From an optimization exercise on the open Yosys and OpenROAD flow, aimed at small area; shortcuts taken in it are not production practice. At most, simulation tests tie the RTL to the original design; equivalence was not proved. Not every run is shown, and edits may drop behaviour that the tests do not exercise. For runs 7 to 10 and 12 to 14, only the layout was checked, not whether the RTL still works. No driver is modelled on the clock port, so clocking that relies on it looks cheaper here than on a real chip.

Run 1, routed metal per tile:
Drawn at 1 px/um. The die is cut into 36 by 36 equal tiles; dark blue is low, red is high, scaled to the fullest tile. Values are wire area over tile area, all layers added.
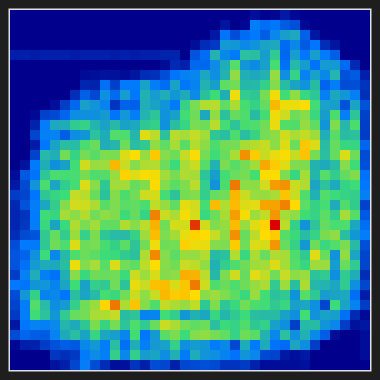
Run 1, the metal 3 layer:
Drawn at 1 px/um.
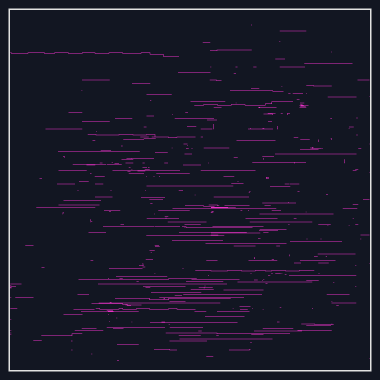
Run 1, routed metal, one color a layer:
Drawn at 1 px/um.
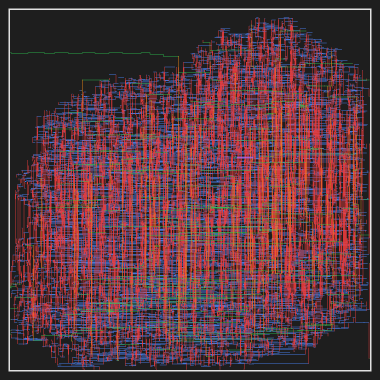
==> flow/design.v, too long to show whole: its modules and the start of the top module <==
// module fir_12bit: 5635 lines
// module fir_fa: 4 lines
module fir_12bit(
  input clk,
  input rst,
  input wire signed [11:0] signal_in,
  output wire signed [11:0] signal_out
);
  // ...
==> flow/run.sh <==
#!/bin/bash
# synth_recipe.tcl (not shown) runs the flow's synth.tcl, then flattens the netlist and writes it again
# the make line also repeats each setting of config.mk as NAME=value (left out here)
make -C /OpenROAD-flow-scripts/flow DESIGN_CONFIG=/design/flow/config.mk WORK_HOME=/design/flow/orfs CLKGATE_MAP_FILE= SYNTH_SCRIPT=/design/flow/synth_recipe.tcl finish
==> flow/config.mk <==
export PLATFORM = sky130hd
export DESIGN_NAME = fir_12bit
export DESIGN_NICKNAME = fir_12bit
export VERILOG_FILES = /design/flow/design.v
export SDC_FILE = /design/flow/constraint.sdc
export NUM_CORES = 4
export LEC_CHECK = 0
export CAP_MARGIN = 20
export CORE_MARGIN = 2
export CORE_UTILIZATION = 40
export SLEW_MARGIN = 20
export SYNTH_HIERARCHICAL = 1
==> flow/constraint.sdc <==
create_clock -name core_clock -period 12.0 [get_ports {clk}]
set_input_delay 2.4000 -clock core_clock [delete_from_list [all_inputs] [get_ports {clk}]]
set_output_delay 2.4000 -clock core_clock [all_outputs]
set_load 0.01 [all_outputs]
==> out/summary.txt, run 1 <==
status - complete, no violations
final setup margin - 159 ps
max-slew violations - 0
#FFs+latches synth - 812
Initial Util - 0.403
share of cells above drive strength 1 - 0.252
placed insts - 4792
# DRC - 0
Hold Fails Final Rpt - 0
metal3 WL - 6.52 mm
worst path arrival time - 12400 ps
largest net degree at the start of global routing - 184
combinational family with the most area after synthesis - adder cells
top cells by area, synth - fa_1 54%, dfrtp_1 40%, inv_1 3.5%
post-synthesis compound-gate area fraction - 0.000271
fraction of area in multi-input gates - 0.487
Util after Layout - 0.478
Finished Cell Area - 0.0601 mm2
worst hold slack - 344 ps
hold buffer count at cts - 0
area of the multi-input gates - 0.0293 mm2
met2 WL - 83.6 mm
Slew headroom - 0.219
Tcrit/Tclk final - 0.987
Top Metal Used - met5
clock root cell - clkbuf_16
# Taps - 1650
Yosys top cell area share - 0.535
signal buffers share of area - 0.0584
first-pass GRT wire length - 236 mm
crit path time final - 11840 ps
H-tree levels - 3
Crit path max-delay family - adder cells
Post CTS Setup Buffer Count - 9
DPL Wire Length - 146 mm
Routed Antenna Nets - 0
Back to the opening pictures, 'routed metal per tile':
15% of the tiles are nearly empty. The densest ninth of the die: center. The fullest tile reaches 0.53. 37% of the tiles are over half the peak. The mean over all tiles is 0.20.
wirelength, routed: 162 mm
GR Util All Layers: 0.267

Back to the opening pictures, 'the metal 3 layer':
222 nets have wire on it. The longest straight run is 129 um.
GR Util met3: 0.0439
Vias: 23677

Back to the opening pictures, 'routed metal, one color a layer':
Key: blue = met1 [wire length 64.7 mm]; red = met2 [wire length 83.6 mm]; orange = met4 [wire length 7140 um]; purple = met5 [wire length 14.7 um]; green = met3 [wire length 6520 um]
routed length per instance: 32.5 um

==> run 2, diff against run 1 <==
--- a/flow/config.mk
+++ b/flow/config.mk
@@ -8,5 +8,9 @@
 export CAP_MARGIN = 20
 export CORE_MARGIN = 2
 export CORE_UTILIZATION = 40
+export CTS_BUF_LIST = sky130_fd_sc_hd__clkbuf_8
+export CTS_CLUSTER_SIZE = 30
+export GPL_TIMING_DRIVEN = 0
+export SETUP_SLACK_MARGIN = 0.05
 export SLEW_MARGIN = 20
 export SYNTH_HIERARCHICAL = 1
Run 2, routed metal per tile:
Drawn at 1 px/um. The die is cut into 36 by 36 equal tiles; dark blue is low, red is high, scaled to the fullest tile. Values are wire area over tile area, all layers added.
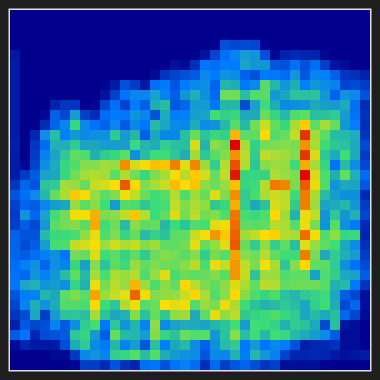
19% of the tiles are nearly empty. The densest ninth of the die: center. 32% of the tiles are over half the peak. The fullest tile reaches 0.53.
GR Util All Layers: 0.250
Vias: 22873
routed length per instance: 31.4 um
wirelength, routed: 150 mm

Run 2, the metal 3 layer:
Drawn at 1 px/um.
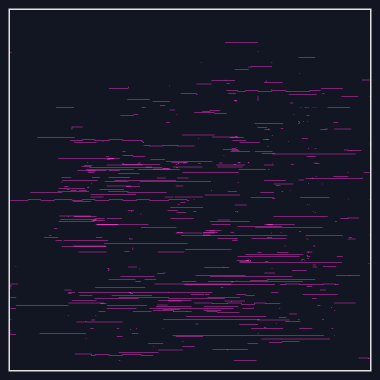
The longest straight run is 151 um. The layer carries 7470 um of wire. 260 nets have wire on it. The wires run mostly horizontal.
GR Util met3: 0.0472

==> run 2 against run 1 <==
Compared with the run above:
- area after synthesis stayed put
- sequential share of layout area is 1.4 points higher
- clock-buffer cell count is 44 higher
- hold slack better by 2.9 ps
- still clean on timing, DRC and antenna
- register-to-register slack hardly changed
- utilization is 1.9 points lower
- die area stayed put
- final cell count is 4.0% lower
- routed wire length is 7.3% lower
- critical endpoint is now q6
- final area is 3.9% lower
- fmax hardly changed
==> out/summary.txt, run 2 <==
min-delay worst type - reg2reg
Pre-antenna DRT Iters - 5
multi-input gates - 1471
leading cell type in the layout, fill and taps excluded - fa_1
metal3 WL - 7.47 mm (+14%)
crit path buf inv count - 3
placed insts - 4444 (-7.3%)
status - complete, no violations
# nets final - 4498
share of cells above drive strength 1 - 0.213 (-0.0387)
latest clock arrival within the worst-skew pair - 930 ps
port bufs - 25
multiplexer share of the synthesized area - 0
critical path's slowest cell - fa_2
Slew headroom - 0.628 (+0.409)
clock buffer count - 164
Setup WS pre-CTS - -1070 ps
placed cell areas - 0.0532 mm2
ys async rst share - 1.00
Top Metal Used - met5
ClkCell Share - 0.0505
post-synthesis xor/xnor area fraction - 0.000346
Post CTS Setup Buffer Count - 47 (+38)
H-tree levels - 4 (+1)
Post-synth top cells - 1356 x fa_1, 812 x dfrtp_1, 466 x inv_1
Post-Synth Simple-Gate Area - 0.000444
worst hold slack - 347 ps (+2.86 ps)
Yosys top cell area share - 0.535 (unchanged)
Routed Antenna Nets - 0 (unchanged)
final setup margin - 160 ps (+1.28 ps)
number of synthesis warnings - 7
diode count - 6
Finished Cell Area - 0.0578 mm2 (-3.9%)
fraction of area in multi-input gates - 0.510 (+0.0223)
CP most frequent cell - fa_2
Worst setup EP type - flip-flop
signal buffers share of area - 0.0218 (-0.0365)
synth-to-layout area growth - 14.0%
Logic inverters - 466
Worst path depth - 28
EDFF count, synth - 0
crit path time final - 11840 ps (-1.28 ps)
top-count cell post-synth - fa_1
Hold Fails Final Rpt - 0 (unchanged)
hold buffer count at cts - 0 (unchanged)
top cells by area, synth - fa_1 54%, dfrtp_1 40%, inv_1 3.5%
Tcrit/Tclk final - 0.987 (about the same)
routed length on met1 - 60.1 mm
Congestion Overflow GR - 0
post-synthesis compound-gate area fraction - 0.000271 (unchanged)
largest net degree at the start of global routing - 115 (-38%)
crit path kind - reg2reg
# DRC - 0 (unchanged)
Net Count, Synth - 4238
DPL Wire Length - 133 mm (-8.5%)
area of the multi-input gates - 0.0294 mm2 (+0.48%)
worst path arrival time - 12610 ps (+210 ps)
final non-filler cell total - 4779
Resized Gates After CTS - 231
ys flop type - dfrtp_1
clk sinks - 812
#FFs+latches synth - 812 (unchanged)
Synth area leader - fa_1
first-pass GRT wire length - 221 mm (-6.3%)
fmax - 84.5 MHz
synthesized area per cell - 18.4 um2
met2 WL - 76.4 mm (-8.6%)
number of buffers created by CTS - 139
Synth Instances - 2761
Core Area - 0.126 mm2
vias in the first global route - 28825
row count - 130
FILL cells - 10747
die height - 360 um
Initial DRC Count - 1673
r2r worst-path depth - 28
gpl congestion - 0.978
FFs & Latches - 812
Crit path max-delay family - adder cells
max-slew violations - 0 (unchanged)
clock root cell - clkbuf_8
Clock Skews - 69.6 ps
Post-Synth Adder-Cell Area - 0.562
worst-margin pin slew - 558 ps
Initial Util - 0.403 (unchanged)
CTS tree - yes
Worst EP required - 12770 ps
# Taps - 1650 (unchanged)
Setup crit start kind - flip-flop
CTS clk-pin slew, worst paths - 60 ps
die width - 360 um
combinational family with the most area after synthesis - adder cells
die area - 0.130 mm2
Run 2, routing congestion:
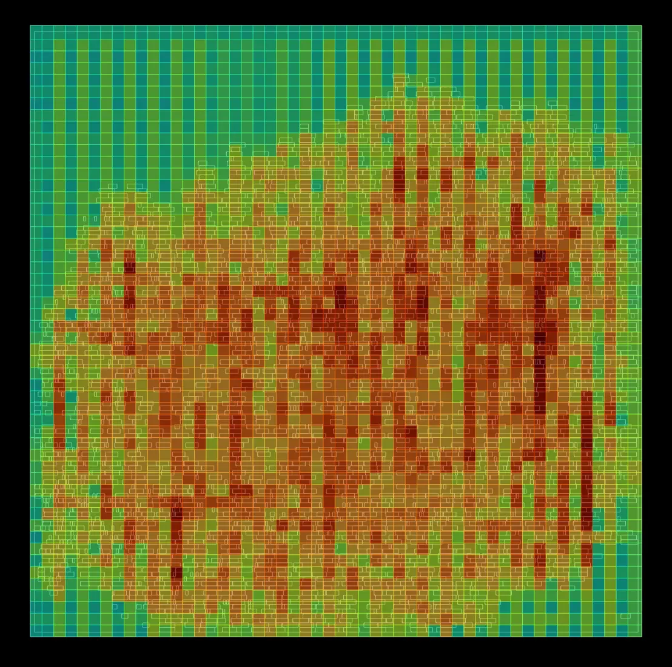
Util after Layout: 0.460
met1 Use GR: 0.335
most crowded layer after global routing: met2
met2 Usage GRT: 0.410

## Run 3: large edit since run 2, in outline
flow/design.v: 5640 -> 5458 lines; modules unchanged: 1
  fir_12bit: edited, 5635 -> 5453 lines
==> flow/config.mk (replaced) <==
export PLATFORM = sky130hd
export DESIGN_NAME = fir_12bit
export DESIGN_NICKNAME = fir_12bit
export VERILOG_FILES = /design/flow/design.v
export SDC_FILE = /design/flow/constraint.sdc
export NUM_CORES = 4
export LEC_CHECK = 0
export CAP_MARGIN = 5
export CORE_MARGIN = 2
export CORE_UTILIZATION = 55
export CTS_BUF_LIST = sky130_fd_sc_hd__clkbuf_16
export CTS_CLUSTER_DIAMETER = 120
export CTS_CLUSTER_SIZE = 25
export GPL_TIMING_DRIVEN = 0
export SETUP_SLACK_MARGIN = 0.05
export SLEW_MARGIN = 5
export SYNTH_HIERARCHICAL = 1
Run 3, gate-type map:
Drawn at 2 px/um.
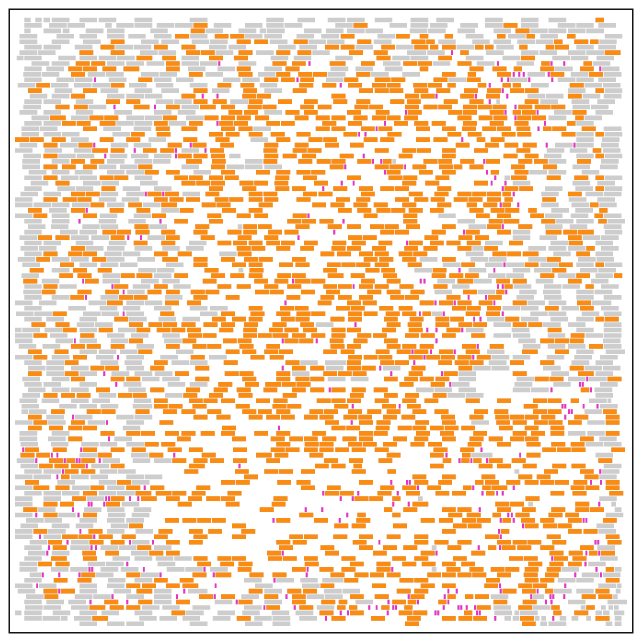
Key: orange = adder and majority cells [cells 1522, most used fa_1, where spread over the die]; magenta = inverters [cells 304, most used inv_1, where spread over the die]
final non-filler cell total: 4017
fraction of area in multi-input gates: 0.542
leading cell type in the layout, fill and taps excluded: fa_1

Run 3, routed metal per tile:
Drawn at 1 px/um. The die is cut into 31 by 31 equal tiles; dark blue is low, red is high, scaled to the fullest tile. Values are wire area over tile area, all layers added.
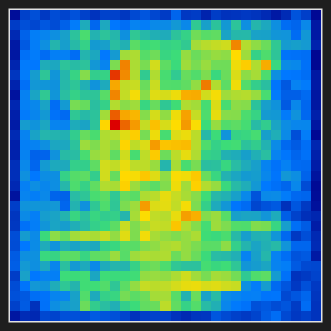
36% of the tiles are over half the peak. 0.40% of the tiles are nearly empty. The mean over all tiles is 0.28.
routed length per instance: 40.6 um
GR Util All Layers: 0.362
Vias: 23137

==> run 3 against run 2 <==
Compared with the run above:
- synthesized cell count shrank 3.2%
- sequential share of layout area up 2.5 points
- fmax grew 0.61%
- clock skew decreased by 40 ps
- routed wire length up 8.8%
- still clean on timing, DRC and antenna
- final cell count down 16%
- sequential cell count rose by 19
==> out/summary.txt, run 3 <==
status - complete, no violations
Hold Fails Final Rpt - 0 (unchanged)
Resized Gates After CTS - 2 (-99%)
placed insts - 3959 (-11%)
CP most frequent cell - fa_1
Initial DRC Count - 2565 (+53%)
ys flop type - dfrtp_1
routed length on met1 - 70.7 mm (+18%)
EDFF count, synth - 0 (unchanged)
row count - 112 (-14%)
clock buffer count - 42 (-74%)
top-count cell post-synth - fa_1
first-pass GRT wire length - 228 mm (+3.0%)
combinational family with the most area after synthesis - adder cells
Pre-antenna DRT Iters - 5 (unchanged)
worst path arrival time - 12320 ps (-290 ps)
CTS tree - yes
met2 Usage GRT - 0.486 (+0.0765)
met1 Use GR - 0.570 (+0.235)
FILL cells - 6854 (-36%)
post-synthesis xor/xnor area fraction - 0 (-0.000346)
Clock Skews - 29.1 ps (-40.5 ps)
Congestion Overflow GR - 0 (unchanged)
multiplexer share of the synthesized area - 0 (unchanged)
Net Count, Synth - 4209 (-0.68%)
number of buffers created by CTS - 42 (-70%)
DPL Wire Length - 148 mm (+11%)
Worst EP required - 12550 ps (-220 ps)
worst-margin pin slew - 842 ps (+284 ps)
Setup crit start kind - flip-flop
# Taps - 1254 (-24%)
vias in the first global route - 27980 (-2.9%)
area of the multi-input gates - 0.0299 mm2 (+1.6%)
clock root cell - clkbuf_16
fmax - 85.0 MHz (+0.61%)
Top Metal Used - met5
crit path buf inv count - 2 (-1)
Core Area - 0.0933 mm2 (-26%)
most crowded layer after global routing - met1
metal3 WL - 20.3 mm (+170%)
port bufs - 25 (unchanged)
CTS clk-pin slew, worst paths - 100 ps (+40 ps)
post-synthesis compound-gate area fraction - 0.000290 (+0.0000182)
Finished Cell Area - 0.0552 mm2 (-4.4%)
Worst setup EP type - flip-flop
Slew headroom - 0.439 (-0.189)
#FFs+latches synth - 831 (+2.3%)
worst hold slack - 353 ps (+6.17 ps)
crit path kind - reg2reg
ys async rst share - 1.00 (unchanged)
r2r worst-path depth - 27 (-3.6%)
die width - 311 um (-14%)
H-tree levels - 2 (-2)
Routed Antenna Nets - 0 (unchanged)
Setup WS pre-CTS - -166 ps (+903 ps)
number of synthesis warnings - 7 (unchanged)
Tcrit/Tclk final - 0.981 (-0.00596)
placed cell areas - 0.0538 mm2 (+1.1%)
Post-synth top cells - 1429 x fa_1, 831 x dfrtp_1, 304 x inv_1
latest clock arrival within the worst-skew pair - 660 ps (-270 ps)
final setup margin - 232 ps (+71.5 ps)
Synth Instances - 2673 (-3.2%)
# DRC - 0 (unchanged)
multi-input gates - 1526 (+3.7%)
Post-Synth Simple-Gate Area - 0.000362 (-0.0000821)
Run 3, the metal 3 layer:
Drawn at 1.5 px/um.
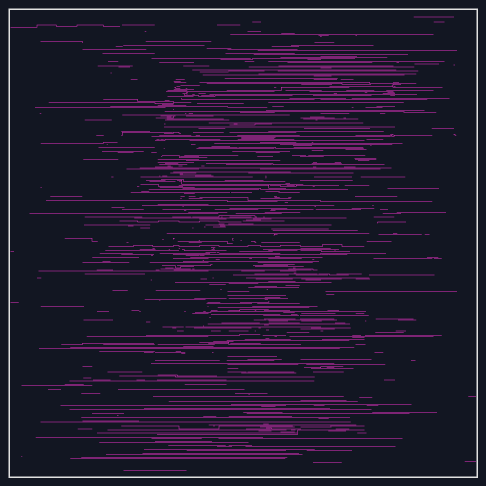
The layer holds 12% of the routed length. 448 nets have wire on it. The longest straight run is 207 um. The layer carries 20.3 mm of wire.
wirelength, routed: 163 mm
GR Util met3: 0.145

==> run 4, diff against run 3 <==
==> flow/config.mk (replaced) <==
export PLATFORM = sky130hd
export DESIGN_NAME = fir_12bit
export DESIGN_NICKNAME = fir_12bit
export VERILOG_FILES = /design/flow/design.v
export SDC_FILE = /design/flow/constraint.sdc
export NUM_CORES = 4
export LEC_CHECK = 0
export CAP_MARGIN = 20
export CORE_MARGIN = 2
export CORE_UTILIZATION = 40
export CTS_BUF_LIST = sky130_fd_sc_hd__clkbuf_16
export CTS_CLUSTER_DIAMETER = 120
export CTS_CLUSTER_SIZE = 25
export GPL_TIMING_DRIVEN = 0
export SETUP_SLACK_MARGIN = 0.05
export SLEW_MARGIN = 20
export SYNTH_HIERARCHICAL = 1
Run 4, the metal 3 layer:
Drawn at 1 px/um.
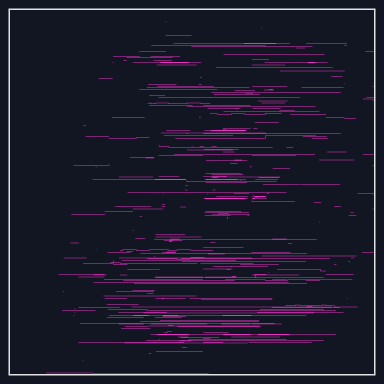
The wires run mostly horizontal. 232 nets have wire on it. The layer carries 12200 um of wire. The longest straight run is 200 um. The layer holds 7.9% of the routed length.
wirelength, routed: 153 mm
Vias: 22019
GR Util met3: 0.0714

Run 4, routed metal per tile:
Drawn at 1 px/um. The die is cut into 36 by 36 equal tiles; dark blue is low, red is high, scaled to the fullest tile. Values are wire area over tile area, all layers added.
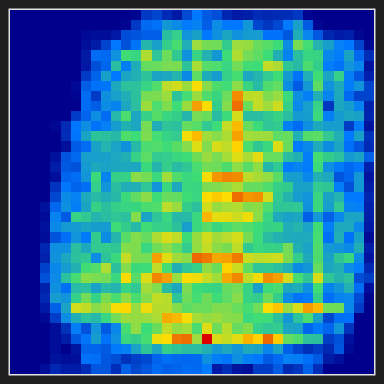
The mean over all tiles is 0.18. 17% of the tiles are nearly empty. The emptiest ninth of the die: upper left. The fullest tile reaches 0.53. 28% of the tiles are over half the peak.
routed length per instance: 34.1 um
GR Util All Layers: 0.245

==> run 4 against run 3 <==
Compared with the run above:
- die area grew 37%
- setup slack got worse by 7.9 ps
==> out/summary.txt, run 4 <==
hold path depth - 0
Worst EP required - 12560 ps (about the same)
placed insts - 4448 (+12%)
Initial DRC Count - 1753 (-32%)
final setup margin - 224 ps (-7.91 ps)
Worst setup EP type - flip-flop
Post-synth top cells - 1429 x fa_1, 831 x dfrtp_1, 304 x inv_1
Slew headroom - 0.567 (+0.128)
multi-input gates - 1526 (unchanged)
top-count cell post-synth - fa_1
area of the multi-input gates - 0.0298 mm2 (-0.27%)
synth-to-layout area growth - 7.45%
Setup crit start kind - flip-flop
metal3 WL - 12.2 mm (-40%)
first-pass GRT wire length - 215 mm (-5.6%)
# Taps - 1742 (+39%)
gpl congestion - 0.976
post-synthesis compound-gate area fraction - 0.000290 (unchanged)
post-synthesis xor/xnor area fraction - 0 (unchanged)
worst path arrival time - 12330 ps (about the same)
Setup WS pre-CTS - 58.3 ps (+224 ps)
Post CTS Setup Buffer Count - 0
clock buffer count - 42 (unchanged)
crit path buf inv count - 2 (unchanged)
die width - 364 um (+17%)
Hold Fails Final Rpt - 0 (unchanged)
Net Count, Synth - 4209 (unchanged)
DPL Wire Length - 137 mm (-7.5%)
met2 Usage GRT - 0.369 (-0.117)
row count - 132 (+18%)
worst hold slack - 353 ps (+0.398 ps)
clk sinks - 831
Core Area - 0.129 mm2 (+38%)
vias in the first global route - 28313 (+1.2%)
fmax - 84.9 MHz (about the same)
crit path max fanout - 4
Congestion Overflow GR - 0 (unchanged)
min-delay worst type - reg2reg
latest clock arrival within the worst-skew pair - 680 ps (+20 ps)
most crowded layer after global routing - met2
crit path kind - reg2reg
Routed Antenna Nets - 0 (unchanged)
FFs & Latches - 831
largest net degree at the start of global routing - 114
ClkCell Share - 0.0210
sequential cell area share - 0.373
Signal buffers - 45
leading cell type in the layout, fill and taps excluded - fa_1
Synth Instances - 2673 (unchanged)
Sum Neg Setup Slack - 0 ps
CTS tree - yes
H-tree levels - 2 (unchanged)
Finished Cell Area - 0.0557 mm2 (+0.84%)
number of buffers created by CTS - 41 (-2.4%)
endpoints failing setup - 0
Pre-antenna DRT Iters - 4 (-1)
ys flop type - dfrtp_1
EDFF count, synth - 0 (unchanged)
worst-margin pin slew - 649 ps (-193 ps)
placed cell areas - 0.0545 mm2 (+1.2%)
combinational family with the most area after synthesis - adder cells
Logic inverters - 304
hold buffer count at cts - 0
FF-to-FF setup slack - 220 ps
met2 WL - 70.9 mm
# nets final - 4285
die height - 364 um
#FFs+latches synth - 831 (unchanged)
RSZ-0062 raised after global routing - false
# DRC - 0 (unchanged)
Largest cell class - multi-input gates
Post-Synth Adder-Cell Area - 0.574
Initial Util - 0.402
CP most frequent cell - fa_1
CP peak stage delay - 670 ps
ys async rst share - 1.00 (unchanged)
status - complete, no violations
Top Metal Used - met5
Resized Gates After CTS - 1 (-1)
CTS clk-pin slew, worst paths - 100 ps (about the same)
number of synthesis warnings - 7 (unchanged)
r2r worst-path depth - 27 (unchanged)
Post-Synth Simple-Gate Area - 0.000362 (unchanged)
port bufs - 25 (unchanged)
multiplexer share of the synthesized area - 0 (unchanged)
diode count - 1
met1 Use GR - 0.366 (-0.203)
Tcrit/Tclk final - 0.981 (about the same)
Synth area leader - fa_1
clock root cell - clkbuf_16
FILL cells - 11210 (+64%)
share of cells above drive strength 1 - 0.0305
Clock Skews - 41.0 ps (+11.9 ps)
routed length on met1 - 68.4 mm (-3.2%)
top cells by area, synth - fa_1 55%, dfrtp_1 40%, ha_1 2.2%
Run 4, gate-type map:
Drawn at 1.5 px/um.
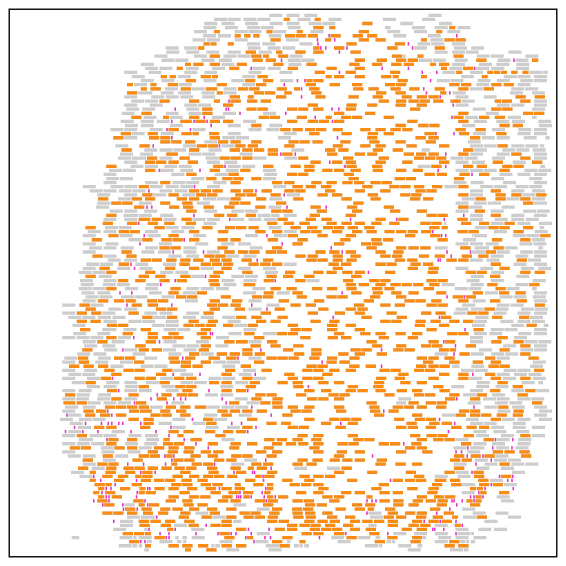
Key: magenta = inverters [cells 304, most used inv_1, where spread over the die]; orange = adder and majority cells [cells 1522, most used fa_1]
final non-filler cell total: 4499
fraction of area in multi-input gates: 0.536

==> run 5, diff against run 4 <==
--- a/flow/config.mk
+++ b/flow/config.mk
@@ -8,10 +8,11 @@
 export CAP_MARGIN = 20
 export CORE_MARGIN = 2
 export CORE_UTILIZATION = 40
-export CTS_BUF_LIST = sky130_fd_sc_hd__clkbuf_16
-export CTS_CLUSTER_DIAMETER = 120
-export CTS_CLUSTER_SIZE = 25
+export CTS_BUF_LIST = sky130_fd_sc_hd__clkbuf_8
+export CTS_CLUSTER_DIAMETER = 90
+export CTS_CLUSTER_SIZE = 16
 export GPL_TIMING_DRIVEN = 0
+export PLACE_DENSITY = 0.7
 export SETUP_SLACK_MARGIN = 0.05
 export SLEW_MARGIN = 20
 export SYNTH_HIERARCHICAL = 1
Run 5, routing congestion:
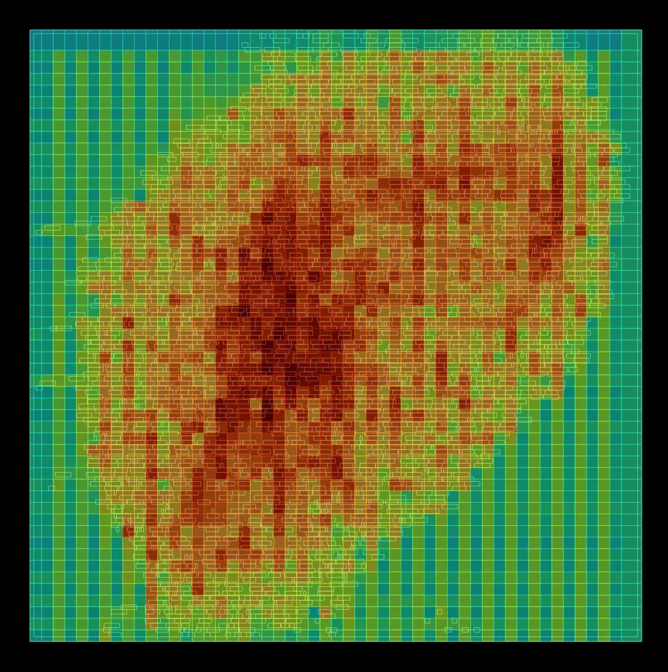
GR Util All Layers: 0.236
met2 Usage GRT: 0.359
Util after Layout: 0.430
GR Util met3: 0.0621

Run 5, routed metal, one color a layer:
Drawn at 1 px/um.
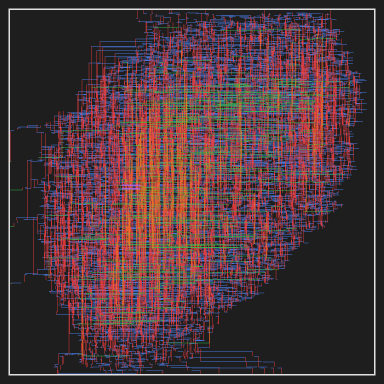
Key: green = met3 [wire length 11400 um]; purple = met5 [wire length 33.1 um]; red = met2 [wire length 68.9 mm]; orange = met4 [wire length 6450 um]; blue = met1 [wire length 58.6 mm]
Vias: 22417
wirelength, routed: 145 mm

==> run 5 against run 4 <==
Compared with the run above:
- sequential share of layout area increased by 0.14 points
- routed wire length is 5.1% lower
- register-to-register slack improved by 80 ps
- via count up 1.8%
- critical path depth did not move
- area after synthesis is the same
- clock-buffer cell count grew 19
- still clean
- hold slack worse by 2.2 ps
- critical path type unchanged
- clock skew increased by 44 ps
- final area decreased by 0.37%
- setup slack better by 76 ps
==> out/summary.txt, run 5 <==
r2r worst-path depth - 27 (unchanged)
row count - 132 (unchanged)
port bufs - 25 (unchanged)
post-synthesis compound-gate area fraction - 0.000290 (unchanged)
FILL cells - 11225 (+0.13%)
Largest cell class - multi-input gates
met2 WL - 68.9 mm (-2.8%)
Congestion Overflow GR - 0 (unchanged)
routed length per instance - 32.2 um (-5.6%)
area of the multi-input gates - 0.0298 mm2 (about the same)
multi-input gates - 1526 (unchanged)
Post-Synth Adder-Cell Area - 0.574 (unchanged)
final setup margin - 300 ps (+76.1 ps)
Initial DRC Count - 2099 (+20%)
Net Count, Synth - 4209 (unchanged)
Hold Fails Final Rpt - 0 (unchanged)
Synth area leader - fa_1
latest clock arrival within the worst-skew pair - 850 ps (+170 ps)
CTS tree - yes
FFs & Latches - 831 (unchanged)
endpoints failing setup - 0 (unchanged)
top-count cell post-synth - fa_1
CTS clk-pin slew, worst paths - 100 ps (about the same)
Signal buffers - 44 (-2.2%)
ClkCell Share - 0.0180 (-0.00306)
met1 Use GR - 0.329 (-0.0378)
Post CTS Setup Buffer Count - 0 (unchanged)
Slew headroom - 0.506 (-0.0614)
vias in the first global route - 27678 (-2.2%)
fmax - 85.5 MHz (+0.65%)
worst-margin pin slew - 741 ps (+92.8 ps)
crit path kind - reg2reg
CP most frequent cell - fa_1
ys flop type - dfrtp_1
clk sinks - 831 (unchanged)
share of cells above drive strength 1 - 0.0382 (+0.00771)
critical path's slowest cell - fa_1
worst path arrival time - 12380 ps (+50 ps)
Sum Neg Setup Slack - 0 ps (unchanged)
leading cell type in the layout, fill and taps excluded - fa_1
most crowded layer after global routing - met2
# DRC - 0 (unchanged)
RSZ-0062 raised after global routing - false
die width - 364 um (unchanged)
multiplexer share of the synthesized area - 0 (unchanged)
Core Area - 0.129 mm2 (unchanged)
Post-Synth Simple-Gate Area - 0.000362 (unchanged)
Max clock buf depth - 3
number of buffers created by CTS - 60 (+46%)
Ports - 26
worst hold slack - 351 ps (-2.18 ps)
diode count - 4 (+3)
Synth Instances - 2673 (unchanged)
Setup crit start kind - flip-flop
synth-to-layout area growth - 7.05%
die height - 364 um (unchanged)
crit path buf inv count - 3 (+1)
clock buffer count - 61 (+45%)
metal3 WL - 11.4 mm (-6.3%)
Routed Antenna Nets - 0 (unchanged)
Setup WS pre-CTS - 69.2 ps (+10.8 ps)
hold buffer count at cts - 0 (unchanged)
clock root cell - clkbuf_8
# Taps - 1742 (unchanged)
Logic inverters - 304 (unchanged)
ys async rst share - 1.00 (unchanged)
largest net degree at the start of global routing - 139 (+22%)
number of synthesis warnings - 7 (unchanged)
crit path max fanout - 4 (unchanged)
top cells by area, synth - fa_1 55%, dfrtp_1 40%, ha_1 2.2%
Worst setup EP type - flip-flop
Worst EP required - 12680 ps (+120 ps)
Post-synth top cells - 1429 x fa_1, 831 x dfrtp_1, 304 x inv_1
min-delay worst type - reg2reg
status - complete, no violations
#FFs+latches synth - 831 (unchanged)
post-synthesis xor/xnor area fraction - 0 (unchanged)
hold path depth - 0 (unchanged)
routed length on met1 - 58.6 mm (-14%)
FF-to-FF setup slack - 300 ps (+80 ps)
DPL Wire Length - 132 mm (-4.2%)
Finished Cell Area - 0.0555 mm2 (-0.37%)
Tcrit/Tclk final - 0.975 (-0.00634)
placed insts - 4446 (-0.045%)
# nets final - 4303 (+0.42%)
H-tree levels - 2 (unchanged)
gpl congestion - 1.02 (+4.8%)
Top Metal Used - met5
synthesized area per cell - 19.4 um2
placed cell areas - 0.0544 mm2 (about the same)
CP peak stage delay - 730 ps (+60 ps)
Run 5, gate-type map:
Drawn at 1.5 px/um.
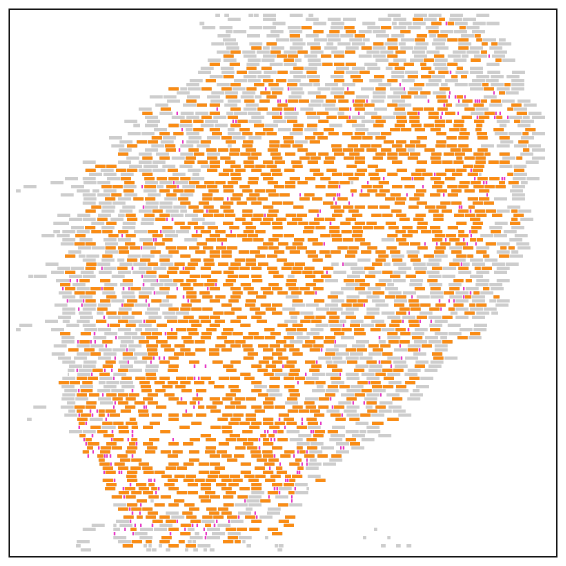
Key: orange = adder and majority cells [cells 1522, most used fa_1]; magenta = inverters [cells 304, most used inv_1, where spread over the die]
final non-filler cell total: 4522
fraction of area in multi-input gates: 0.538

==> run 6, diff against run 5 <==
--- a/flow/config.mk
+++ b/flow/config.mk
@@ -12,7 +12,6 @@
 export CTS_CLUSTER_DIAMETER = 90
 export CTS_CLUSTER_SIZE = 16
 export GPL_TIMING_DRIVEN = 0
-export PLACE_DENSITY = 0.7
 export SETUP_SLACK_MARGIN = 0.05
 export SLEW_MARGIN = 20
 export SYNTH_HIERARCHICAL = 1
Run 6, routed metal, one color a layer:
Drawn at 1 px/um.
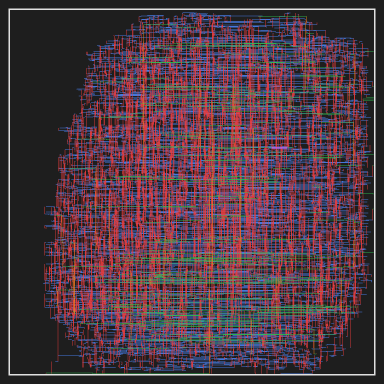
Key: red = met2 [wire length 70.9 mm]; orange = met4 [wire length 1690 um]; green = met3 [wire length 11500 um]; purple = met5 [wire length 13.8 um]; blue = met1 [wire length 69.3 mm]
Vias: 22133
wirelength, routed: 153 mm
GR Util All Layers: 0.246

Run 6, gate-type map:
Drawn at 1.5 px/um.
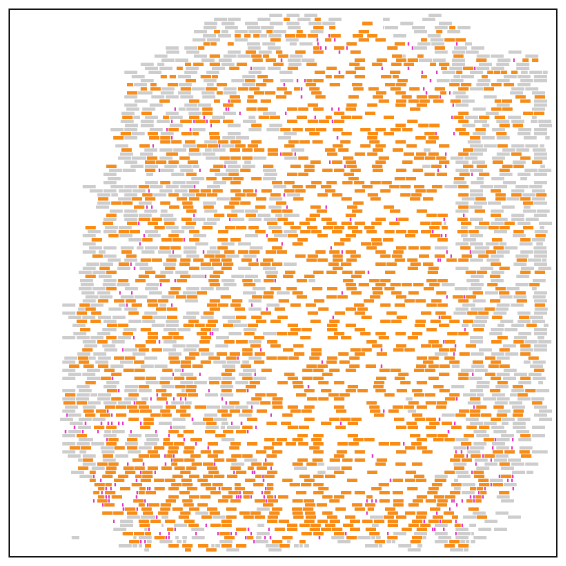
Key: magenta = inverters [cells 304, most used inv_1, where spread over the die]; orange = adder and majority cells [cells 1522, most used fa_1]
fraction of area in multi-input gates: 0.537
final non-filler cell total: 4525

==> run 6 against run 5 <==
Compared with the run above:
- utilization hardly changed
- largest cell class unchanged
- critical path type unchanged
- hold slack better by 4.9 ps
- sequential share of layout area about the same
- final cell count hardly changed
- non-clock buffer count grew 1
- still clean
- clock skew fell by 20 ps
==> out/summary.txt, run 6 <==
vias in the first global route - 28479 (+2.9%)
Synth area leader - fa_1
Finished Cell Area - 0.0555 mm2 (+0.11%)
row count - 132 (unchanged)
Util after Layout - 0.431 (+0.000485)
Post-Synth Simple-Gate Area - 0.000362 (unchanged)
leading cell type in the layout, fill and taps excluded - fa_1
Top Metal Used - met5
status - complete, no violations
latest clock arrival within the worst-skew pair - 820 ps (-30 ps)
top-count cell post-synth - fa_1
CTS clk-pin slew, worst paths - 100 ps (about the same)
multiplexer share of the synthesized area - 0 (unchanged)
most crowded layer after global routing - met2
Largest cell class - multi-input gates
routed length on met1 - 69.3 mm (+18%)
met2 Usage GRT - 0.369 (+0.00993)
die height - 364 um (unchanged)
synth-to-layout area growth - 7.17%
met1 Use GR - 0.368 (+0.0396)
Post-Synth Adder-Cell Area - 0.574 (unchanged)
post-synthesis xor/xnor area fraction - 0 (unchanged)
# Taps - 1742 (unchanged)
Max clock buf depth - 3 (unchanged)
crit path buf inv count - 2 (-1)
r2r worst-path depth - 27 (unchanged)
Routed Antenna Nets - 0 (unchanged)
Setup crit start kind - flip-flop
top cells by area, synth - fa_1 55%, dfrtp_1 40%, ha_1 2.2%
ys async rst share - 1.00 (unchanged)
port bufs - 25 (unchanged)
FFs & Latches - 831 (unchanged)
Signal buffers - 45 (+2.3%)
hold buffer count at cts - 0 (unchanged)
fmax - 84.8 MHz (-0.74%)
clock buffer count - 62 (+1.6%)
placed insts - 4448 (+0.045%)
number of synthesis warnings - 7 (unchanged)
diode count - 2 (-2)
worst path arrival time - 12510 ps (+130 ps)
Setup WS pre-CTS - 58.3 ps (-10.8 ps)
FF-to-FF setup slack - 210 ps (-90 ps)
CP peak stage delay - 680 ps (-50 ps)
multi-input gates - 1526 (unchanged)
largest net degree at the start of global routing - 114 (-18%)
clock root cell - clkbuf_8
Worst EP required - 12720 ps (+40 ps)
final setup margin - 213 ps (-87.2 ps)
Initial DRC Count - 1772 (-16%)
worst hold slack - 356 ps (+4.92 ps)
Logic inverters - 304 (unchanged)
RSZ-0062 raised after global routing - false
ys flop type - dfrtp_1
# DRC - 0 (unchanged)
H-tree levels - 2 (unchanged)
area of the multi-input gates - 0.0298 mm2 (about the same)
CP most frequent cell - fa_1
Slew headroom - 0.534 (+0.0278)
Net Count, Synth - 4209 (unchanged)
min-delay worst type - reg2reg
Sum Neg Setup Slack - 0 ps (unchanged)
worst-margin pin slew - 699 ps (-42.4 ps)
Ports - 26 (unchanged)
crit path kind - reg2reg
Run 6, the metal 3 layer:
Drawn at 1 px/um.
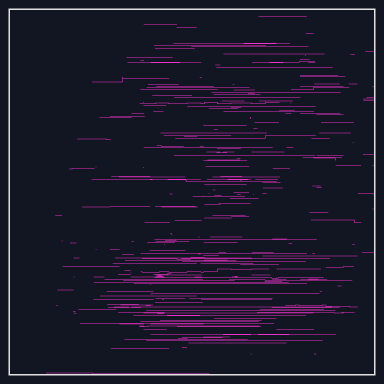
The layer holds 7.5% of the routed length. The longest straight run is 200 um. The layer carries 11500 um of wire. 200 nets have wire on it. The wires run mostly horizontal.
GR Util met3: 0.0710

## Run 7: large edit since run 6, in outline
flow/design.v: 5458 -> 5455 lines; modules unchanged: 1
  fir_12bit: edited, 5453 -> 5450 lines
--- a/flow/config.mk
+++ b/flow/config.mk
@@ -13,4 +13,5 @@
 export CTS_CLUSTER_SIZE = 16
 export GPL_TIMING_DRIVEN = 0
+export PLACE_DENSITY = 0.7
 export SETUP_SLACK_MARGIN = 0.05
 export SLEW_MARGIN = 20
Run 7, routing congestion:
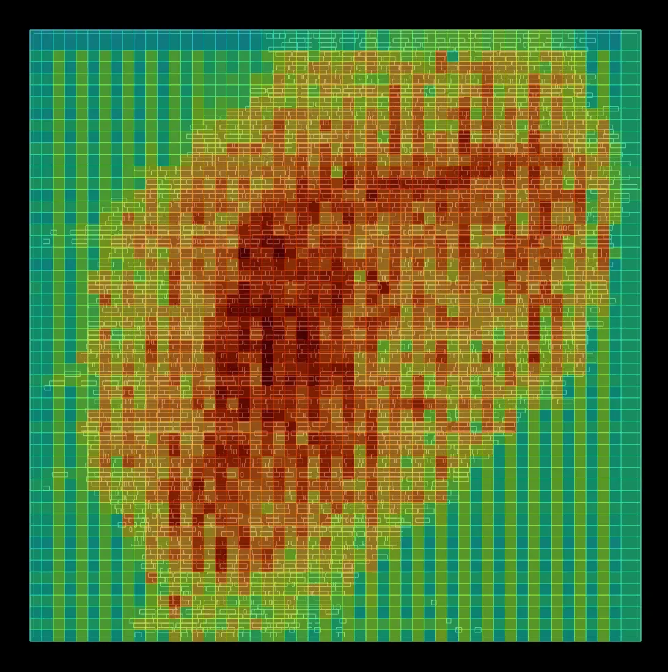
Util after Layout: 0.430
routed length per instance: 32.1 um
GR Util All Layers: 0.234
met1 Use GR: 0.324
met2 Usage GRT: 0.357

Run 7, routed metal per tile:
Drawn at 1 px/um. The die is cut into 36 by 36 equal tiles; dark blue is low, red is high, scaled to the fullest tile. Values are wire area over tile area, all layers added.
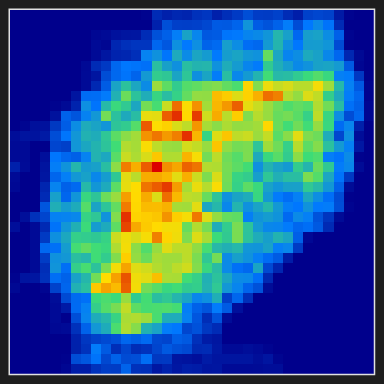
The densest ninth of the die: center. 24% of the tiles are over half the peak. The emptiest ninth of the die: lower right. 28% of the tiles are nearly empty.
Vias: 22686
wirelength, routed: 145 mm

==> run 7 against run 6 <==
Compared with the run above:
- area after synthesis barely moved
- critical path type unchanged
- first-iteration DRC count rose by 5.5%
- critical path depth rose by 1
- clock skew rose by 37 ps
- routed wire length fell by 5.5%
- final cell count fell by 0.15%
- final area fell by 0.17%
- die area barely moved
- still clean
==> out/summary.txt, run 7 <==
post-synthesis xor/xnor area fraction - 0 (unchanged)
Logic inverters - 303 (-0.33%)
FF-to-FF setup slack - 270 ps (+60 ps)
r2r worst-path depth - 28 (+3.7%)
largest net degree at the start of global routing - 104 (-8.8%)
multiplexer share of the synthesized area - 0 (unchanged)
crit path buf inv count - 3 (+1)
Congestion Overflow GR - 0
final non-filler cell total - 4518 (-0.15%)
synth-to-layout area growth - 7.05%
synthesized cell area - 0.0518 mm2
Signal buffers - 47 (+4.4%)
FILL cells - 11180
worst hold slack - 320 ps (-35.8 ps)
sequential fraction of the synthesis area - 0.401
maxcap violations - 0
crit path time final - 11730 ps
diode count - 1 (-1)
die area - 0.132 mm2
most crowded layer after global routing - met2
worst-margin pin slew - 660 ps (-38.9 ps)
CP peak stage delay - 850 ps (+170 ps)
post-synthesis compound-gate area fraction - 0.000290
Max clock buf depth - 3 (unchanged)
placed cell areas - 0.0545 mm2
min-delay worst type - reg2reg
leading cell type in the layout, fill and taps excluded - fa_1
gpl congestion - 1.02
clock root cell - clkbuf_8
Setup WS pre-CTS - -45.1 ps (-103 ps)
met2 WL - 68.3 mm
post-DR vias/cell - 5.02
Synth Instances - 2671
RSZ-0062 raised after global routing - false
Setup crit start kind - flip-flop
ys flop type - dfrtp_1
Yosys cell types - 8
Resized Gates After CTS - 5
DPL Wire Length - 131 mm
worst path arrival time - 12380 ps (-130 ps)
clock buffer count - 60 (-3.2%)
Synth area leader - fa_1
number of synthesis warnings - 7 (unchanged)
Sum Neg Setup Slack - 0 ps (unchanged)
Routed Antenna Nets - 0 (unchanged)
CTS tree - yes
die height - 364 um (about the same)
port bufs - 25 (unchanged)
Initial DRC Count - 1869 (+5.5%)
Clock Skews - 102 ps
CP most frequent cell - fa_1
vias in the first global route - 27767 (-2.5%)
FFs & Latches - 830 (-0.12%)
routed length on met1 - 57.8 mm (-17%)
Pre-antenna DRT Iters - 7
row count - 132 (unchanged)
Worst path depth - 28
H-tree levels - 2 (unchanged)
fmax - 85.3 MHz (+0.52%)
Slew headroom - 0.559 (+0.0260)
# Taps - 1742 (unchanged)
signal buffers share of area - 0.0105
Post-Synth Simple-Gate Area - 0.000362 (about the same)
crit path max fanout - 4
hold path depth - 0
clk sinks - 830
ClkCell Share - 0.0168
fraction of area in multi-input gates - 0.538 (+0.00117)
Ports - 26 (unchanged)
Post-Synth Adder-Cell Area - 0.575 (about the same)
# DRC - 0 (unchanged)
Net Count, Synth - 4207 (-0.048%)
multi-input gates - 1526 (unchanged)
final setup margin - 274 ps (+61.5 ps)
die width - 364 um
top cells by area, synth - fa_1 55%, dfrtp_1 40%, ha_1 2.2%
most frequent cells in the layout - 1410 x fa_1, 830 x dfrtp_1, 302 x inv_1, 93 x ha_1, 60 x clkbuf_8
top-count cell post-synth - fa_1
area of the multi-input gates - 0.0299 mm2 (about the same)
crit path kind - reg2reg
Tcrit/Tclk final - 0.977
ys async rst share - 1.00 (unchanged)
sequential cell area share - 0.375
Largest cell class - multi-input gates
Top Metal Used - met5
synthesized area per cell - 19.4 um2
first-pass GRT wire length - 210 mm
status - complete, no violations
Worst setup EP type - flip-flop
Worst EP required - 12660 ps (-60 ps)
latest clock arrival within the worst-skew pair - 820 ps (about the same)
Finished Cell Area - 0.0555 mm2 (-0.17%)
storage element area - 0.0208 mm2
placed insts - 4446 (-0.045%)
CTS clk-pin slew, worst paths - 100 ps (about the same)
hold buffer count at cts - 0 (unchanged)
Run 7, the metal 3 layer:
Drawn at 1 px/um.
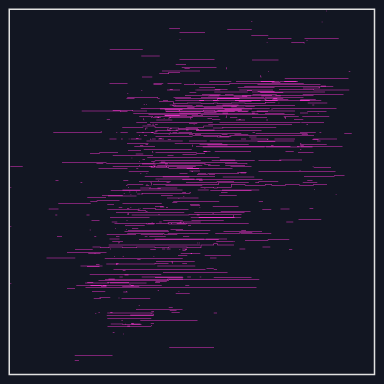
The wires run mostly horizontal. The layer holds 8.3% of the routed length. 359 nets have wire on it. The layer carries 12000 um of wire.
GR Util met3: 0.0625

--- run 8: outline of the changes from run 7 ---
flow/design.v: 5455 -> 5445 lines; modules unchanged: 1
  fir_12bit: edited, 5450 -> 5440 lines
Run 8, routed metal per tile:
Drawn at 1 px/um. The die is cut into 36 by 36 equal tiles; dark blue is low, red is high, scaled to the fullest tile. Values are wire area over tile area, all layers added.
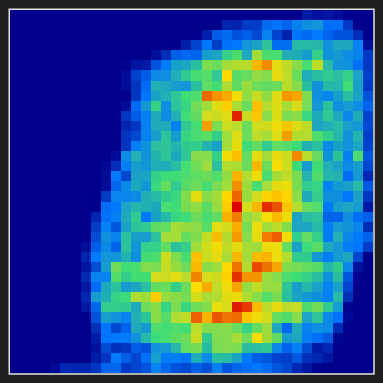
The fullest tile reaches 0.55. The emptiest ninth of the die: upper left. The mean over all tiles is 0.17. 29% of the tiles are over half the peak. 32% of the tiles are nearly empty.
routed length per instance: 30.8 um
wirelength, routed: 137 mm
GR Util All Layers: 0.220
Vias: 22302

Run 8, the metal 3 layer:
Drawn at 1 px/um.
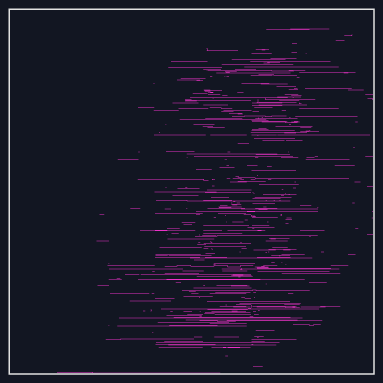
The layer carries 10100 um of wire. The layer holds 7.3% of the routed length. The longest straight run is 183 um.
GR Util met3: 0.0442

==> run 8 against run 7 <==
Compared with the run above:
- still clean
- fmax up 0.83%
- sequential cell count down 6
- sequential share of layout area down 0.34 points
- hold slack better by 36 ps
- area after synthesis down 0.30%
- critical path type unchanged
==> out/summary.txt, run 8 <==
FILL cells - 11063 (-1.0%)
largest net degree at the start of global routing - 105 (+0.96%)
ClkCell Share - 0.0167 (-0.000143)
most crowded layer after global routing - met2
min-delay worst type - reg2reg
Core Area - 0.128 mm2
CTS tree - yes
gpl congestion - 1.01 (-1.4%)
final non-filler cell total - 4451 (-1.5%)
sequential cell area share - 0.371 (-0.00338)
Worst setup EP type - flip-flop
synthesized area per cell - 19.4 um2 (about the same)
CP peak stage delay - 680 ps (-170 ps)
Initial DRC Count - 2329 (+25%)
Yosys cell types - 8 (unchanged)
area of the multi-input gates - 0.0300 mm2 (+0.65%)
port bufs - 25 (unchanged)
# Taps - 1662 (-4.6%)
synth-to-layout area growth - 7.57%
multiplexer share of the synthesized area - 0 (unchanged)
status - complete, no violations
storage element area - 0.0206 mm2 (-0.72%)
top cells by area, synth - fa_1 55%, dfrtp_1 40%, ha_1 2.3%
Congestion Overflow GR - 0 (unchanged)
Sum Neg Setup Slack - 0 ps (unchanged)
Synth Instances - 2663 (-0.30%)
post-DR vias/cell - 5.01 (-0.21%)
met2 WL - 66.2 mm (-3.1%)
crit path time final - 11630 ps (-96.5 ps)
Post-Synth Simple-Gate Area - 0.000363 (+0.00000111)
vias in the first global route - 27756 (-0.040%)
H-tree levels - 2 (unchanged)
Largest cell class - multi-input gates
Tcrit/Tclk final - 0.969 (-0.00804)
first-pass GRT wire length - 197 mm (-6.3%)
combinational family with the most area after synthesis - adder cells
FF-to-FF setup slack - 370 ps (+100 ps)
CP most frequent cell - fa_1
hold buffer count at cts - 0 (unchanged)
Setup crit start kind - flip-flop
Max clock buf depth - 3 (unchanged)
hold path depth - 0 (unchanged)
critical path's slowest cell - fa_2
Worst EP required - 12680 ps (+20 ps)
Clock Skews - 59.8 ps (-41.7 ps)
Top Metal Used - met5
Resized Gates After CTS - 46 (+41)
Ports - 26 (unchanged)
Signal buffers - 69 (+47%)
clock buffer count - 60 (unchanged)
Synth area leader - fa_1
diode count - 1 (unchanged)
# DRC - 0 (unchanged)
Pre-antenna DRT Iters - 5 (-2)
latest clock arrival within the worst-skew pair - 790 ps (-30 ps)
ys async rst share - 1.00 (unchanged)
Net Count, Synth - 4199 (-0.19%)
die height - 363 um (-0.15%)
ys flop type - dfrtp_1
Logic inverters - 301 (-0.66%)
FFs & Latches - 824 (-0.72%)
top-count cell post-synth - fa_1
RSZ-0062 raised after global routing - false
maxcap violations - 0 (unchanged)
worst-margin pin slew - 646 ps (-14.5 ps)
placed insts - 4358 (-2.0%)
signal buffers share of area - 0.0134 (+0.00295)
Slew headroom - 0.569 (+0.00968)
clk sinks - 824 (-0.72%)
placed cell areas - 0.0542 mm2 (-0.47%)
most frequent cells in the layout - 1335 x fa_1, 824 x dfrtp_1, 293 x inv_1, 94 x fa_2, 91 x ha_1
sequential fraction of the synthesis area - 0.399 (-0.00168)
Routed Antenna Nets - 0 (unchanged)
worst path arrival time - 12310 ps (-70 ps)
number of synthesis warnings - 7 (unchanged)
worst hold slack - 356 ps (+36.1 ps)
die width - 363 um (-0.15%)
routed length on met1 - 57.6 mm (-0.27%)
post-synthesis xor/xnor area fraction - 0 (unchanged)
fraction of area in multi-input gates - 0.541 (+0.00250)
Worst path depth - 33 (+18%)
post-synthesis compound-gate area fraction - 0.000291 (+0.000000885)
synthesized cell area - 0.0516 mm2 (-0.30%)
leading cell type in the layout, fill and taps excluded - fa_1
clock root cell - clkbuf_8
Run 8, routing congestion:
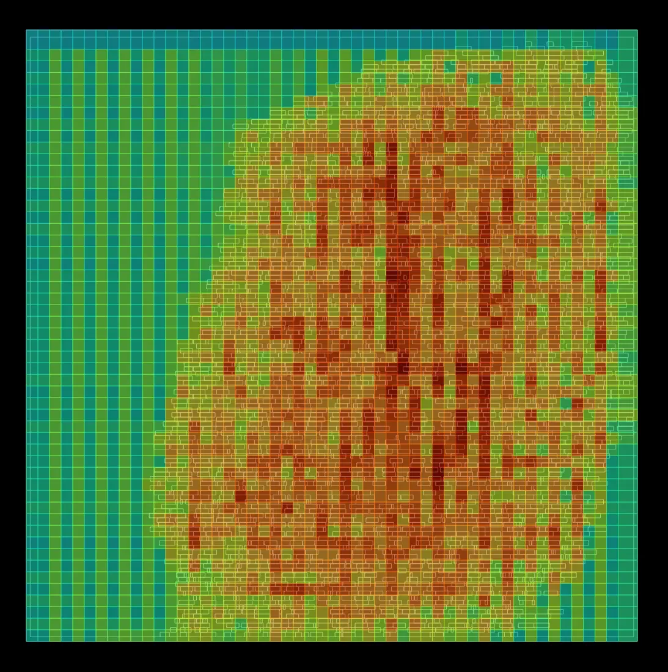
met1 Use GR: 0.320
met2 Usage GRT: 0.346
Util after Layout: 0.435

--- run 9: outline of the changes from run 8 ---
flow/design.v: 5445 -> 5659 lines; modules unchanged: 1
  fir_12bit: edited, 5440 -> 5654 lines
==> flow/config.mk (replaced) <==
export PLATFORM = sky130hd
export DESIGN_NAME = fir_12bit
export DESIGN_NICKNAME = fir_12bit
export VERILOG_FILES = /design/flow/design.v
export SDC_FILE = /design/flow/constraint.sdc
export NUM_CORES = 4
export LEC_CHECK = 0
export CAP_MARGIN = 20
export CORE_MARGIN = 2
export CORE_UTILIZATION = 40
export SLEW_MARGIN = 20
export SYNTH_HIERARCHICAL = 1
Run 9, routed metal per tile:
Drawn at 1 px/um. The die is cut into 36 by 36 equal tiles; dark blue is low, red is high, scaled to the fullest tile. Values are wire area over tile area, all layers added.
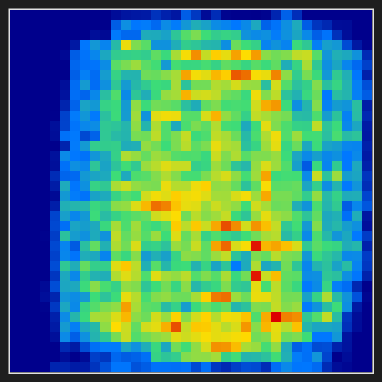
16% of the tiles are nearly empty. The emptiest ninth of the die: upper left. The densest ninth of the die: center. 37% of the tiles are over half the peak. The mean over all tiles is 0.20.
routed length per instance: 32.7 um
GR Util All Layers: 0.261
wirelength, routed: 163 mm

Run 9, routed metal, one color a layer:
Drawn at 1 px/um.
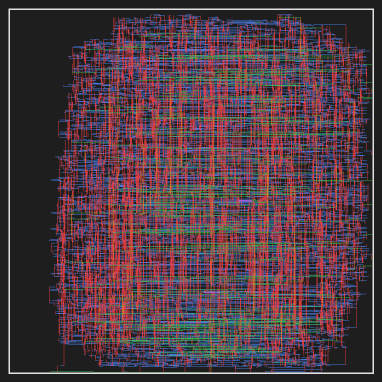
Key: green = met3 [wire length 16100 um]; purple = met5 [wire length 25.8 um]; orange = met4 [wire length 2390 um]; red = met2 [wire length 72.6 mm]; blue = met1 [wire length 71.5 mm]
Vias: 23937

==> run 9 against run 8 <==
Compared with the run above:
- hold slack lost 10 ps
- sequential share of layout area shrank 3.4 points
- utilization grew 3.8 points
- register-to-register slack lost 150 ps
- highest routed layer unchanged
- final cell count grew 12%
- via count grew 7.3%
- still clean
- non-clock buffer count grew 343
==> out/summary.txt, run 9 <==
clock root cell - clkbuf_16
Initial DRC Count - 1650 (-29%)
Post-Synth Simple-Gate Area - 0.000389 (+0.0000261)
signal buffers share of area - 0.0565 (+0.0431)
hold buffer count at cts - 0 (unchanged)
diode count - 1 (unchanged)
Routed Antenna Nets - 0 (unchanged)
Net Count, Synth - 4267 (+1.6%)
port bufs - 25 (unchanged)
met2 WL - 72.6 mm (+9.7%)
Util after Layout - 0.472 (+0.0378)
RSZ-0062 raised after global routing - true
Ports - 26 (unchanged)
top-count cell post-synth - fa_1
Signal buffers - 412 (+500%)
CP most frequent cell - fa_1
post-synthesis compound-gate area fraction - 0.000341 (+0.0000501)
Largest cell class - multi-input gates
CP peak stage delay - 660 ps (-20 ps)
metal3 WL - 16.1 mm
Post-synth top cells - 1410 x fa_1, 811 x dfrtp_1, 418 x inv_1
critical path's slowest cell - fa_1
r2r worst-path depth - 27
final non-filler cell total - 4974 (+12%)
latest clock arrival within the worst-skew pair - 730 ps (-60 ps)
synthesized area per cell - 18.7 um2 (-3.6%)
routed length on met1 - 71.5 mm (+24%)
Post-Synth Adder-Cell Area - 0.572
met1 Use GR - 0.378 (+0.0580)
Slew headroom - 0.359 (-0.211)
Yosys cell types - 10 (+2)
storage element area - 0.0203 mm2 (-1.6%)
first-pass GRT wire length - 228 mm (+16%)
worst path arrival time - 12420 ps (+110 ps)
clk sinks - 811 (-1.6%)
ClkCell Share - 0.0506 (+0.0339)
sequential fraction of the synthesis area - 0.395 (-0.00442)
hold path depth - 0 (unchanged)
largest net degree at the start of global routing - 202 (+92%)
multiplexer share of the synthesized area - 0 (unchanged)
ys flop type - dfrtp_1
die height - 362 um (-0.24%)
most frequent cells in the layout - 1264 x fa_1, 811 x dfrtp_1, 410 x inv_1, 368 x buf_4, 146 x fa_2
worst-margin pin slew - 962 ps (+317 ps)
worst hold slack - 346 ps (-9.96 ps)
placed cell areas - 0.0567 mm2 (+4.6%)
Logic inverters - 418 (+39%)
initial antenna violation count - 6
Finished Cell Area - 0.0602 mm2
FILL cells - 10803 (-2.4%)
clock buffer count - 125 (+110%)
combinational family with the most area after synthesis - adder cells
ys async rst share - 1.00 (unchanged)
met2 Usage GRT - 0.379 (+0.0331)
Congestion Overflow GR - 0 (unchanged)
Pre-antenna DRT Iters - 5 (unchanged)
number of synthesis warnings - 7 (unchanged)
# Taps - 1662 (unchanged)
Sum Neg Setup Slack - 0 ps (unchanged)
crit path buf inv count - 2
fmax - 84.9 MHz
synthesized cell area - 0.0514 mm2 (-0.47%)
gpl congestion - 0.972 (-3.4%)
Synth area leader - fa_1
vias in the first global route - 30057 (+8.3%)
CTS clk-pin slew, worst paths - 60 ps
leading cell type in the layout, fill and taps excluded - fa_1
crit path time final - 11780 ps (+146 ps)
Top Metal Used - met5
FFs & Latches - 811 (-1.6%)
Core Area - 0.128 mm2 (-0.26%)
Resized Gates After CTS - 56 (+22%)
die width - 362 um (-0.24%)
top cells by area, synth - fa_1 55%, dfrtp_1 39%, inv_1 3.1%
Synth Instances - 2750 (+3.3%)
min-delay worst type - reg2reg
Worst path depth - 27 (-18%)
synth-to-layout area growth - 17.2%
post-synthesis xor/xnor area fraction - 0.000341 (+0.000341)
Tcrit/Tclk final - 0.981 (+0.0122)
fraction of area in multi-input gates - 0.495 (-0.0456)
most crowded layer after global routing - met2
Worst setup EP type - flip-flop
Setup crit start kind - flip-flop
H-tree levels - 3 (+1)
post-DR vias/cell - 4.81 (-4.0%)
Clock Skews - 43.5 ps (-16.3 ps)
# DRC - 0 (unchanged)
#FFs+latches synth - 811
status - complete, no violations
DPL Wire Length - 145 mm
Worst EP required - 12650 ps (-30 ps)
placed insts - 4804 (+10%)
sequential cell area share - 0.337 (-0.0342)
crit path max fanout - 2
area of the multi-input gates - 0.0298 mm2 (-0.73%)
Run 9, the metal 3 layer:
Drawn at 1 px/um.
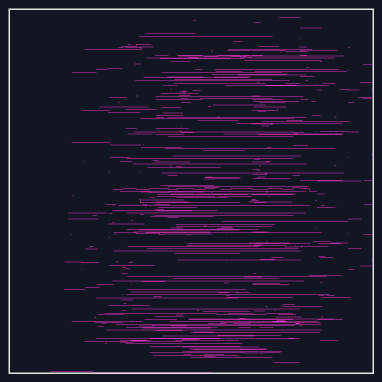
The wires run mostly horizontal. 294 nets have wire on it.
GR Util met3: 0.102

--- run 10 (changed files replaced; the others as in run 9) ---
==> flow/design.v <==
`timescale 1ns/1ps
module fir_12bit(
	input clk,
	input rst,
	input wire signed [11:0] signal_in,
	output wire signed [11:0] signal_out
);
reg signed [29:0] unit;
reg signed [11:0] delay_pipeline[63:0];
wire signed [15:0] coef[63:0];
    assign coef[0] = 3;
    assign coef[1] = -37;
    assign coef[2] = -33;
    assign coef[3] = -17;
    assign coef[4] = 22;
    assign coef[5] = 64;
    assign coef[6] = 77;
    assign coef[7] = 38;
    assign coef[8] = -46;
    assign coef[9] = -131;
    assign coef[10] = -154;
    assign coef[11] = -74;
    assign coef[12] = 87;
    assign coef[13] = 242;
    assign coef[14] = 279;
    assign coef[15] = 133;
    assign coef[16] = -153;
    assign coef[17] = -421;
    assign coef[18] = -482;
    assign coef[19] = -228;
    assign coef[20] = 262;
    assign coef[21] = 727;
    assign coef[22] = 838;
    assign coef[23] = 403;
    assign coef[24] = -473;
    assign coef[25] = -1357;
    assign coef[26] = -1645;
    assign coef[27] = -850;
    assign coef[28] = 1112;
    assign coef[29] = 3805;
    assign coef[30] = 6394;
    assign coef[31] = 7978;
    assign coef[32] = 7978;
    assign coef[33] = 6394;
    assign coef[34] = 3805;
    assign coef[35] = 1112;
    assign coef[36] = -850;
    assign coef[37] = -1645;
    assign coef[38] = -1357;
    assign coef[39] = -473;
    assign coef[40] = 403;
    assign coef[41] = 838;
    assign coef[42] = 727;
    assign coef[43] = 262;
    assign coef[44] = -228;
    assign coef[45] = -482;
    assign coef[46] = -421;
    assign coef[47] = -153;
    assign coef[48] = 133;
    assign coef[49] = 279;
    assign coef[50] = 242;
    assign coef[51] = 87;
    assign coef[52] = -74;
    assign coef[53] = -154;
    assign coef[54] = -131;
    assign coef[55] = -46;
    assign coef[56] = 38;
    assign coef[57] = 77;
    assign coef[58] = 64;
    assign coef[59] = 22;
    assign coef[60] = -17;
    assign coef[61] = -33;
    assign coef[62] = -37;
    assign coef[63] = 3;
   reg signed [29:0] product[63:0];
   reg signed [29:0] sum_buf;
   reg signed [11:0] data_in_buf;
   always @(posedge clk or negedge rst) begin
		if(!rst) begin
			data_in_buf <= 0;
		end
        else begin
		    data_in_buf <= signal_in;
		end
	end
	always @(posedge clk or negedge rst) begin
		if (!rst) begin
            delay_pipeline[0] <= 0;
	        delay_pipeline[1] <= 0;
			delay_pipeline[2] <= 0;
			delay_pipeline[3] <= 0;
			delay_pipeline[4] <= 0;
			delay_pipeline[5] <= 0;
			delay_pipeline[6] <= 0;
			delay_pipeline[7] <= 0;
			delay_pipeline[8] <= 0;
	        delay_pipeline[9] <= 0;
			delay_pipeline[10] <= 0;
			delay_pipeline[11] <= 0;
			delay_pipeline[12] <= 0;
			delay_pipeline[13] <= 0;
			delay_pipeline[14] <= 0;
			delay_pipeline[15] <= 0;
			delay_pipeline[16] <= 0;
	        delay_pipeline[17] <= 0;
			delay_pipeline[18] <= 0;
			delay_pipeline[19] <= 0;
			delay_pipeline[20] <= 0;
			delay_pipeline[21] <= 0;
			delay_pipeline[22] <= 0;
			delay_pipeline[23] <= 0;
			delay_pipeline[24] <= 0;
	        delay_pipeline[25] <= 0;
			delay_pipeline[26] <= 0;
			delay_pipeline[27] <= 0;
			delay_pipeline[28] <= 0;
			delay_pipeline[29] <= 0;
			delay_pipeline[30] <= 0;
			delay_pipeline[31] <= 0;
			delay_pipeline[32] <= 0;
	        delay_pipeline[33] <= 0;
			delay_pipeline[34] <= 0;
			delay_pipeline[35] <= 0;
			delay_pipeline[36] <= 0;
			delay_pipeline[37] <= 0;
			delay_pipeline[38] <= 0;
			delay_pipeline[39] <= 0;
			delay_pipeline[40] <= 0;
	        delay_pipeline[41] <= 0;
			delay_pipeline[42] <= 0;
			delay_pipeline[43] <= 0;
			delay_pipeline[44] <= 0;
			delay_pipeline[45] <= 0;
			delay_pipeline[46] <= 0;
			delay_pipeline[47] <= 0;
			delay_pipeline[48] <= 0;
	        delay_pipeline[49] <= 0;
			delay_pipeline[50] <= 0;
			delay_pipeline[51] <= 0;
			delay_pipeline[52] <= 0;
			delay_pipeline[53] <= 0;
			delay_pipeline[54] <= 0;
			delay_pipeline[55] <= 0;
			delay_pipeline[56] <= 0;
	        delay_pipeline[57] <= 0;
			delay_pipeline[58] <= 0;
			delay_pipeline[59] <= 0;
			delay_pipeline[60] <= 0;
			delay_pipeline[61] <= 0;
			delay_pipeline[62] <= 0;
			delay_pipeline[63] <= 0;
		end
		else begin
			delay_pipeline[0] <= data_in_buf;
	        delay_pipeline[1] <= delay_pipeline[0] ;
			delay_pipeline[2] <= delay_pipeline[1] ;
			delay_pipeline[3] <= delay_pipeline[2] ;
			delay_pipeline[4] <= delay_pipeline[3] ;
			delay_pipeline[5] <= delay_pipeline[4] ;
			delay_pipeline[6] <= delay_pipeline[5] ;
			delay_pipeline[7] <= delay_pipeline[6] ;
			delay_pipeline[8] <= delay_pipeline[7] ;
	        delay_pipeline[9] <= delay_pipeline[8] ;
			delay_pipeline[10] <=delay_pipeline[9] ;
			delay_pipeline[11] <=delay_pipeline[10];
			delay_pipeline[12] <=delay_pipeline[11];
			delay_pipeline[13] <=delay_pipeline[12];
			delay_pipeline[14] <=delay_pipeline[13];
			delay_pipeline[15] <=delay_pipeline[14];
			delay_pipeline[16] <=delay_pipeline[15];
	        delay_pipeline[17] <=delay_pipeline[16];
			delay_pipeline[18] <=delay_pipeline[17];
			delay_pipeline[19] <=delay_pipeline[18];
			delay_pipeline[20] <=delay_pipeline[19];
			delay_pipeline[21] <=delay_pipeline[20];
			delay_pipeline[22] <=delay_pipeline[21];
			delay_pipeline[23] <=delay_pipeline[22];
			delay_pipeline[24] <=delay_pipeline[23];
	        delay_pipeline[25] <=delay_pipeline[24];
			delay_pipeline[26] <=delay_pipeline[25];
			delay_pipeline[27] <=delay_pipeline[26];
			delay_pipeline[28] <=delay_pipeline[27];
			delay_pipeline[29] <=delay_pipeline[28];
			delay_pipeline[30] <=delay_pipeline[29];
			delay_pipeline[31] <=delay_pipeline[30];
			delay_pipeline[32] <=delay_pipeline[31];
	        delay_pipeline[33] <=delay_pipeline[32];
			delay_pipeline[34] <=delay_pipeline[33];
			delay_pipeline[35] <=delay_pipeline[34];
			delay_pipeline[36] <=delay_pipeline[35];
			delay_pipeline[37] <=delay_pipeline[36];
			delay_pipeline[38] <=delay_pipeline[37];
			delay_pipeline[39] <=delay_pipeline[38];
			delay_pipeline[40] <=delay_pipeline[39];
	        delay_pipeline[41] <=delay_pipeline[40];
			delay_pipeline[42] <=delay_pipeline[41];
			delay_pipeline[43] <=delay_pipeline[42];
			delay_pipeline[44] <=delay_pipeline[43];
			delay_pipeline[45] <=delay_pipeline[44];
			delay_pipeline[46] <=delay_pipeline[45];
			delay_pipeline[47] <=delay_pipeline[46];
			delay_pipeline[48] <=delay_pipeline[47];
	        delay_pipeline[49] <=delay_pipeline[48];
			delay_pipeline[50] <=delay_pipeline[49];
			delay_pipeline[51] <=delay_pipeline[50];
			delay_pipeline[52] <=delay_pipeline[51];
			delay_pipeline[53] <=delay_pipeline[52];
			delay_pipeline[54] <=delay_pipeline[53];
			delay_pipeline[55] <=delay_pipeline[54];
			delay_pipeline[56] <=delay_pipeline[55];
	        delay_pipeline[57] <=delay_pipeline[56];
			delay_pipeline[58] <=delay_pipeline[57];
			delay_pipeline[59] <=delay_pipeline[58];
			delay_pipeline[60] <=delay_pipeline[59];
			delay_pipeline[61] <=delay_pipeline[60];
			delay_pipeline[62] <=delay_pipeline[61];
			delay_pipeline[63] <=delay_pipeline[62];	
		end
	end
	always @(posedge clk or negedge rst) begin
		if (!rst) begin
			product[0] <= 0;
			product[1] <= 0;
			product[2] <= 0;
			product[3] <= 0;
			product[4] <= 0;
			product[5] <= 0;
			product[6] <= 0;
			product[7] <= 0;
			product[8] <= 0;
			product[9] <= 0;
			product[10] <= 0;
			product[11] <= 0;
			product[12] <= 0;
			product[13] <= 0;
			product[14] <= 0;
			product[15] <= 0;
			product[16] <= 0;
			product[17] <= 0;
			product[18] <= 0;
			product[19] <= 0;
			product[20] <= 0;
			product[21] <= 0;
			product[22] <= 0;
			product[23] <= 0;
			product[24] <= 0;
			product[25] <= 0;
			product[26] <= 0;
			product[27] <= 0;
			product[28] <= 0;
			product[29] <= 0;
			product[30] <= 0;
			product[31] <= 0;
			product[32] <= 0;
			product[33] <= 0;
			product[34] <= 0;
			product[35] <= 0;
			product[36] <= 0;
			product[37] <= 0;
			product[38] <= 0;
			product[39] <= 0;
			product[40] <= 0;
			product[41] <= 0;
			product[42] <= 0;
			product[43] <= 0;
			product[44] <= 0;
			product[45] <= 0;
			product[46] <= 0;
			product[47] <= 0;
			product[48] <= 0;
			product[49] <= 0;
			product[50] <= 0;
			product[51] <= 0;
			product[52] <= 0;
			product[53] <= 0;
			product[54] <= 0;
			product[55] <= 0;
			product[56] <= 0;
			product[57] <= 0;
			product[58] <= 0;
			product[59] <= 0;
			product[60] <= 0;
			product[61] <= 0;
			product[62] <= 0;
			product[63] <= 0;
		end
		else begin
			product[0] <=  coef[0]* delay_pipeline[0] ;
		    product[1] <=  coef[1]* delay_pipeline[1] ;
            product[2] <=  coef[2]* delay_pipeline[2] ;
            product[3] <=  coef[3]* delay_pipeline[3] ;
            product[4] <=  coef[4]* delay_pipeline[4] ;
            product[5] <=  coef[5]* delay_pipeline[5] ;
            product[6] <=  coef[6]* delay_pipeline[6] ;
            product[7] <=  coef[7]* delay_pipeline[7] ;
            product[8] <=  coef[8]* delay_pipeline[8] ;
            product[9] <=  coef[9]* delay_pipeline[9] ;
            product[10] <= coef[10]*delay_pipeline[10]; 
            product[11] <= coef[11]*delay_pipeline[11]; 
            product[12] <= coef[12]*delay_pipeline[12];
            product[13] <= coef[13]*delay_pipeline[13];
            product[14] <= coef[14]*delay_pipeline[14];
            product[15] <= coef[15]*delay_pipeline[15];
            product[16] <= coef[16]*delay_pipeline[16];
            product[17] <= coef[17]*delay_pipeline[17];
            product[18] <= coef[18]*delay_pipeline[18];
            product[19] <= coef[19]*delay_pipeline[19];
            product[20] <= coef[20]*delay_pipeline[20];
            product[21] <= coef[21]*delay_pipeline[21];
            product[22] <= coef[22]*delay_pipeline[22];
            product[23] <= coef[23]*delay_pipeline[23];
            product[24] <= coef[24]*delay_pipeline[24];
            product[25] <= coef[25]*delay_pipeline[25];
            product[26] <= coef[26]*delay_pipeline[26];
            product[27] <= coef[27]*delay_pipeline[27];
            product[28] <= coef[28]*delay_pipeline[28];
            product[29] <= coef[29]*delay_pipeline[29];
            product[30] <= coef[30]*delay_pipeline[30];
            product[31] <= coef[31]*delay_pipeline[31];
            product[32] <= coef[32]*delay_pipeline[32];
            product[33] <= coef[33]*delay_pipeline[33];
            product[34] <= coef[34]*delay_pipeline[34];
            product[35] <= coef[35]*delay_pipeline[35];
            product[36] <= coef[36]*delay_pipeline[36];
            product[37] <= coef[37]*delay_pipeline[37];
            product[38] <= coef[38]*delay_pipeline[38];
            product[39] <= coef[39]*delay_pipeline[39];
            product[40] <= coef[40]*delay_pipeline[40];
            product[41] <= coef[41]*delay_pipeline[41];
            product[42] <= coef[42]*delay_pipeline[42];
            product[43] <= coef[43]*delay_pipeline[43];
            product[44] <= coef[44]*delay_pipeline[44];
            product[45] <= coef[45]*delay_pipeline[45];
            product[46] <= coef[46]*delay_pipeline[46];
            product[47] <= coef[47]*delay_pipeline[47];
            product[48] <= coef[48]*delay_pipeline[48];
            product[49] <= coef[49]*delay_pipeline[49];
            product[50] <= coef[50]*delay_pipeline[50];
            product[51] <= coef[51]*delay_pipeline[51];
            product[52] <= coef[52]*delay_pipeline[52];
            product[53] <= coef[53]*delay_pipeline[53];
            product[54] <= coef[54]*delay_pipeline[54];
            product[55] <= coef[55]*delay_pipeline[55];
            product[56] <= coef[56]*delay_pipeline[56];
            product[57] <= coef[57]*delay_pipeline[57];
            product[58] <= coef[58]*delay_pipeline[58];
            product[59] <= coef[59]*delay_pipeline[59];
            product[60] <= coef[60]*delay_pipeline[60];
            product[61] <= coef[61]*delay_pipeline[61];
            product[62] <= coef[62]*delay_pipeline[62];
            product[63] <= coef[63]*delay_pipeline[63];
		end
	end
    always @(posedge clk or negedge rst) begin
		if (!rst) begin
			sum_buf <= 0;
		end
		else begin
			sum_buf <= product[0]+ product[1]+ product[2]+ product[3]
			+product[4]+product[5]+product[6]+product[7]
			+product[8]+product[9]+product[10]+product[11]
			+product[12]+product[13]+product[14]+product[15]
			+product[16]+product[17]+product[18]+product[19]
			+product[20]+product[21]+product[22]+product[23]
			+product[24]+product[25]+product[26]+product[27]
			+product[28]+product[29]+product[30]+product[31]
			+product[32]+product[33]+product[34]+product[35]
			+product[36]+product[37]+product[38]+product[39]
			+product[40]+product[41]+product[42]+product[43]
			+product[44]+product[45]+product[46]+product[47]
			+product[48]+product[49]+product[50]+product[51]
			+product[52]+product[53]+product[54]+product[55]
			+product[56]+product[57]+product[58]+product[59]
			+product[60]+product[61]+product[62]+product[63];
		end
	end	
	always @(*) begin
		if (!rst) begin
			unit = 0;
		end
		else begin
		    unit = (sum_buf >> 15);
		end
	end
	assign signal_out = unit[11:0];
endmodule	
==> flow/config.mk <==
export PLATFORM = sky130hd
export DESIGN_NAME = fir_12bit
export DESIGN_NICKNAME = fir_12bit
export VERILOG_FILES = /design/flow/design.v
export SDC_FILE = /design/flow/constraint.sdc
export NUM_CORES = 4
export LEC_CHECK = 0
export CAP_MARGIN = 20
export CORE_MARGIN = 2
export CORE_UTILIZATION = 40
export SLEW_MARGIN = 20
Run 10, the metal 3 layer:
Drawn at 1 px/um.
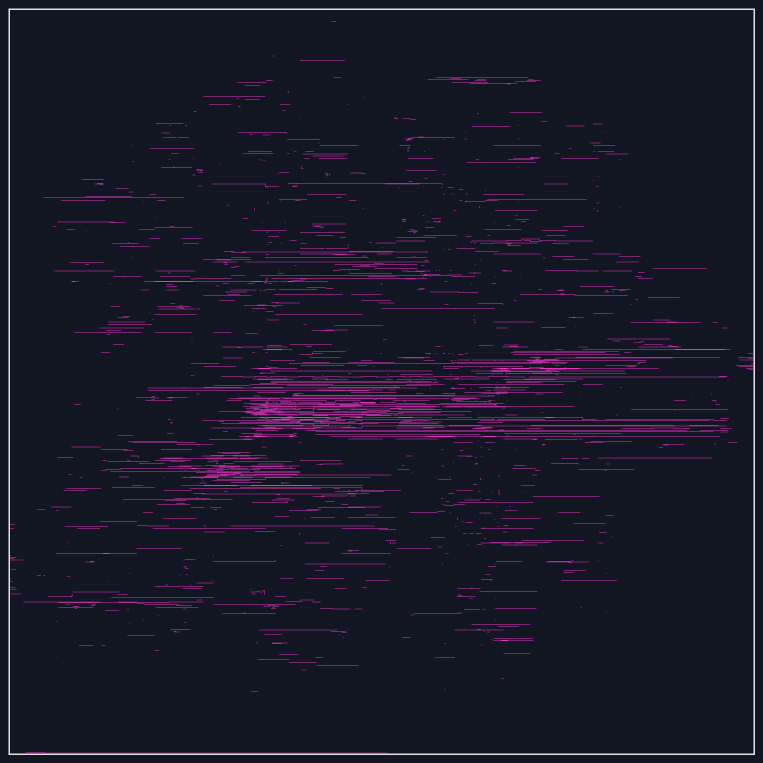
The layer holds 5.7% of the routed length. The layer carries 31.5 mm of wire. The wires run mostly horizontal. The longest straight run is 398 um.
Vias: 131810
GR Util met3: 0.0385
wirelength, routed: 549 mm

Run 10, routed metal per tile:
Drawn at 0.5 px/um. The die is cut into 37 by 37 equal tiles; dark blue is low, red is high, scaled to the fullest tile. Values are wire area over tile area, all layers added.
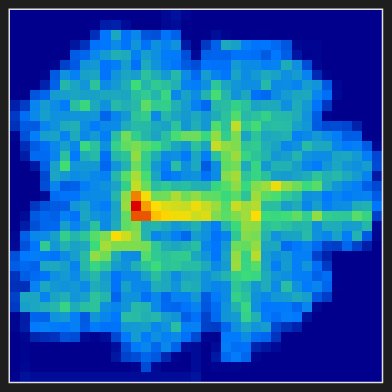
The mean over all tiles is 0.16. The emptiest ninth of the die: lower right. The fullest tile reaches 0.65. The densest ninth of the die: center. 27% of the tiles are nearly empty.
GR Util All Layers: 0.206
routed length per instance: 19.8 um

==> run 10 against run 9 <==
Compared with the run above:
- largest cell class unchanged
- first-iteration DRC count increased to 4.5 times the previous value
- die area increased to 4.2 times the previous value
- via count increased to 5.5 times the previous value
- critical path depth increased by 6
- hold slack got worse by 21 ps
- highest routed layer unchanged
- still clean on timing, DRC and antenna
==> out/summary.txt, run 10 <==
FILL cells - 51601 (+380%)
Congestion Overflow GR - 0 (unchanged)
post-DR vias/cell - 4.76 (-1.0%)
crit path time final - 10290 ps (-1490 ps)
H-tree levels - 4 (+1)
vias in the first global route - 142998 (+380%)
signal buffers share of area - 0.00272 (-0.0538)
crit path max fanout - 4 (+2)
hold buffer count at cts - 0 (unchanged)
RSZ-0062 raised after global routing - false
clk sinks - 2003 (+150%)
post-synthesis xor/xnor area fraction - 0.0478 (+0.0475)
ClkCell Share - 0.0355 (-0.0151)
worst hold slack - 326 ps (-20.6 ps)
Post-Synth Simple-Gate Area - 0.0394 (+0.0390)
Post-Synth Adder-Cell Area - 0.523 (-0.0485)
post-synthesis compound-gate area fraction - 0.0522 (+0.0518)
clock root cell - clkbuf_16
clock buffer count - 288 (+130%)
combinational family with the most area after synthesis - adder cells
Synth Instances - 19966 (+630%)
initial antenna violation count - 38 (+32)
Initial DRC Count - 7464 (+350%)
Tcrit/Tclk final - 0.857 (-0.124)
number of synthesis warnings - 3 (-4)
sequential fraction of the synthesis area - 0.229 (-0.166)
Initial Util - 0.402
fraction of area in multi-input gates - 0.615 (+0.120)
Pre-antenna DRT Iters - 5 (unchanged)
die width - 743 um (+110%)
met2 WL - 251 mm (+250%)
top cells by area, synth - fa_1 31%, dfrtp_1 23%, ha_1 22%
top-count cell post-synth - inv_1
# DRC - 0 (unchanged)
first-pass GRT wire length - 861 mm (+280%)
Signal buffers - 64 (-84%)
synthesized cell area - 0.219 mm2 (+330%)
hold path depth - 0 (unchanged)
status - complete, no violations
routed length on met1 - 248 mm (+250%)
storage element area - 0.0501 mm2 (+150%)
FFs & Latches - 2003 (+150%)
worst path arrival time - 11170 ps (-1250 ps)
Resized Gates After CTS - 0 (-100%)
most crowded layer after global routing - met2
Net Count, Synth - 27112 (+540%)
Ports - 26 (unchanged)
latest clock arrival within the worst-skew pair - 1000 ps (+270 ps)
DPL Wire Length - 473 mm (+230%)
CP most frequent cell - fa_1
multiplexer share of the synthesized area - 0.00275 (+0.00275)
die height - 743 um (+110%)
ys flop type - dfrtp_1
Worst EP required - 12890 ps (+240 ps)
Setup crit start kind - flip-flop
Finished Cell Area - 0.237 mm2 (+290%)
number of buffers created by CTS - 238
gpl congestion - 0.991 (+2.0%)
Synth area leader - fa_1
Worst setup EP type - flip-flop
#FFs+latches synth - 2003 (+150%)
ys async rst share - 1.00 (unchanged)
synthesized area per cell - 11.0 um2 (-41%)
CP peak stage delay - 560 ps (-100 ps)
Routed Antenna Nets - 0 (unchanged)
diode count - 5 (+4)
placed cell areas - 0.228 mm2 (+300%)
synth-to-layout area growth - 8.23%
Logic inverters - 6113 (+1400%)
CTS clk-pin slew, worst paths - 70 ps (about the same)
Clock Skews - 108 ps (+64.3 ps)
metal3 WL - 31.5 mm (+95%)
fmax - 97.2 MHz (+14%)
area of the multi-input gates - 0.146 mm2 (+390%)
die area - 0.553 mm2
critical path's slowest cell - a221oi_1
Yosys cell types - 84 (+74)
Slew headroom - 0.260 (-0.0984)
final non-filler cell total - 27678 (+460%)
most frequent cells in the layout - 6112 x inv_1, 3774 x ha_1, 3358 x fa_1, 2003 x dfrtp_1, 950 x xnor2_1
# Taps - 7234 (+340%)
min-delay worst type - reg2reg
Largest cell class - multi-input gates
port bufs - 25 (unchanged)
worst-margin pin slew - 1100 ps (+140 ps)
sequential cell area share - 0.212 (-0.125)
r2r worst-path depth - 33 (+22%)
Run 10, routing congestion:
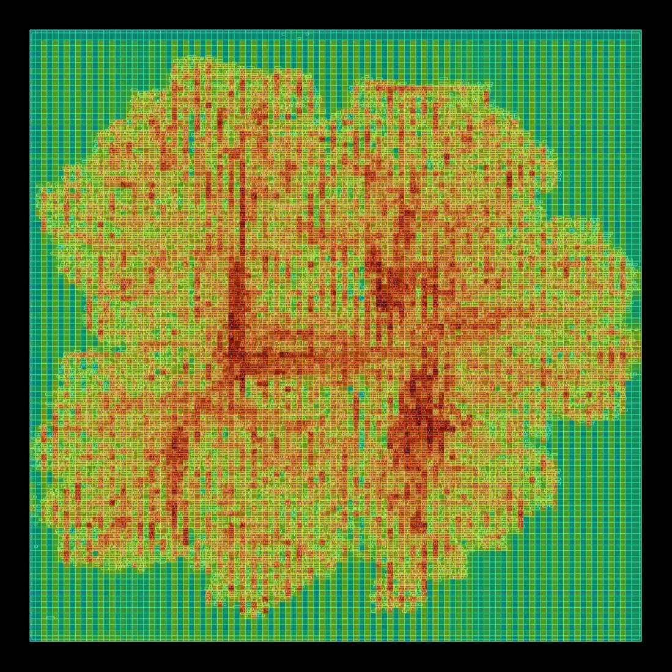
Util after Layout: 0.435
met2 Usage GRT: 0.330
met1 Use GR: 0.285

==> run 11: too many edits to list; what changed since run 10 <==
flow/design.v: 386 -> 5354 lines; modules unchanged: 0
  fir_12bit: edited, 385 -> 5349 lines
  fir_fa: new, 4 lines
==> module fir_fa as of run 11 <==
module fir_fa(input a, input b, input c, output s, output co);
  assign s = a ^ b ^ c;
  assign co = (a & b) | (c & (a ^ b));
endmodule
==> flow/flow/run.sh (new file) <==
#!/bin/bash
# The standard layout, with one change after clock-tree synthesis (flow/skew.tcl):
# the clock of the carry-save result registers q* is delayed by a short buffer
# chain, giving the adder tree that feeds them more time (useful skew between
# registers inside the design). Timing repair then runs after global routing.
set -euo pipefail
export SKIP_CTS_REPAIR_TIMING=1
export POST_CTS_TCL="$PWD/flow/skew.tcl"
bash standard.sh > standard.log 2>&1
==> flow/flow/skew.tcl (new file) <==
# Useful skew (run after CTS): the registers q* capture the adder tree's
# carry-save result and only feed the output adder, which has ample slack.
# Each group of q* registers on one clock leaf net gets its clock through a
# chain of delay buffers placed at the group's centroid.
set db [ord::get_db]
set block [ord::get_db_block]
# two delay buffers, then a clock buffer to drive the registers with a sharp edge
set chain [list sky130_fd_sc_hd__clkdlybuf4s50_1 sky130_fd_sc_hd__clkdlybuf4s50_1 sky130_fd_sc_hd__clkbuf_4]
set groups [dict create]
foreach inst [$block getInsts] {
  if {[regexp {^q[0-9]+\$_DFF} [$inst getName]]} {
    set net [[$inst findITerm CLK] getNet]
    dict lappend groups [$net getName] $inst
  }
}
set idx 0
dict for {netname insts} $groups {
  set net [$block findNet $netname]
  set sx 0
  set sy 0
  foreach inst $insts {
    set loc [$inst getLocation]
    set sx [expr {$sx + [lindex $loc 0]}]
    set sy [expr {$sy + [lindex $loc 1]}]
  }
  set n [llength $insts]
  set cx [expr {$sx / $n}]
  set cy [expr {$sy / $n}]
  set prev $net
  set s 0
  foreach cell $chain {
    set buf [odb::dbInst_create $block [$db findMaster $cell] "skew_dly_${idx}_${s}"]
    set out [odb::dbNet_create $block "skew_clk_${idx}_${s}"]
    $out setSigType CLOCK
    [$buf findITerm A] connect $prev
    [$buf findITerm X] connect $out
    $buf setLocation $cx $cy
    $buf setPlacementStatus PLACED
    set prev $out
    incr s
  }
  foreach inst $insts {
    set it [$inst findITerm CLK]
    $it disconnect
    $it connect $prev
  }
  puts "skew: group $idx on $netname: [llength $insts] registers"
  incr idx
}
global_connect
detailed_placement
check_placement -verbose
estimate_parasitics -placement
report_clock_skew
report_worst_slack -max
report_worst_slack -min
==> flow/standard.sh (new file) <==
#!/bin/bash
# synth_recipe.tcl (not shown) runs the flow's synth.tcl, then flattens the netlist and writes it again
# the make line also repeats each setting of config.mk as NAME=value (left out here)
make -C /OpenROAD-flow-scripts/flow DESIGN_CONFIG=/design/flow/config.mk WORK_HOME=/design/flow/orfs CLKGATE_MAP_FILE= SYNTH_SCRIPT=/design/flow/synth_recipe.tcl "${@:-finish}"
--- a/flow/config.mk
+++ b/flow/config.mk
@@ -9,3 +9,10 @@
 export CORE_MARGIN = 2
 export CORE_UTILIZATION = 40
+export CTS_BUF_LIST = sky130_fd_sc_hd__clkbuf_8
+export CTS_CLUSTER_DIAMETER = 90
+export CTS_CLUSTER_SIZE = 16
+export GPL_TIMING_DRIVEN = 0
+export PLACE_DENSITY = 0.7
+export SETUP_SLACK_MARGIN = 0.05
 export SLEW_MARGIN = 20
+export SYNTH_HIERARCHICAL = 1
removed: flow/run.sh
Run 11, routed metal, one color a layer:
Drawn at 1.5 px/um.
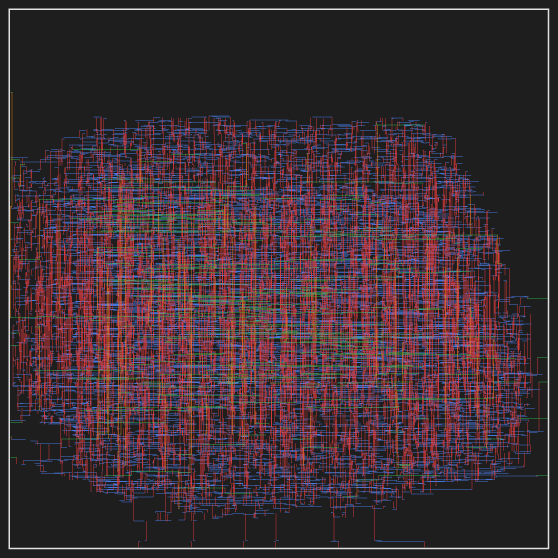
Key: red = met2 [wire length 63.5 mm]; green = met3 [wire length 7570 um]; orange = met4 [wire length 3580 um]; blue = met1 [wire length 52.3 mm]
GR Util All Layers: 0.218
routed length per instance: 28.7 um
Vias: 21144
wirelength, routed: 127 mm

Run 11, gate-type map:
Drawn at 1.5 px/um.
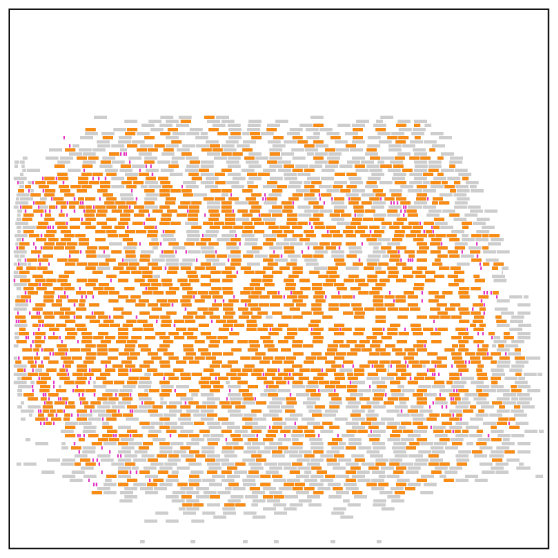
Key: orange = adder and majority cells [cells 1463, most used fa_1]; magenta = inverters [cells 351, most used inv_1]
fraction of area in multi-input gates: 0.529
final non-filler cell total: 4417

==> run 11 against run 10 <==
Compared with the run above:
- still clean on timing, DRC and antenna
- area after synthesis down 77%
- sequential cell count down 1191
- final area down 77%
- global-route usage up 1.2 points
- via count down 84%
- first-iteration DRC count down 74%
- critical path depth down 3
- setup slack worse by 1400 ps
- critical endpoint is now q8
==> out/summary.txt, run 11 <==
status - complete, no violations
fmax - 85.7 MHz (-12%)
Sum Neg Setup Slack - 0 ps
top-count cell post-synth - fa_1
Synth Instances - 2646 (-87%)
maxcap violations - 0
vias in the first global route - 26306 (-82%)
met2 Usage GRT - 0.352 (+0.0217)
crit path max fanout - 2 (-2)
Util after Layout - 0.431 (-0.00338)
CTS clk-pin slew, worst paths - 100 ps (+30 ps)
hold path depth - 0 (unchanged)
Worst EP required - 13730 ps (+840 ps)
post-DR vias/cell - 4.79 (+0.52%)
combinational family with the most area after synthesis - adder cells
Initial Util - 0.402 (about the same)
final setup margin - 337 ps
Finished Cell Area - 0.0539 mm2 (-77%)
placed insts - 4330
# DRC - 0 (unchanged)
met1 Use GR - 0.309 (+0.0241)
min-delay worst type - reg2reg
multiplexer share of the synthesized area - 0 (-0.00275)
Hold Fails Final Rpt - 0
worst hold slack - 351 ps (+25.2 ps)
GR Util met3 - 0.0410 (+0.00256)
crit path time final - 11660 ps (+1380 ps)
sequential fraction of the synthesis area - 0.404 (+0.175)
sequential cell area share - 0.377 (+0.165)
first-pass GRT wire length - 194 mm (-77%)
Pre-antenna DRT Iters - 5 (unchanged)
storage element area - 0.0203 mm2 (-59%)
ys async rst share - 1.00 (unchanged)
Crit path max-delay family - adder cells
routed length on met1 - 52.3 mm (-79%)
CP most frequent cell - fa_1
most crowded layer after global routing - met2
Ports - 26 (unchanged)
Core Area - 0.125 mm2
met2 WL - 63.5 mm (-75%)
Net Count, Synth - 4123 (-85%)
latest clock arrival within the worst-skew pair - 1850 ps (+850 ps)
Tcrit/Tclk final - 0.972 (+0.115)
Top Metal Used - met4
EDFF count, synth - 0
Congestion Overflow GR - 0 (unchanged)
Yosys cell types - 12 (-86%)
Clock Skews - 1110 ps (+1000 ps)
Slew headroom - 0.618 (+0.358)
max-slew violations - 0
Post-Synth Simple-Gate Area - 0.000448 (-0.0389)
synthesized cell area - 0.0503 mm2 (-77%)
die height - 358 um (-52%)
worst path arrival time - 13400 ps (+2230 ps)
most frequent cells in the layout - 1353 x fa_1, 812 x dfrtp_1, 352 x inv_1, 107 x ha_1, 60 x clkbuf_8
#FFs+latches synth - 812 (-59%)
crit path buf inv count - 4
critical path's slowest cell - fa_1
share of cells above drive strength 1 - 0.0365
Synth area leader - fa_1
Worst setup EP type - flip-flop
r2r worst-path depth - 30 (-9.1%)
DPL Wire Length - 115 mm (-76%)
CP peak stage delay - 760 ps (+200 ps)
Logic inverters - 351 (-94%)
Post-Synth Adder-Cell Area - 0.567 (+0.0434)
clk sinks - 812 (-59%)
FILL cells - 10875 (-79%)
# Taps - 1650 (-77%)
RSZ-0062 raised after global routing - false
synth-to-layout area growth - 7.32%
Largest cell class - multi-input gates
post-synthesis xor/xnor area fraction - 0.000348 (-0.0475)
area of the multi-input gates - 0.0285 mm2 (-80%)
top cells by area, synth - fa_1 54%, dfrtp_1 40%, ha_1 2.7%
ys flop type - dfrtp_1
FFs & Latches - 812 (-59%)
die width - 358 um (-52%)
die area - 0.129 mm2 (-77%)
Setup crit start kind - flip-flop
leading cell type in the layout, fill and taps excluded - fa_1
multi-input gates - 1471
number of synthesis warnings - 7 (+4)
CTS tree - yes
crit path kind - reg2reg
metal3 WL - 7.57 mm (-76%)
placed cell areas - 0.0528 mm2 (-77%)
Initial DRC Count - 1923 (-74%)
diode count - 2 (-3)
gpl congestion - 0.980 (-1.2%)
synthesized area per cell - 19.0 um2 (+73%)
initial antenna violation count - 1 (-97%)
# nets final - 4231
Post-synth top cells - 1356 x fa_1, 812 x dfrtp_1, 351 x inv_1
port bufs - 25 (unchanged)
Routed Antenna Nets - 0 (unchanged)
post-synthesis compound-gate area fraction - 0.000274 (-0.0519)
worst-margin pin slew - 572 ps (-530 ps)
Run 11, routed metal per tile:
Drawn at 1 px/um. The die is cut into 36 by 36 equal tiles; dark blue is low, red is high, scaled to the fullest tile. Values are wire area over tile area, all layers added.
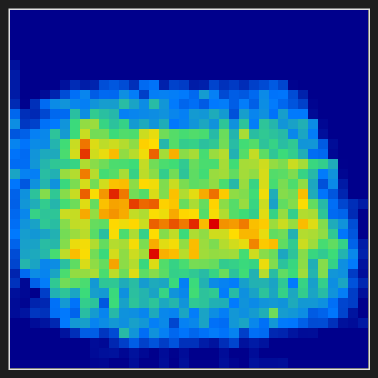
The mean over all tiles is 0.16. The emptiest ninth of the die: upper right. 25% of the tiles are over half the peak. 31% of the tiles are nearly empty. The fullest tile reaches 0.54. The densest ninth of the die: center.

## Run 12: large edit since run 11, in outline
flow/design.v: 5354 -> 5380 lines; modules unchanged: 1
  fir_12bit: edited, 5349 -> 5375 lines
==> flow/run.sh (new file) <==
#!/bin/bash
# synth_recipe.tcl (not shown) runs the flow's synth.tcl, then flattens the netlist and writes it again
# the make line also repeats each setting of config.mk as NAME=value (left out here)
make -C /OpenROAD-flow-scripts/flow DESIGN_CONFIG=/design/flow/config.mk WORK_HOME=/design/flow/orfs CLKGATE_MAP_FILE= SYNTH_SCRIPT=/design/flow/synth_recipe.tcl finish
--- a/flow/config.mk
+++ b/flow/config.mk
@@ -9,9 +9,8 @@
 export CORE_MARGIN = 2
 export CORE_UTILIZATION = 40
-export CTS_BUF_LIST = sky130_fd_sc_hd__clkbuf_8
-export CTS_CLUSTER_DIAMETER = 90
-export CTS_CLUSTER_SIZE = 16
+export CTS_BUF_LIST = sky130_fd_sc_hd__clkbuf_16
+export CTS_CLUSTER_DIAMETER = 120
+export CTS_CLUSTER_SIZE = 25
 export GPL_TIMING_DRIVEN = 0
-export PLACE_DENSITY = 0.7
 export SETUP_SLACK_MARGIN = 0.05
 export SLEW_MARGIN = 20
removed: flow/flow/run.sh
removed: flow/flow/skew.tcl
removed: flow/standard.sh
Run 12, routed metal per tile:
Drawn at 1 px/um. The die is cut into 36 by 36 equal tiles; dark blue is low, red is high, scaled to the fullest tile. Values are wire area over tile area, all layers added.
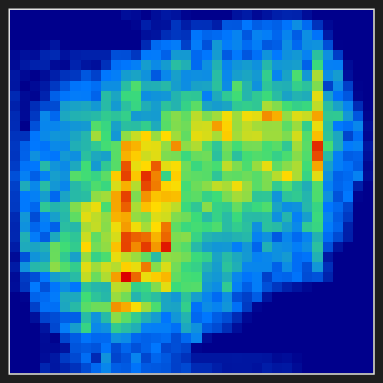
The emptiest ninth of the die: lower right. 23% of the tiles are over half the peak. The mean over all tiles is 0.19. The densest ninth of the die: center. The fullest tile reaches 0.61.
wirelength, routed: 154 mm
GR Util All Layers: 0.250
Vias: 22147
routed length per instance: 35.0 um

Run 12, gate-type map:
Drawn at 1.5 px/um.
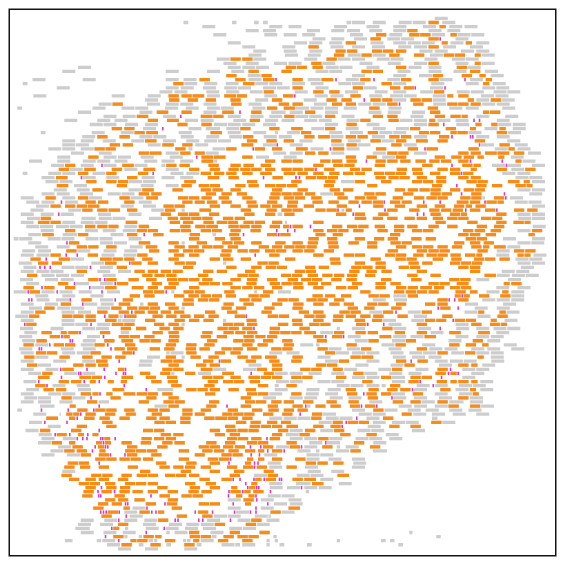
Key: orange = adder and majority cells [cells 1522, most used fa_1]; magenta = inverters [cells 252, most used inv_1, where spread over the die]
fraction of area in multi-input gates: 0.539
final non-filler cell total: 4391

==> run 12 against run 11 <==
Compared with the run above:
- highest routed layer is now met5
- hold slack improved by 6.6 ps
- register-to-register slack got worse by 90 ps
- global-route usage rose by 3.2 points
==> out/summary.txt, run 12 <==
Net Count, Synth - 4158 (+0.85%)
area of the multi-input gates - 0.0300 mm2 (+5.2%)
Hold Fails Final Rpt - 0 (unchanged)
clk sinks - 831 (+2.3%)
diode count - 0 (-2)
RSZ-0062 raised after global routing - false
port bufs - 25 (unchanged)
share of cells above drive strength 1 - 0.0704 (+0.0338)
Setup crit start kind - flip-flop
gpl congestion - 1.05 (+6.9%)
Logic inverters - 252 (-28%)
Initial Util - 0.404 (+0.00202)
synthesized cell area - 0.0516 mm2 (+2.7%)
# DRC - 0 (unchanged)
vias in the first global route - 27952 (+6.3%)
CP peak stage delay - 730 ps (-30 ps)
ys flop type - dfrtp_1
multi-input gates - 1527 (+3.8%)
r2r worst-path depth - 32 (+6.7%)
die height - 363 um (+1.3%)
critical path's slowest cell - fa_1
Routed Antenna Nets - 0 (unchanged)
sequential fraction of the synthesis area - 0.403 (-0.00152)
most frequent cells in the layout - 1337 x fa_1, 831 x dfrtp_1, 249 x inv_1, 92 x fa_2, 91 x ha_1
crit path buf inv count - 7 (+3)
Worst EP required - 12550 ps (-1180 ps)
min-delay worst type - reg2reg
placed cell areas - 0.0542 mm2 (+2.6%)
worst path arrival time - 12300 ps (-1100 ps)
crit path kind - reg2reg
first-pass GRT wire length - 222 mm (+14%)
status - complete, no violations
Top Metal Used - met5
number of synthesis warnings - 7 (unchanged)
max-slew violations - 0 (unchanged)
worst hold slack - 358 ps (+6.64 ps)
# Taps - 1662 (+0.73%)
met2 WL - 75.4 mm (+19%)
routed length on met1 - 62.9 mm (+20%)
maxcap violations - 0 (unchanged)
post-synthesis xor/xnor area fraction - 0 (-0.000348)
FFs & Latches - 831 (+2.3%)
Post-Synth Adder-Cell Area - 0.577 (+0.00987)
hold path depth - 0 (unchanged)
Initial DRC Count - 1757 (-8.6%)
placed insts - 4318 (-0.28%)
crit path time final - 11750 ps (+91.7 ps)
FILL cells - 11058 (+1.7%)
initial antenna violation count - 3 (+2)
die area - 0.132 mm2 (+2.7%)
top cells by area, synth - fa_1 55%, dfrtp_1 40%, ha_1 2.3%
combinational family with the most area after synthesis - adder cells
DPL Wire Length - 140 mm (+22%)
synth-to-layout area growth - 7.97%
Worst setup EP type - flip-flop
Util after Layout - 0.436 (+0.00481)
Clock Skews - 29.1 ps (-1080 ps)
#FFs+latches synth - 831 (+2.3%)
CP most frequent cell - fa_1
die width - 363 um (+1.3%)
top-count cell post-synth - fa_1
Synth area leader - fa_1
Run 12, the metal 3 layer:
Drawn at 1 px/um.
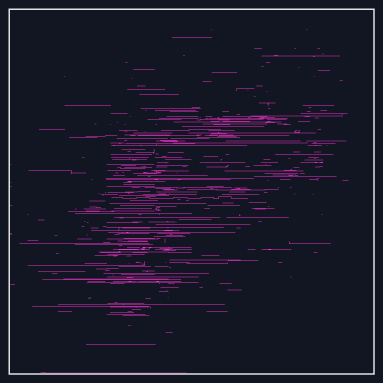
The wires run mostly horizontal. The layer carries 9500 um of wire.
GR Util met3: 0.0501

==> run 13, diff against run 12 <==
--- a/flow/config.mk
+++ b/flow/config.mk
@@ -9,8 +9,8 @@
 export CORE_MARGIN = 2
 export CORE_UTILIZATION = 40
 export CTS_BUF_LIST = sky130_fd_sc_hd__clkbuf_16
-export CTS_CLUSTER_DIAMETER = 120
-export CTS_CLUSTER_SIZE = 25
+export CTS_CLUSTER_DIAMETER = 140
+export CTS_CLUSTER_SIZE = 30
 export GPL_TIMING_DRIVEN = 0
 export SETUP_SLACK_MARGIN = 0.05
 export SLEW_MARGIN = 20
Run 13, gate-type map:
Drawn at 1.5 px/um.
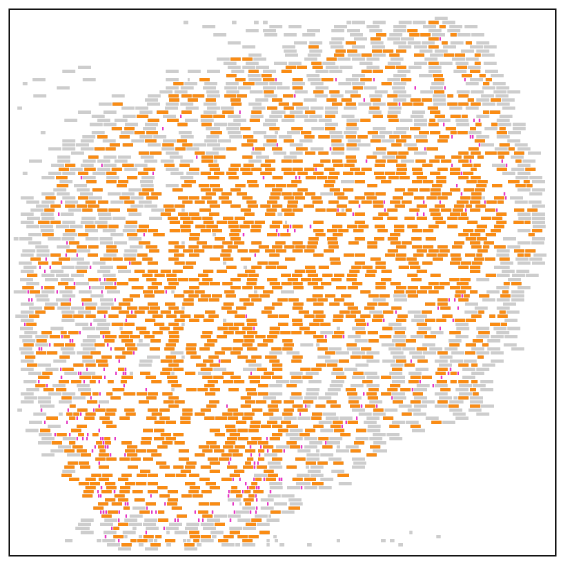
Key: magenta = inverters [cells 252, most used inv_1, where spread over the die]; orange = adder and majority cells [cells 1522, most used fa_1]
fraction of area in multi-input gates: 0.540
final non-filler cell total: 4385

Run 13, routed metal per tile:
Drawn at 1 px/um. The die is cut into 36 by 36 equal tiles; dark blue is low, red is high, scaled to the fullest tile. Values are wire area over tile area, all layers added.
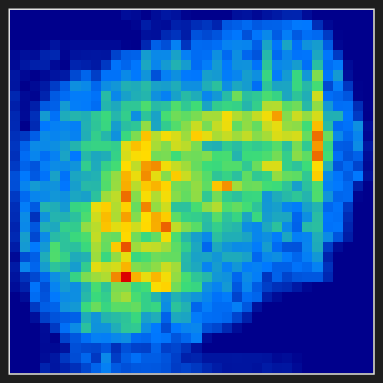
The fullest tile reaches 0.64. The emptiest ninth of the die: lower right. 19% of the tiles are nearly empty. The densest ninth of the die: center. The mean over all tiles is 0.19. 19% of the tiles are over half the peak.
Vias: 22128
wirelength, routed: 153 mm
GR Util All Layers: 0.250

==> run 13 against run 12 <==
Compared with the run above:
- largest cell class unchanged
- setup slack improved by 13 ps
- sequential share of layout area grew 0.083 points
- via count barely moved
- highest routed layer unchanged
- routed wire length decreased by 0.25%
==> out/summary.txt, run 13 <==
status - complete, no violations
RSZ-0062 raised after global routing - false
worst path arrival time - 12270 ps (-30 ps)
hold buffer count at cts - 0
port bufs - 25 (unchanged)
hold path depth - 0 (unchanged)
placed insts - 4318 (unchanged)
number of synthesis warnings - 7 (unchanged)
combinational family with the most area after synthesis - adder cells
first-pass GRT wire length - 223 mm (+0.37%)
Core Area - 0.128 mm2
maxcap violations - 0 (unchanged)
Initial Util - 0.404 (unchanged)
Post-Synth Adder-Cell Area - 0.577 (unchanged)
Worst EP required - 12530 ps (-20 ps)
placed cell areas - 0.0542 mm2 (unchanged)
post-synthesis xor/xnor area fraction - 0 (unchanged)
fmax - 85.2 MHz
top-count cell post-synth - fa_1
CTS tree - yes
Largest cell class - multi-input gates
min-delay worst type - reg2reg
crit path kind - reg2reg
Logic inverters - 252 (unchanged)
r2r worst-path depth - 29 (-9.4%)
most frequent cells in the layout - 1333 x fa_1, 831 x dfrtp_1, 249 x inv_1, 96 x fa_2, 91 x ha_1
FILL cells - 11051 (-0.063%)
crit path time final - 11740 ps (-13.3 ps)
Crit path max-delay family - adder cells
synth-to-layout area growth - 7.73%
FFs & Latches - 831 (unchanged)
Routed Antenna Nets - 0 (unchanged)
die area - 0.132 mm2 (unchanged)
max-slew violations - 0 (unchanged)
CP most frequent cell - fa_1
initial antenna violation count - 3 (unchanged)
sequential fraction of the synthesis area - 0.403 (unchanged)
#FFs+latches synth - 831 (unchanged)
routed length per instance - 35.0 um (-0.12%)
leading cell type in the layout, fill and taps excluded - fa_1
# Taps - 1662 (unchanged)
die width - 363 um (unchanged)
crit path buf inv count - 4 (-3)
Setup crit start kind - flip-flop
Top Metal Used - met5
Clock Skews - 48.2 ps (+19.1 ps)
number of buffers created by CTS - 35
Synth area leader - fa_1
Initial DRC Count - 1903 (+8.3%)
critical path's slowest cell - fa_2
Hold Fails Final Rpt - 0 (unchanged)
top cells by area, synth - fa_1 55%, dfrtp_1 40%, ha_1 2.3%
GR Util met3 - 0.0435 (-0.00659)
# DRC - 0 (unchanged)
Worst setup EP type - flip-flop
met2 WL - 75.0 mm (-0.57%)
diode count - 0 (unchanged)
die height - 363 um (unchanged)
ys flop type - dfrtp_1
CP peak stage delay - 670 ps (-60 ps)
gpl congestion - 1.05 (unchanged)
synthesized cell area - 0.0516 mm2 (unchanged)
Net Count, Synth - 4158 (unchanged)
vias in the first global route - 27963 (+0.039%)
Run 13, routing congestion:
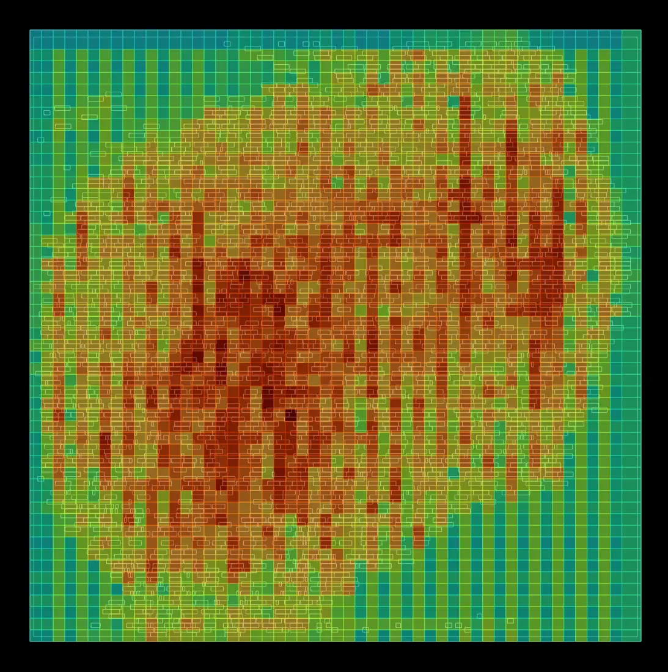
Util after Layout: 0.435
met1 Use GR: 0.354
met2 Usage GRT: 0.397

## Run 14: large edit since run 13, in outline
flow/design.v: 5380 -> 5312 lines; modules unchanged: 1
  fir_12bit: edited, 5375 -> 5307 lines
==> flow/flow/run.sh (new file) <==
#!/bin/bash
# The standard layout, with one change after clock-tree synthesis (flow/skew.tcl):
# the clock of the carry-save result registers q* is delayed by a short buffer
# chain, giving the adder tree that feeds them more time (useful skew between
# registers inside the design). Timing repair then runs after global routing.
set -euo pipefail
export SKIP_CTS_REPAIR_TIMING=1
export POST_CTS_TCL="$PWD/flow/skew.tcl"
bash standard.sh > standard.log 2>&1
==> flow/flow/skew.tcl (new file) <==
# Useful skew (run after CTS): the registers q* capture the adder tree's
# carry-save result and only feed the output adder, which has ample slack.
# Each group of q* registers on one clock leaf net gets its clock through a
# chain of delay buffers placed at the group's centroid.
set db [ord::get_db]
set block [ord::get_db_block]
# four delay buffers, then a clock buffer to drive the registers with a sharp edge
set chain [list sky130_fd_sc_hd__clkdlybuf4s50_1 sky130_fd_sc_hd__clkdlybuf4s50_1 sky130_fd_sc_hd__clkdlybuf4s50_1 sky130_fd_sc_hd__clkdlybuf4s50_1 sky130_fd_sc_hd__clkbuf_4]
set groups [dict create]
foreach inst [$block getInsts] {
  if {[regexp {^q[0-9]+\$_DFF} [$inst getName]]} {
    set net [[$inst findITerm CLK] getNet]
    dict lappend groups [$net getName] $inst
  }
}
set idx 0
dict for {netname insts} $groups {
  set net [$block findNet $netname]
  set sx 0
  set sy 0
  foreach inst $insts {
    set loc [$inst getLocation]
    set sx [expr {$sx + [lindex $loc 0]}]
    set sy [expr {$sy + [lindex $loc 1]}]
  }
  set n [llength $insts]
  set cx [expr {$sx / $n}]
  set cy [expr {$sy / $n}]
  set prev $net
  set s 0
  foreach cell $chain {
    set buf [odb::dbInst_create $block [$db findMaster $cell] "skew_dly_${idx}_${s}"]
    set out [odb::dbNet_create $block "skew_clk_${idx}_${s}"]
    $out setSigType CLOCK
    [$buf findITerm A] connect $prev
    [$buf findITerm X] connect $out
    $buf setLocation $cx $cy
    $buf setPlacementStatus PLACED
    set prev $out
    incr s
  }
  foreach inst $insts {
    set it [$inst findITerm CLK]
    $it disconnect
    $it connect $prev
  }
  puts "skew: group $idx on $netname: [llength $insts] registers"
  incr idx
}
global_connect
detailed_placement
check_placement -verbose
estimate_parasitics -placement
report_clock_skew
report_worst_slack -max
report_worst_slack -min
==> flow/standard.sh (new file) <==
#!/bin/bash
# synth_recipe.tcl (not shown) runs the flow's synth.tcl, then flattens the netlist and writes it again
# the make line also repeats each setting of config.mk as NAME=value (left out here)
make -C /OpenROAD-flow-scripts/flow DESIGN_CONFIG=/design/flow/config.mk WORK_HOME=/design/flow/orfs CLKGATE_MAP_FILE= SYNTH_SCRIPT=/design/flow/synth_recipe.tcl "${@:-finish}"
--- a/flow/config.mk
+++ b/flow/config.mk
@@ -9,8 +9,9 @@
 export CORE_MARGIN = 2
 export CORE_UTILIZATION = 40
-export CTS_BUF_LIST = sky130_fd_sc_hd__clkbuf_16
-export CTS_CLUSTER_DIAMETER = 140
-export CTS_CLUSTER_SIZE = 30
+export CTS_BUF_LIST = sky130_fd_sc_hd__clkbuf_8
+export CTS_CLUSTER_DIAMETER = 90
+export CTS_CLUSTER_SIZE = 16
 export GPL_TIMING_DRIVEN = 0
+export PLACE_DENSITY = 0.7
 export SETUP_SLACK_MARGIN = 0.05
 export SLEW_MARGIN = 20
removed: flow/run.sh
Run 14, routed metal per tile:
Drawn at 1 px/um. The die is cut into 36 by 36 equal tiles; dark blue is low, red is high, scaled to the fullest tile. Values are wire area over tile area, all layers added.
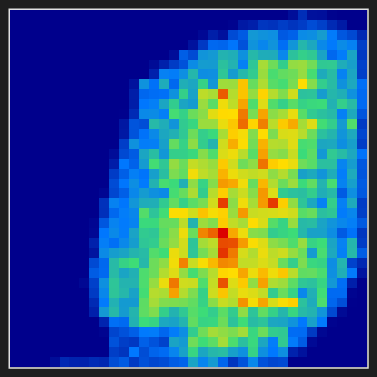
35% of the tiles are nearly empty. The densest ninth of the die: center. 26% of the tiles are over half the peak. The mean over all tiles is 0.16. The emptiest ninth of the die: upper left. The fullest tile reaches 0.55.
wirelength, routed: 125 mm
routed length per instance: 28.4 um
Vias: 21751

Run 14, gate-type map:
Drawn at 1.5 px/um.
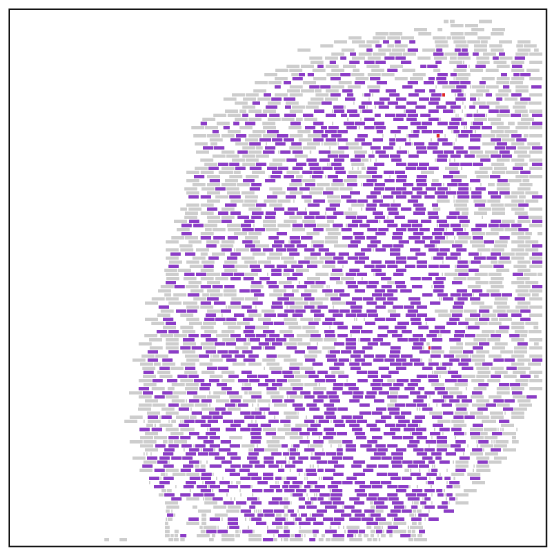
Key: purple = adder and majority cells [cells 1448, most used fa_1]; red = NAND gates [cells 3, most used nand2b_1]
final non-filler cell total: 4413
fraction of area in multi-input gates: 0.527

==> run 14 against run 13 <==
Compared with the run above:
- highest routed layer is now met4
- the layout now fails its checks (hold timing)
- largest cell class unchanged
- sequential share of layout area up 0.14 points
- setup slack better by 340 ps
==> out/summary.txt, run 14 <==
status - complete, but fails checks
SO Faults - hold timing
port bufs - 25 (unchanged)
initial antenna violation count - 2 (-1)
Initial Util - 0.403 (-0.000835)
Logic inverters - 351 (+39%)
first-pass GRT wire length - 183 mm (-18%)
Clock Skews - 2150 ps (+2100 ps)
crit path buf inv count - 3 (-1)
max-slew violations - 0 (unchanged)
CP most frequent cell - fa_1
synthesized cell area - 0.0499 mm2 (-3.4%)
Post-Synth Adder-Cell Area - 0.564 (-0.0125)
fmax - 87.7 MHz (+3.0%)
Initial DRC Count - 1911 (+0.42%)
Net Count, Synth - 4092 (-1.6%)
synth-to-layout area growth - 8.27%
CP peak stage delay - 760 ps (+90 ps)
placed cell areas - 0.0527 mm2 (-2.8%)
CTS tree - yes
die area - 0.128 mm2 (-3.3%)
GR Util met3 - 0.0418 (-0.00171)
Post-synth top cells - 1336 x fa_1, 810 x dfrtp_1, 351 x inv_1
diode count - 2 (+2)
Routed Antenna Nets - 0 (unchanged)
ys async rst share - 1.00
Largest cell class - multi-input gates
Setup WS pre-CTS - -1500 ps
# Taps - 1637 (-1.5%)
crit path max fanout - 3
min-delay worst type - reg2reg
placed insts - 4300 (-0.42%)
multiplexer share of the synthesized area - 0
worst path arrival time - 14180 ps (+1910 ps)
leading cell type in the layout, fill and taps excluded - fa_1
RSZ-0062 raised after global routing - false
critical path's slowest cell - fa_1
vias in the first global route - 26947 (-3.6%)
ys flop type - dfrtp_1
Setup crit start kind - flip-flop
most frequent cells in the layout - 1235 x fa_1, 810 x dfrtp_1, 352 x inv_1, 109 x ha_1, 101 x fa_2
GR Util All Layers - 0.209 (-0.0409)
hold path depth - 8 (+8)
# DRC - 0 (unchanged)
crit path time final - 11400 ps (-341 ps)
die height - 357 um (-1.7%)
Finished Cell Area - 0.0540 mm2
Core Area - 0.124 mm2 (-3.2%)
gpl congestion - 0.963 (-8.0%)
post-DR vias/cell - 4.93
Synth area leader - fa_1
die width - 357 um (-1.7%)
top-count cell post-synth - fa_1
storage element area - 0.0203 mm2
Worst setup EP type - flip-flop
Worst EP required - 14780 ps (+2250 ps)
top cells by area, synth - fa_1 54%, dfrtp_1 41%, ha_1 2.8%
sequential fraction of the synthesis area - 0.406 (+0.00351)
worst hold slack - -104 ps
FILL cells - 10619 (-3.9%)
FFs & Latches - 810 (-2.5%)
maxcap violations - 0 (unchanged)
post-synthesis xor/xnor area fraction - 0.000351 (+0.000351)
number of synthesis warnings - 7 (unchanged)
r2r worst-path depth - 33 (+14%)
#FFs+latches synth - 810 (-2.5%)
Crit path max-delay family - adder cells
Top Metal Used - met4
Hold Fails Final Rpt - 5 (+5)
met2 WL - 60.8 mm (-19%)
FF-to-FF setup slack - 600 ps
combinational family with the most area after synthesis - adder cells
crit path kind - reg2reg
share of cells above drive strength 1 - 0.0725
Run 14, routing congestion:
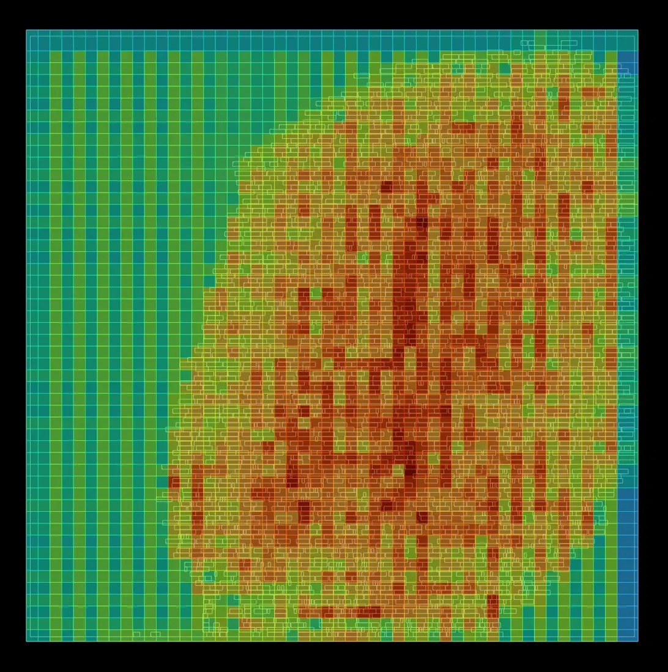
met1 Use GR: 0.302
Util after Layout: 0.436
met2 Usage GRT: 0.330


## Gallery

Routing congestion.
Plate I
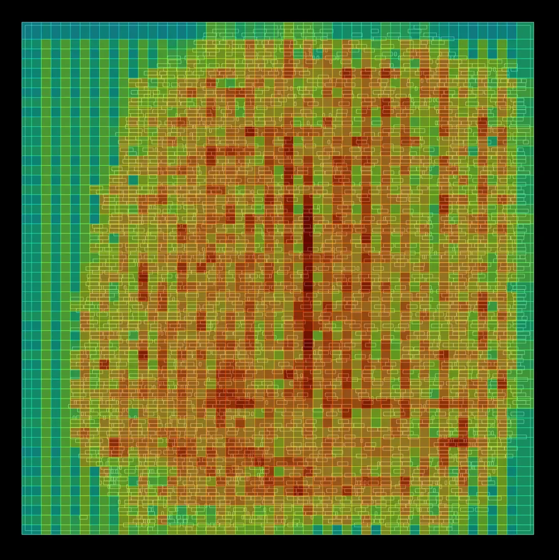
Plate II
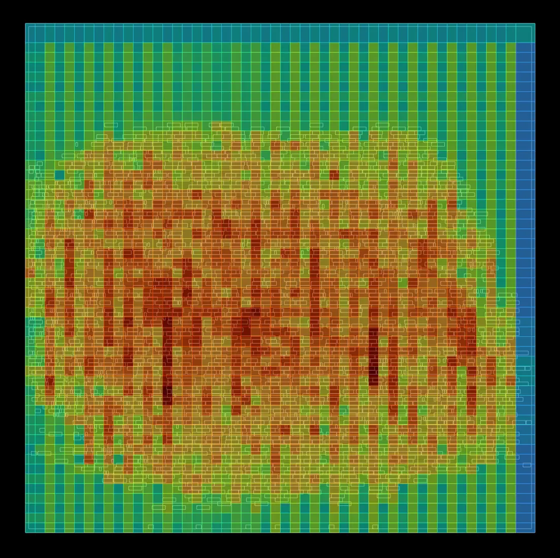
Plate III
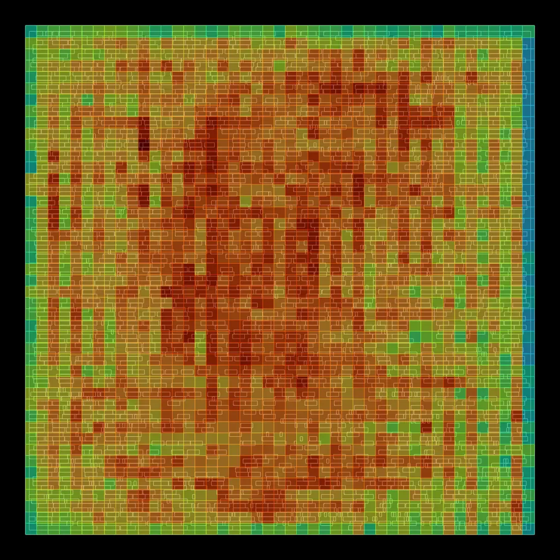
Plate IV
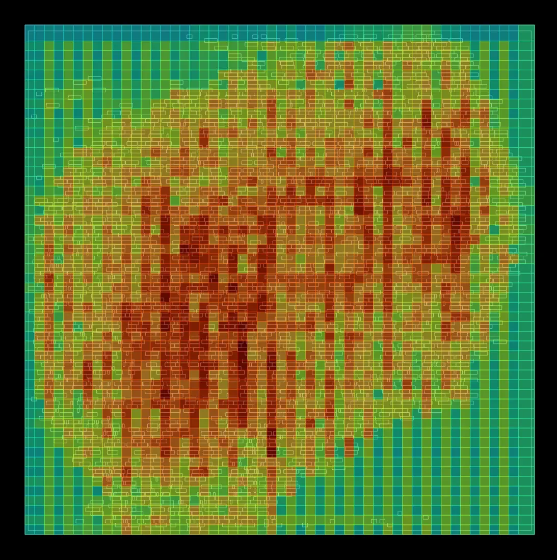
Of these, highest track usage: Plate III
Of these, most wire per cell: Plate III
Plate I: run 6
Plate II: run 11
Plate III: run 3
Plate IV: run 12

[re-timing with driven ports]
The flow's constraints put no driver on any port. The routed layouts listed below were extracted and timed again, unchanged, in two steps.
Step 1 assumes that a clkbuf_16 drives the clock port and a buf_2 every other input.
Step 2, shift: input delay + t, output delay - t, t = (earliest + latest rising clock arrival at the registers) / 2. This alone moves slack from input paths to output paths.
Three values: ideal, step 1, step 2; two values: the first two.
run | t, ns | setup slack, ns | worst hold slack (ns) | latest minus earliest clock arrival (ns) | worst slew at a driven data input, ns
run 1 | 0.770 | 0.159 / 0.159 / 0.159 | 0.344 / 0.344 / 0.344 | 0.040 / 0.040 | 0.08
run 2 | 0.960 | 0.160 / 0.160 / 0.160 | 0.347 / 0.347 / 0.347 | 0.071 / 0.070 | 0.06
run 3 | 0.724 | 0.232 / 0.232 / 0.232 | 0.353 / 0.353 / 0.353 | 0.037 / 0.037 | 0.08
run 4 | 0.724 | 0.224 / 0.224 / 0.224 | 0.353 / 0.353 / 0.353 | 0.050 / 0.049 | 0.05
run 5 | 0.873 | 0.300 / 0.300 / 0.300 | 0.351 / 0.351 / 0.351 | 0.088 / 0.089 | 0.06
run 6 | 0.859 | 0.213 / 0.213 / 0.213 | 0.356 / 0.356 / 0.356 | 0.071 / 0.071 | 0.05
run 7 | 0.852 | 0.274 / 0.274 / 0.274 | 0.320 / 0.320 / 0.320 | 0.102 / 0.101 | 0.07
run 8 | 0.829 | 0.371 / 0.371 / 0.371 | 0.356 / 0.356 / 0.356 | 0.060 / 0.060 | 0.06
run 9 | 0.778 | 0.225 / 0.225 / 0.225 | 0.346 / 0.346 / 0.346 | 0.045 / 0.045 | 0.05
run 10 | 1.076 | 1.713 / 1.713 / 1.713 | 0.326 / 0.326 / 0.326 | 0.129 / 0.130 | 0.09
run 11 | 1.363 | 0.337 / 0.337 / 0.337 | 0.351 / 0.351 / 0.351 | 1.112 / 1.112 | 0.05
run 12 | 0.720 | 0.245 / 0.245 / 0.245 | 0.358 / 0.358 / 0.358 | 0.034 / 0.033 | 0.10
run 13 | 0.687 | 0.258 / 0.258 / 0.258 | 0.346 / 0.346 / 0.346 | 0.054 / 0.054 | 0.10
run 14 | 1.853 | 0.599 / 0.599 / 0.599 | -0.104 / -0.104 / -0.104 | 2.145 / 2.146 | 0.04
In run 11 and run 14 the clock reaches the registers at very different times; t lies between them, and the last value is a rough guide only.
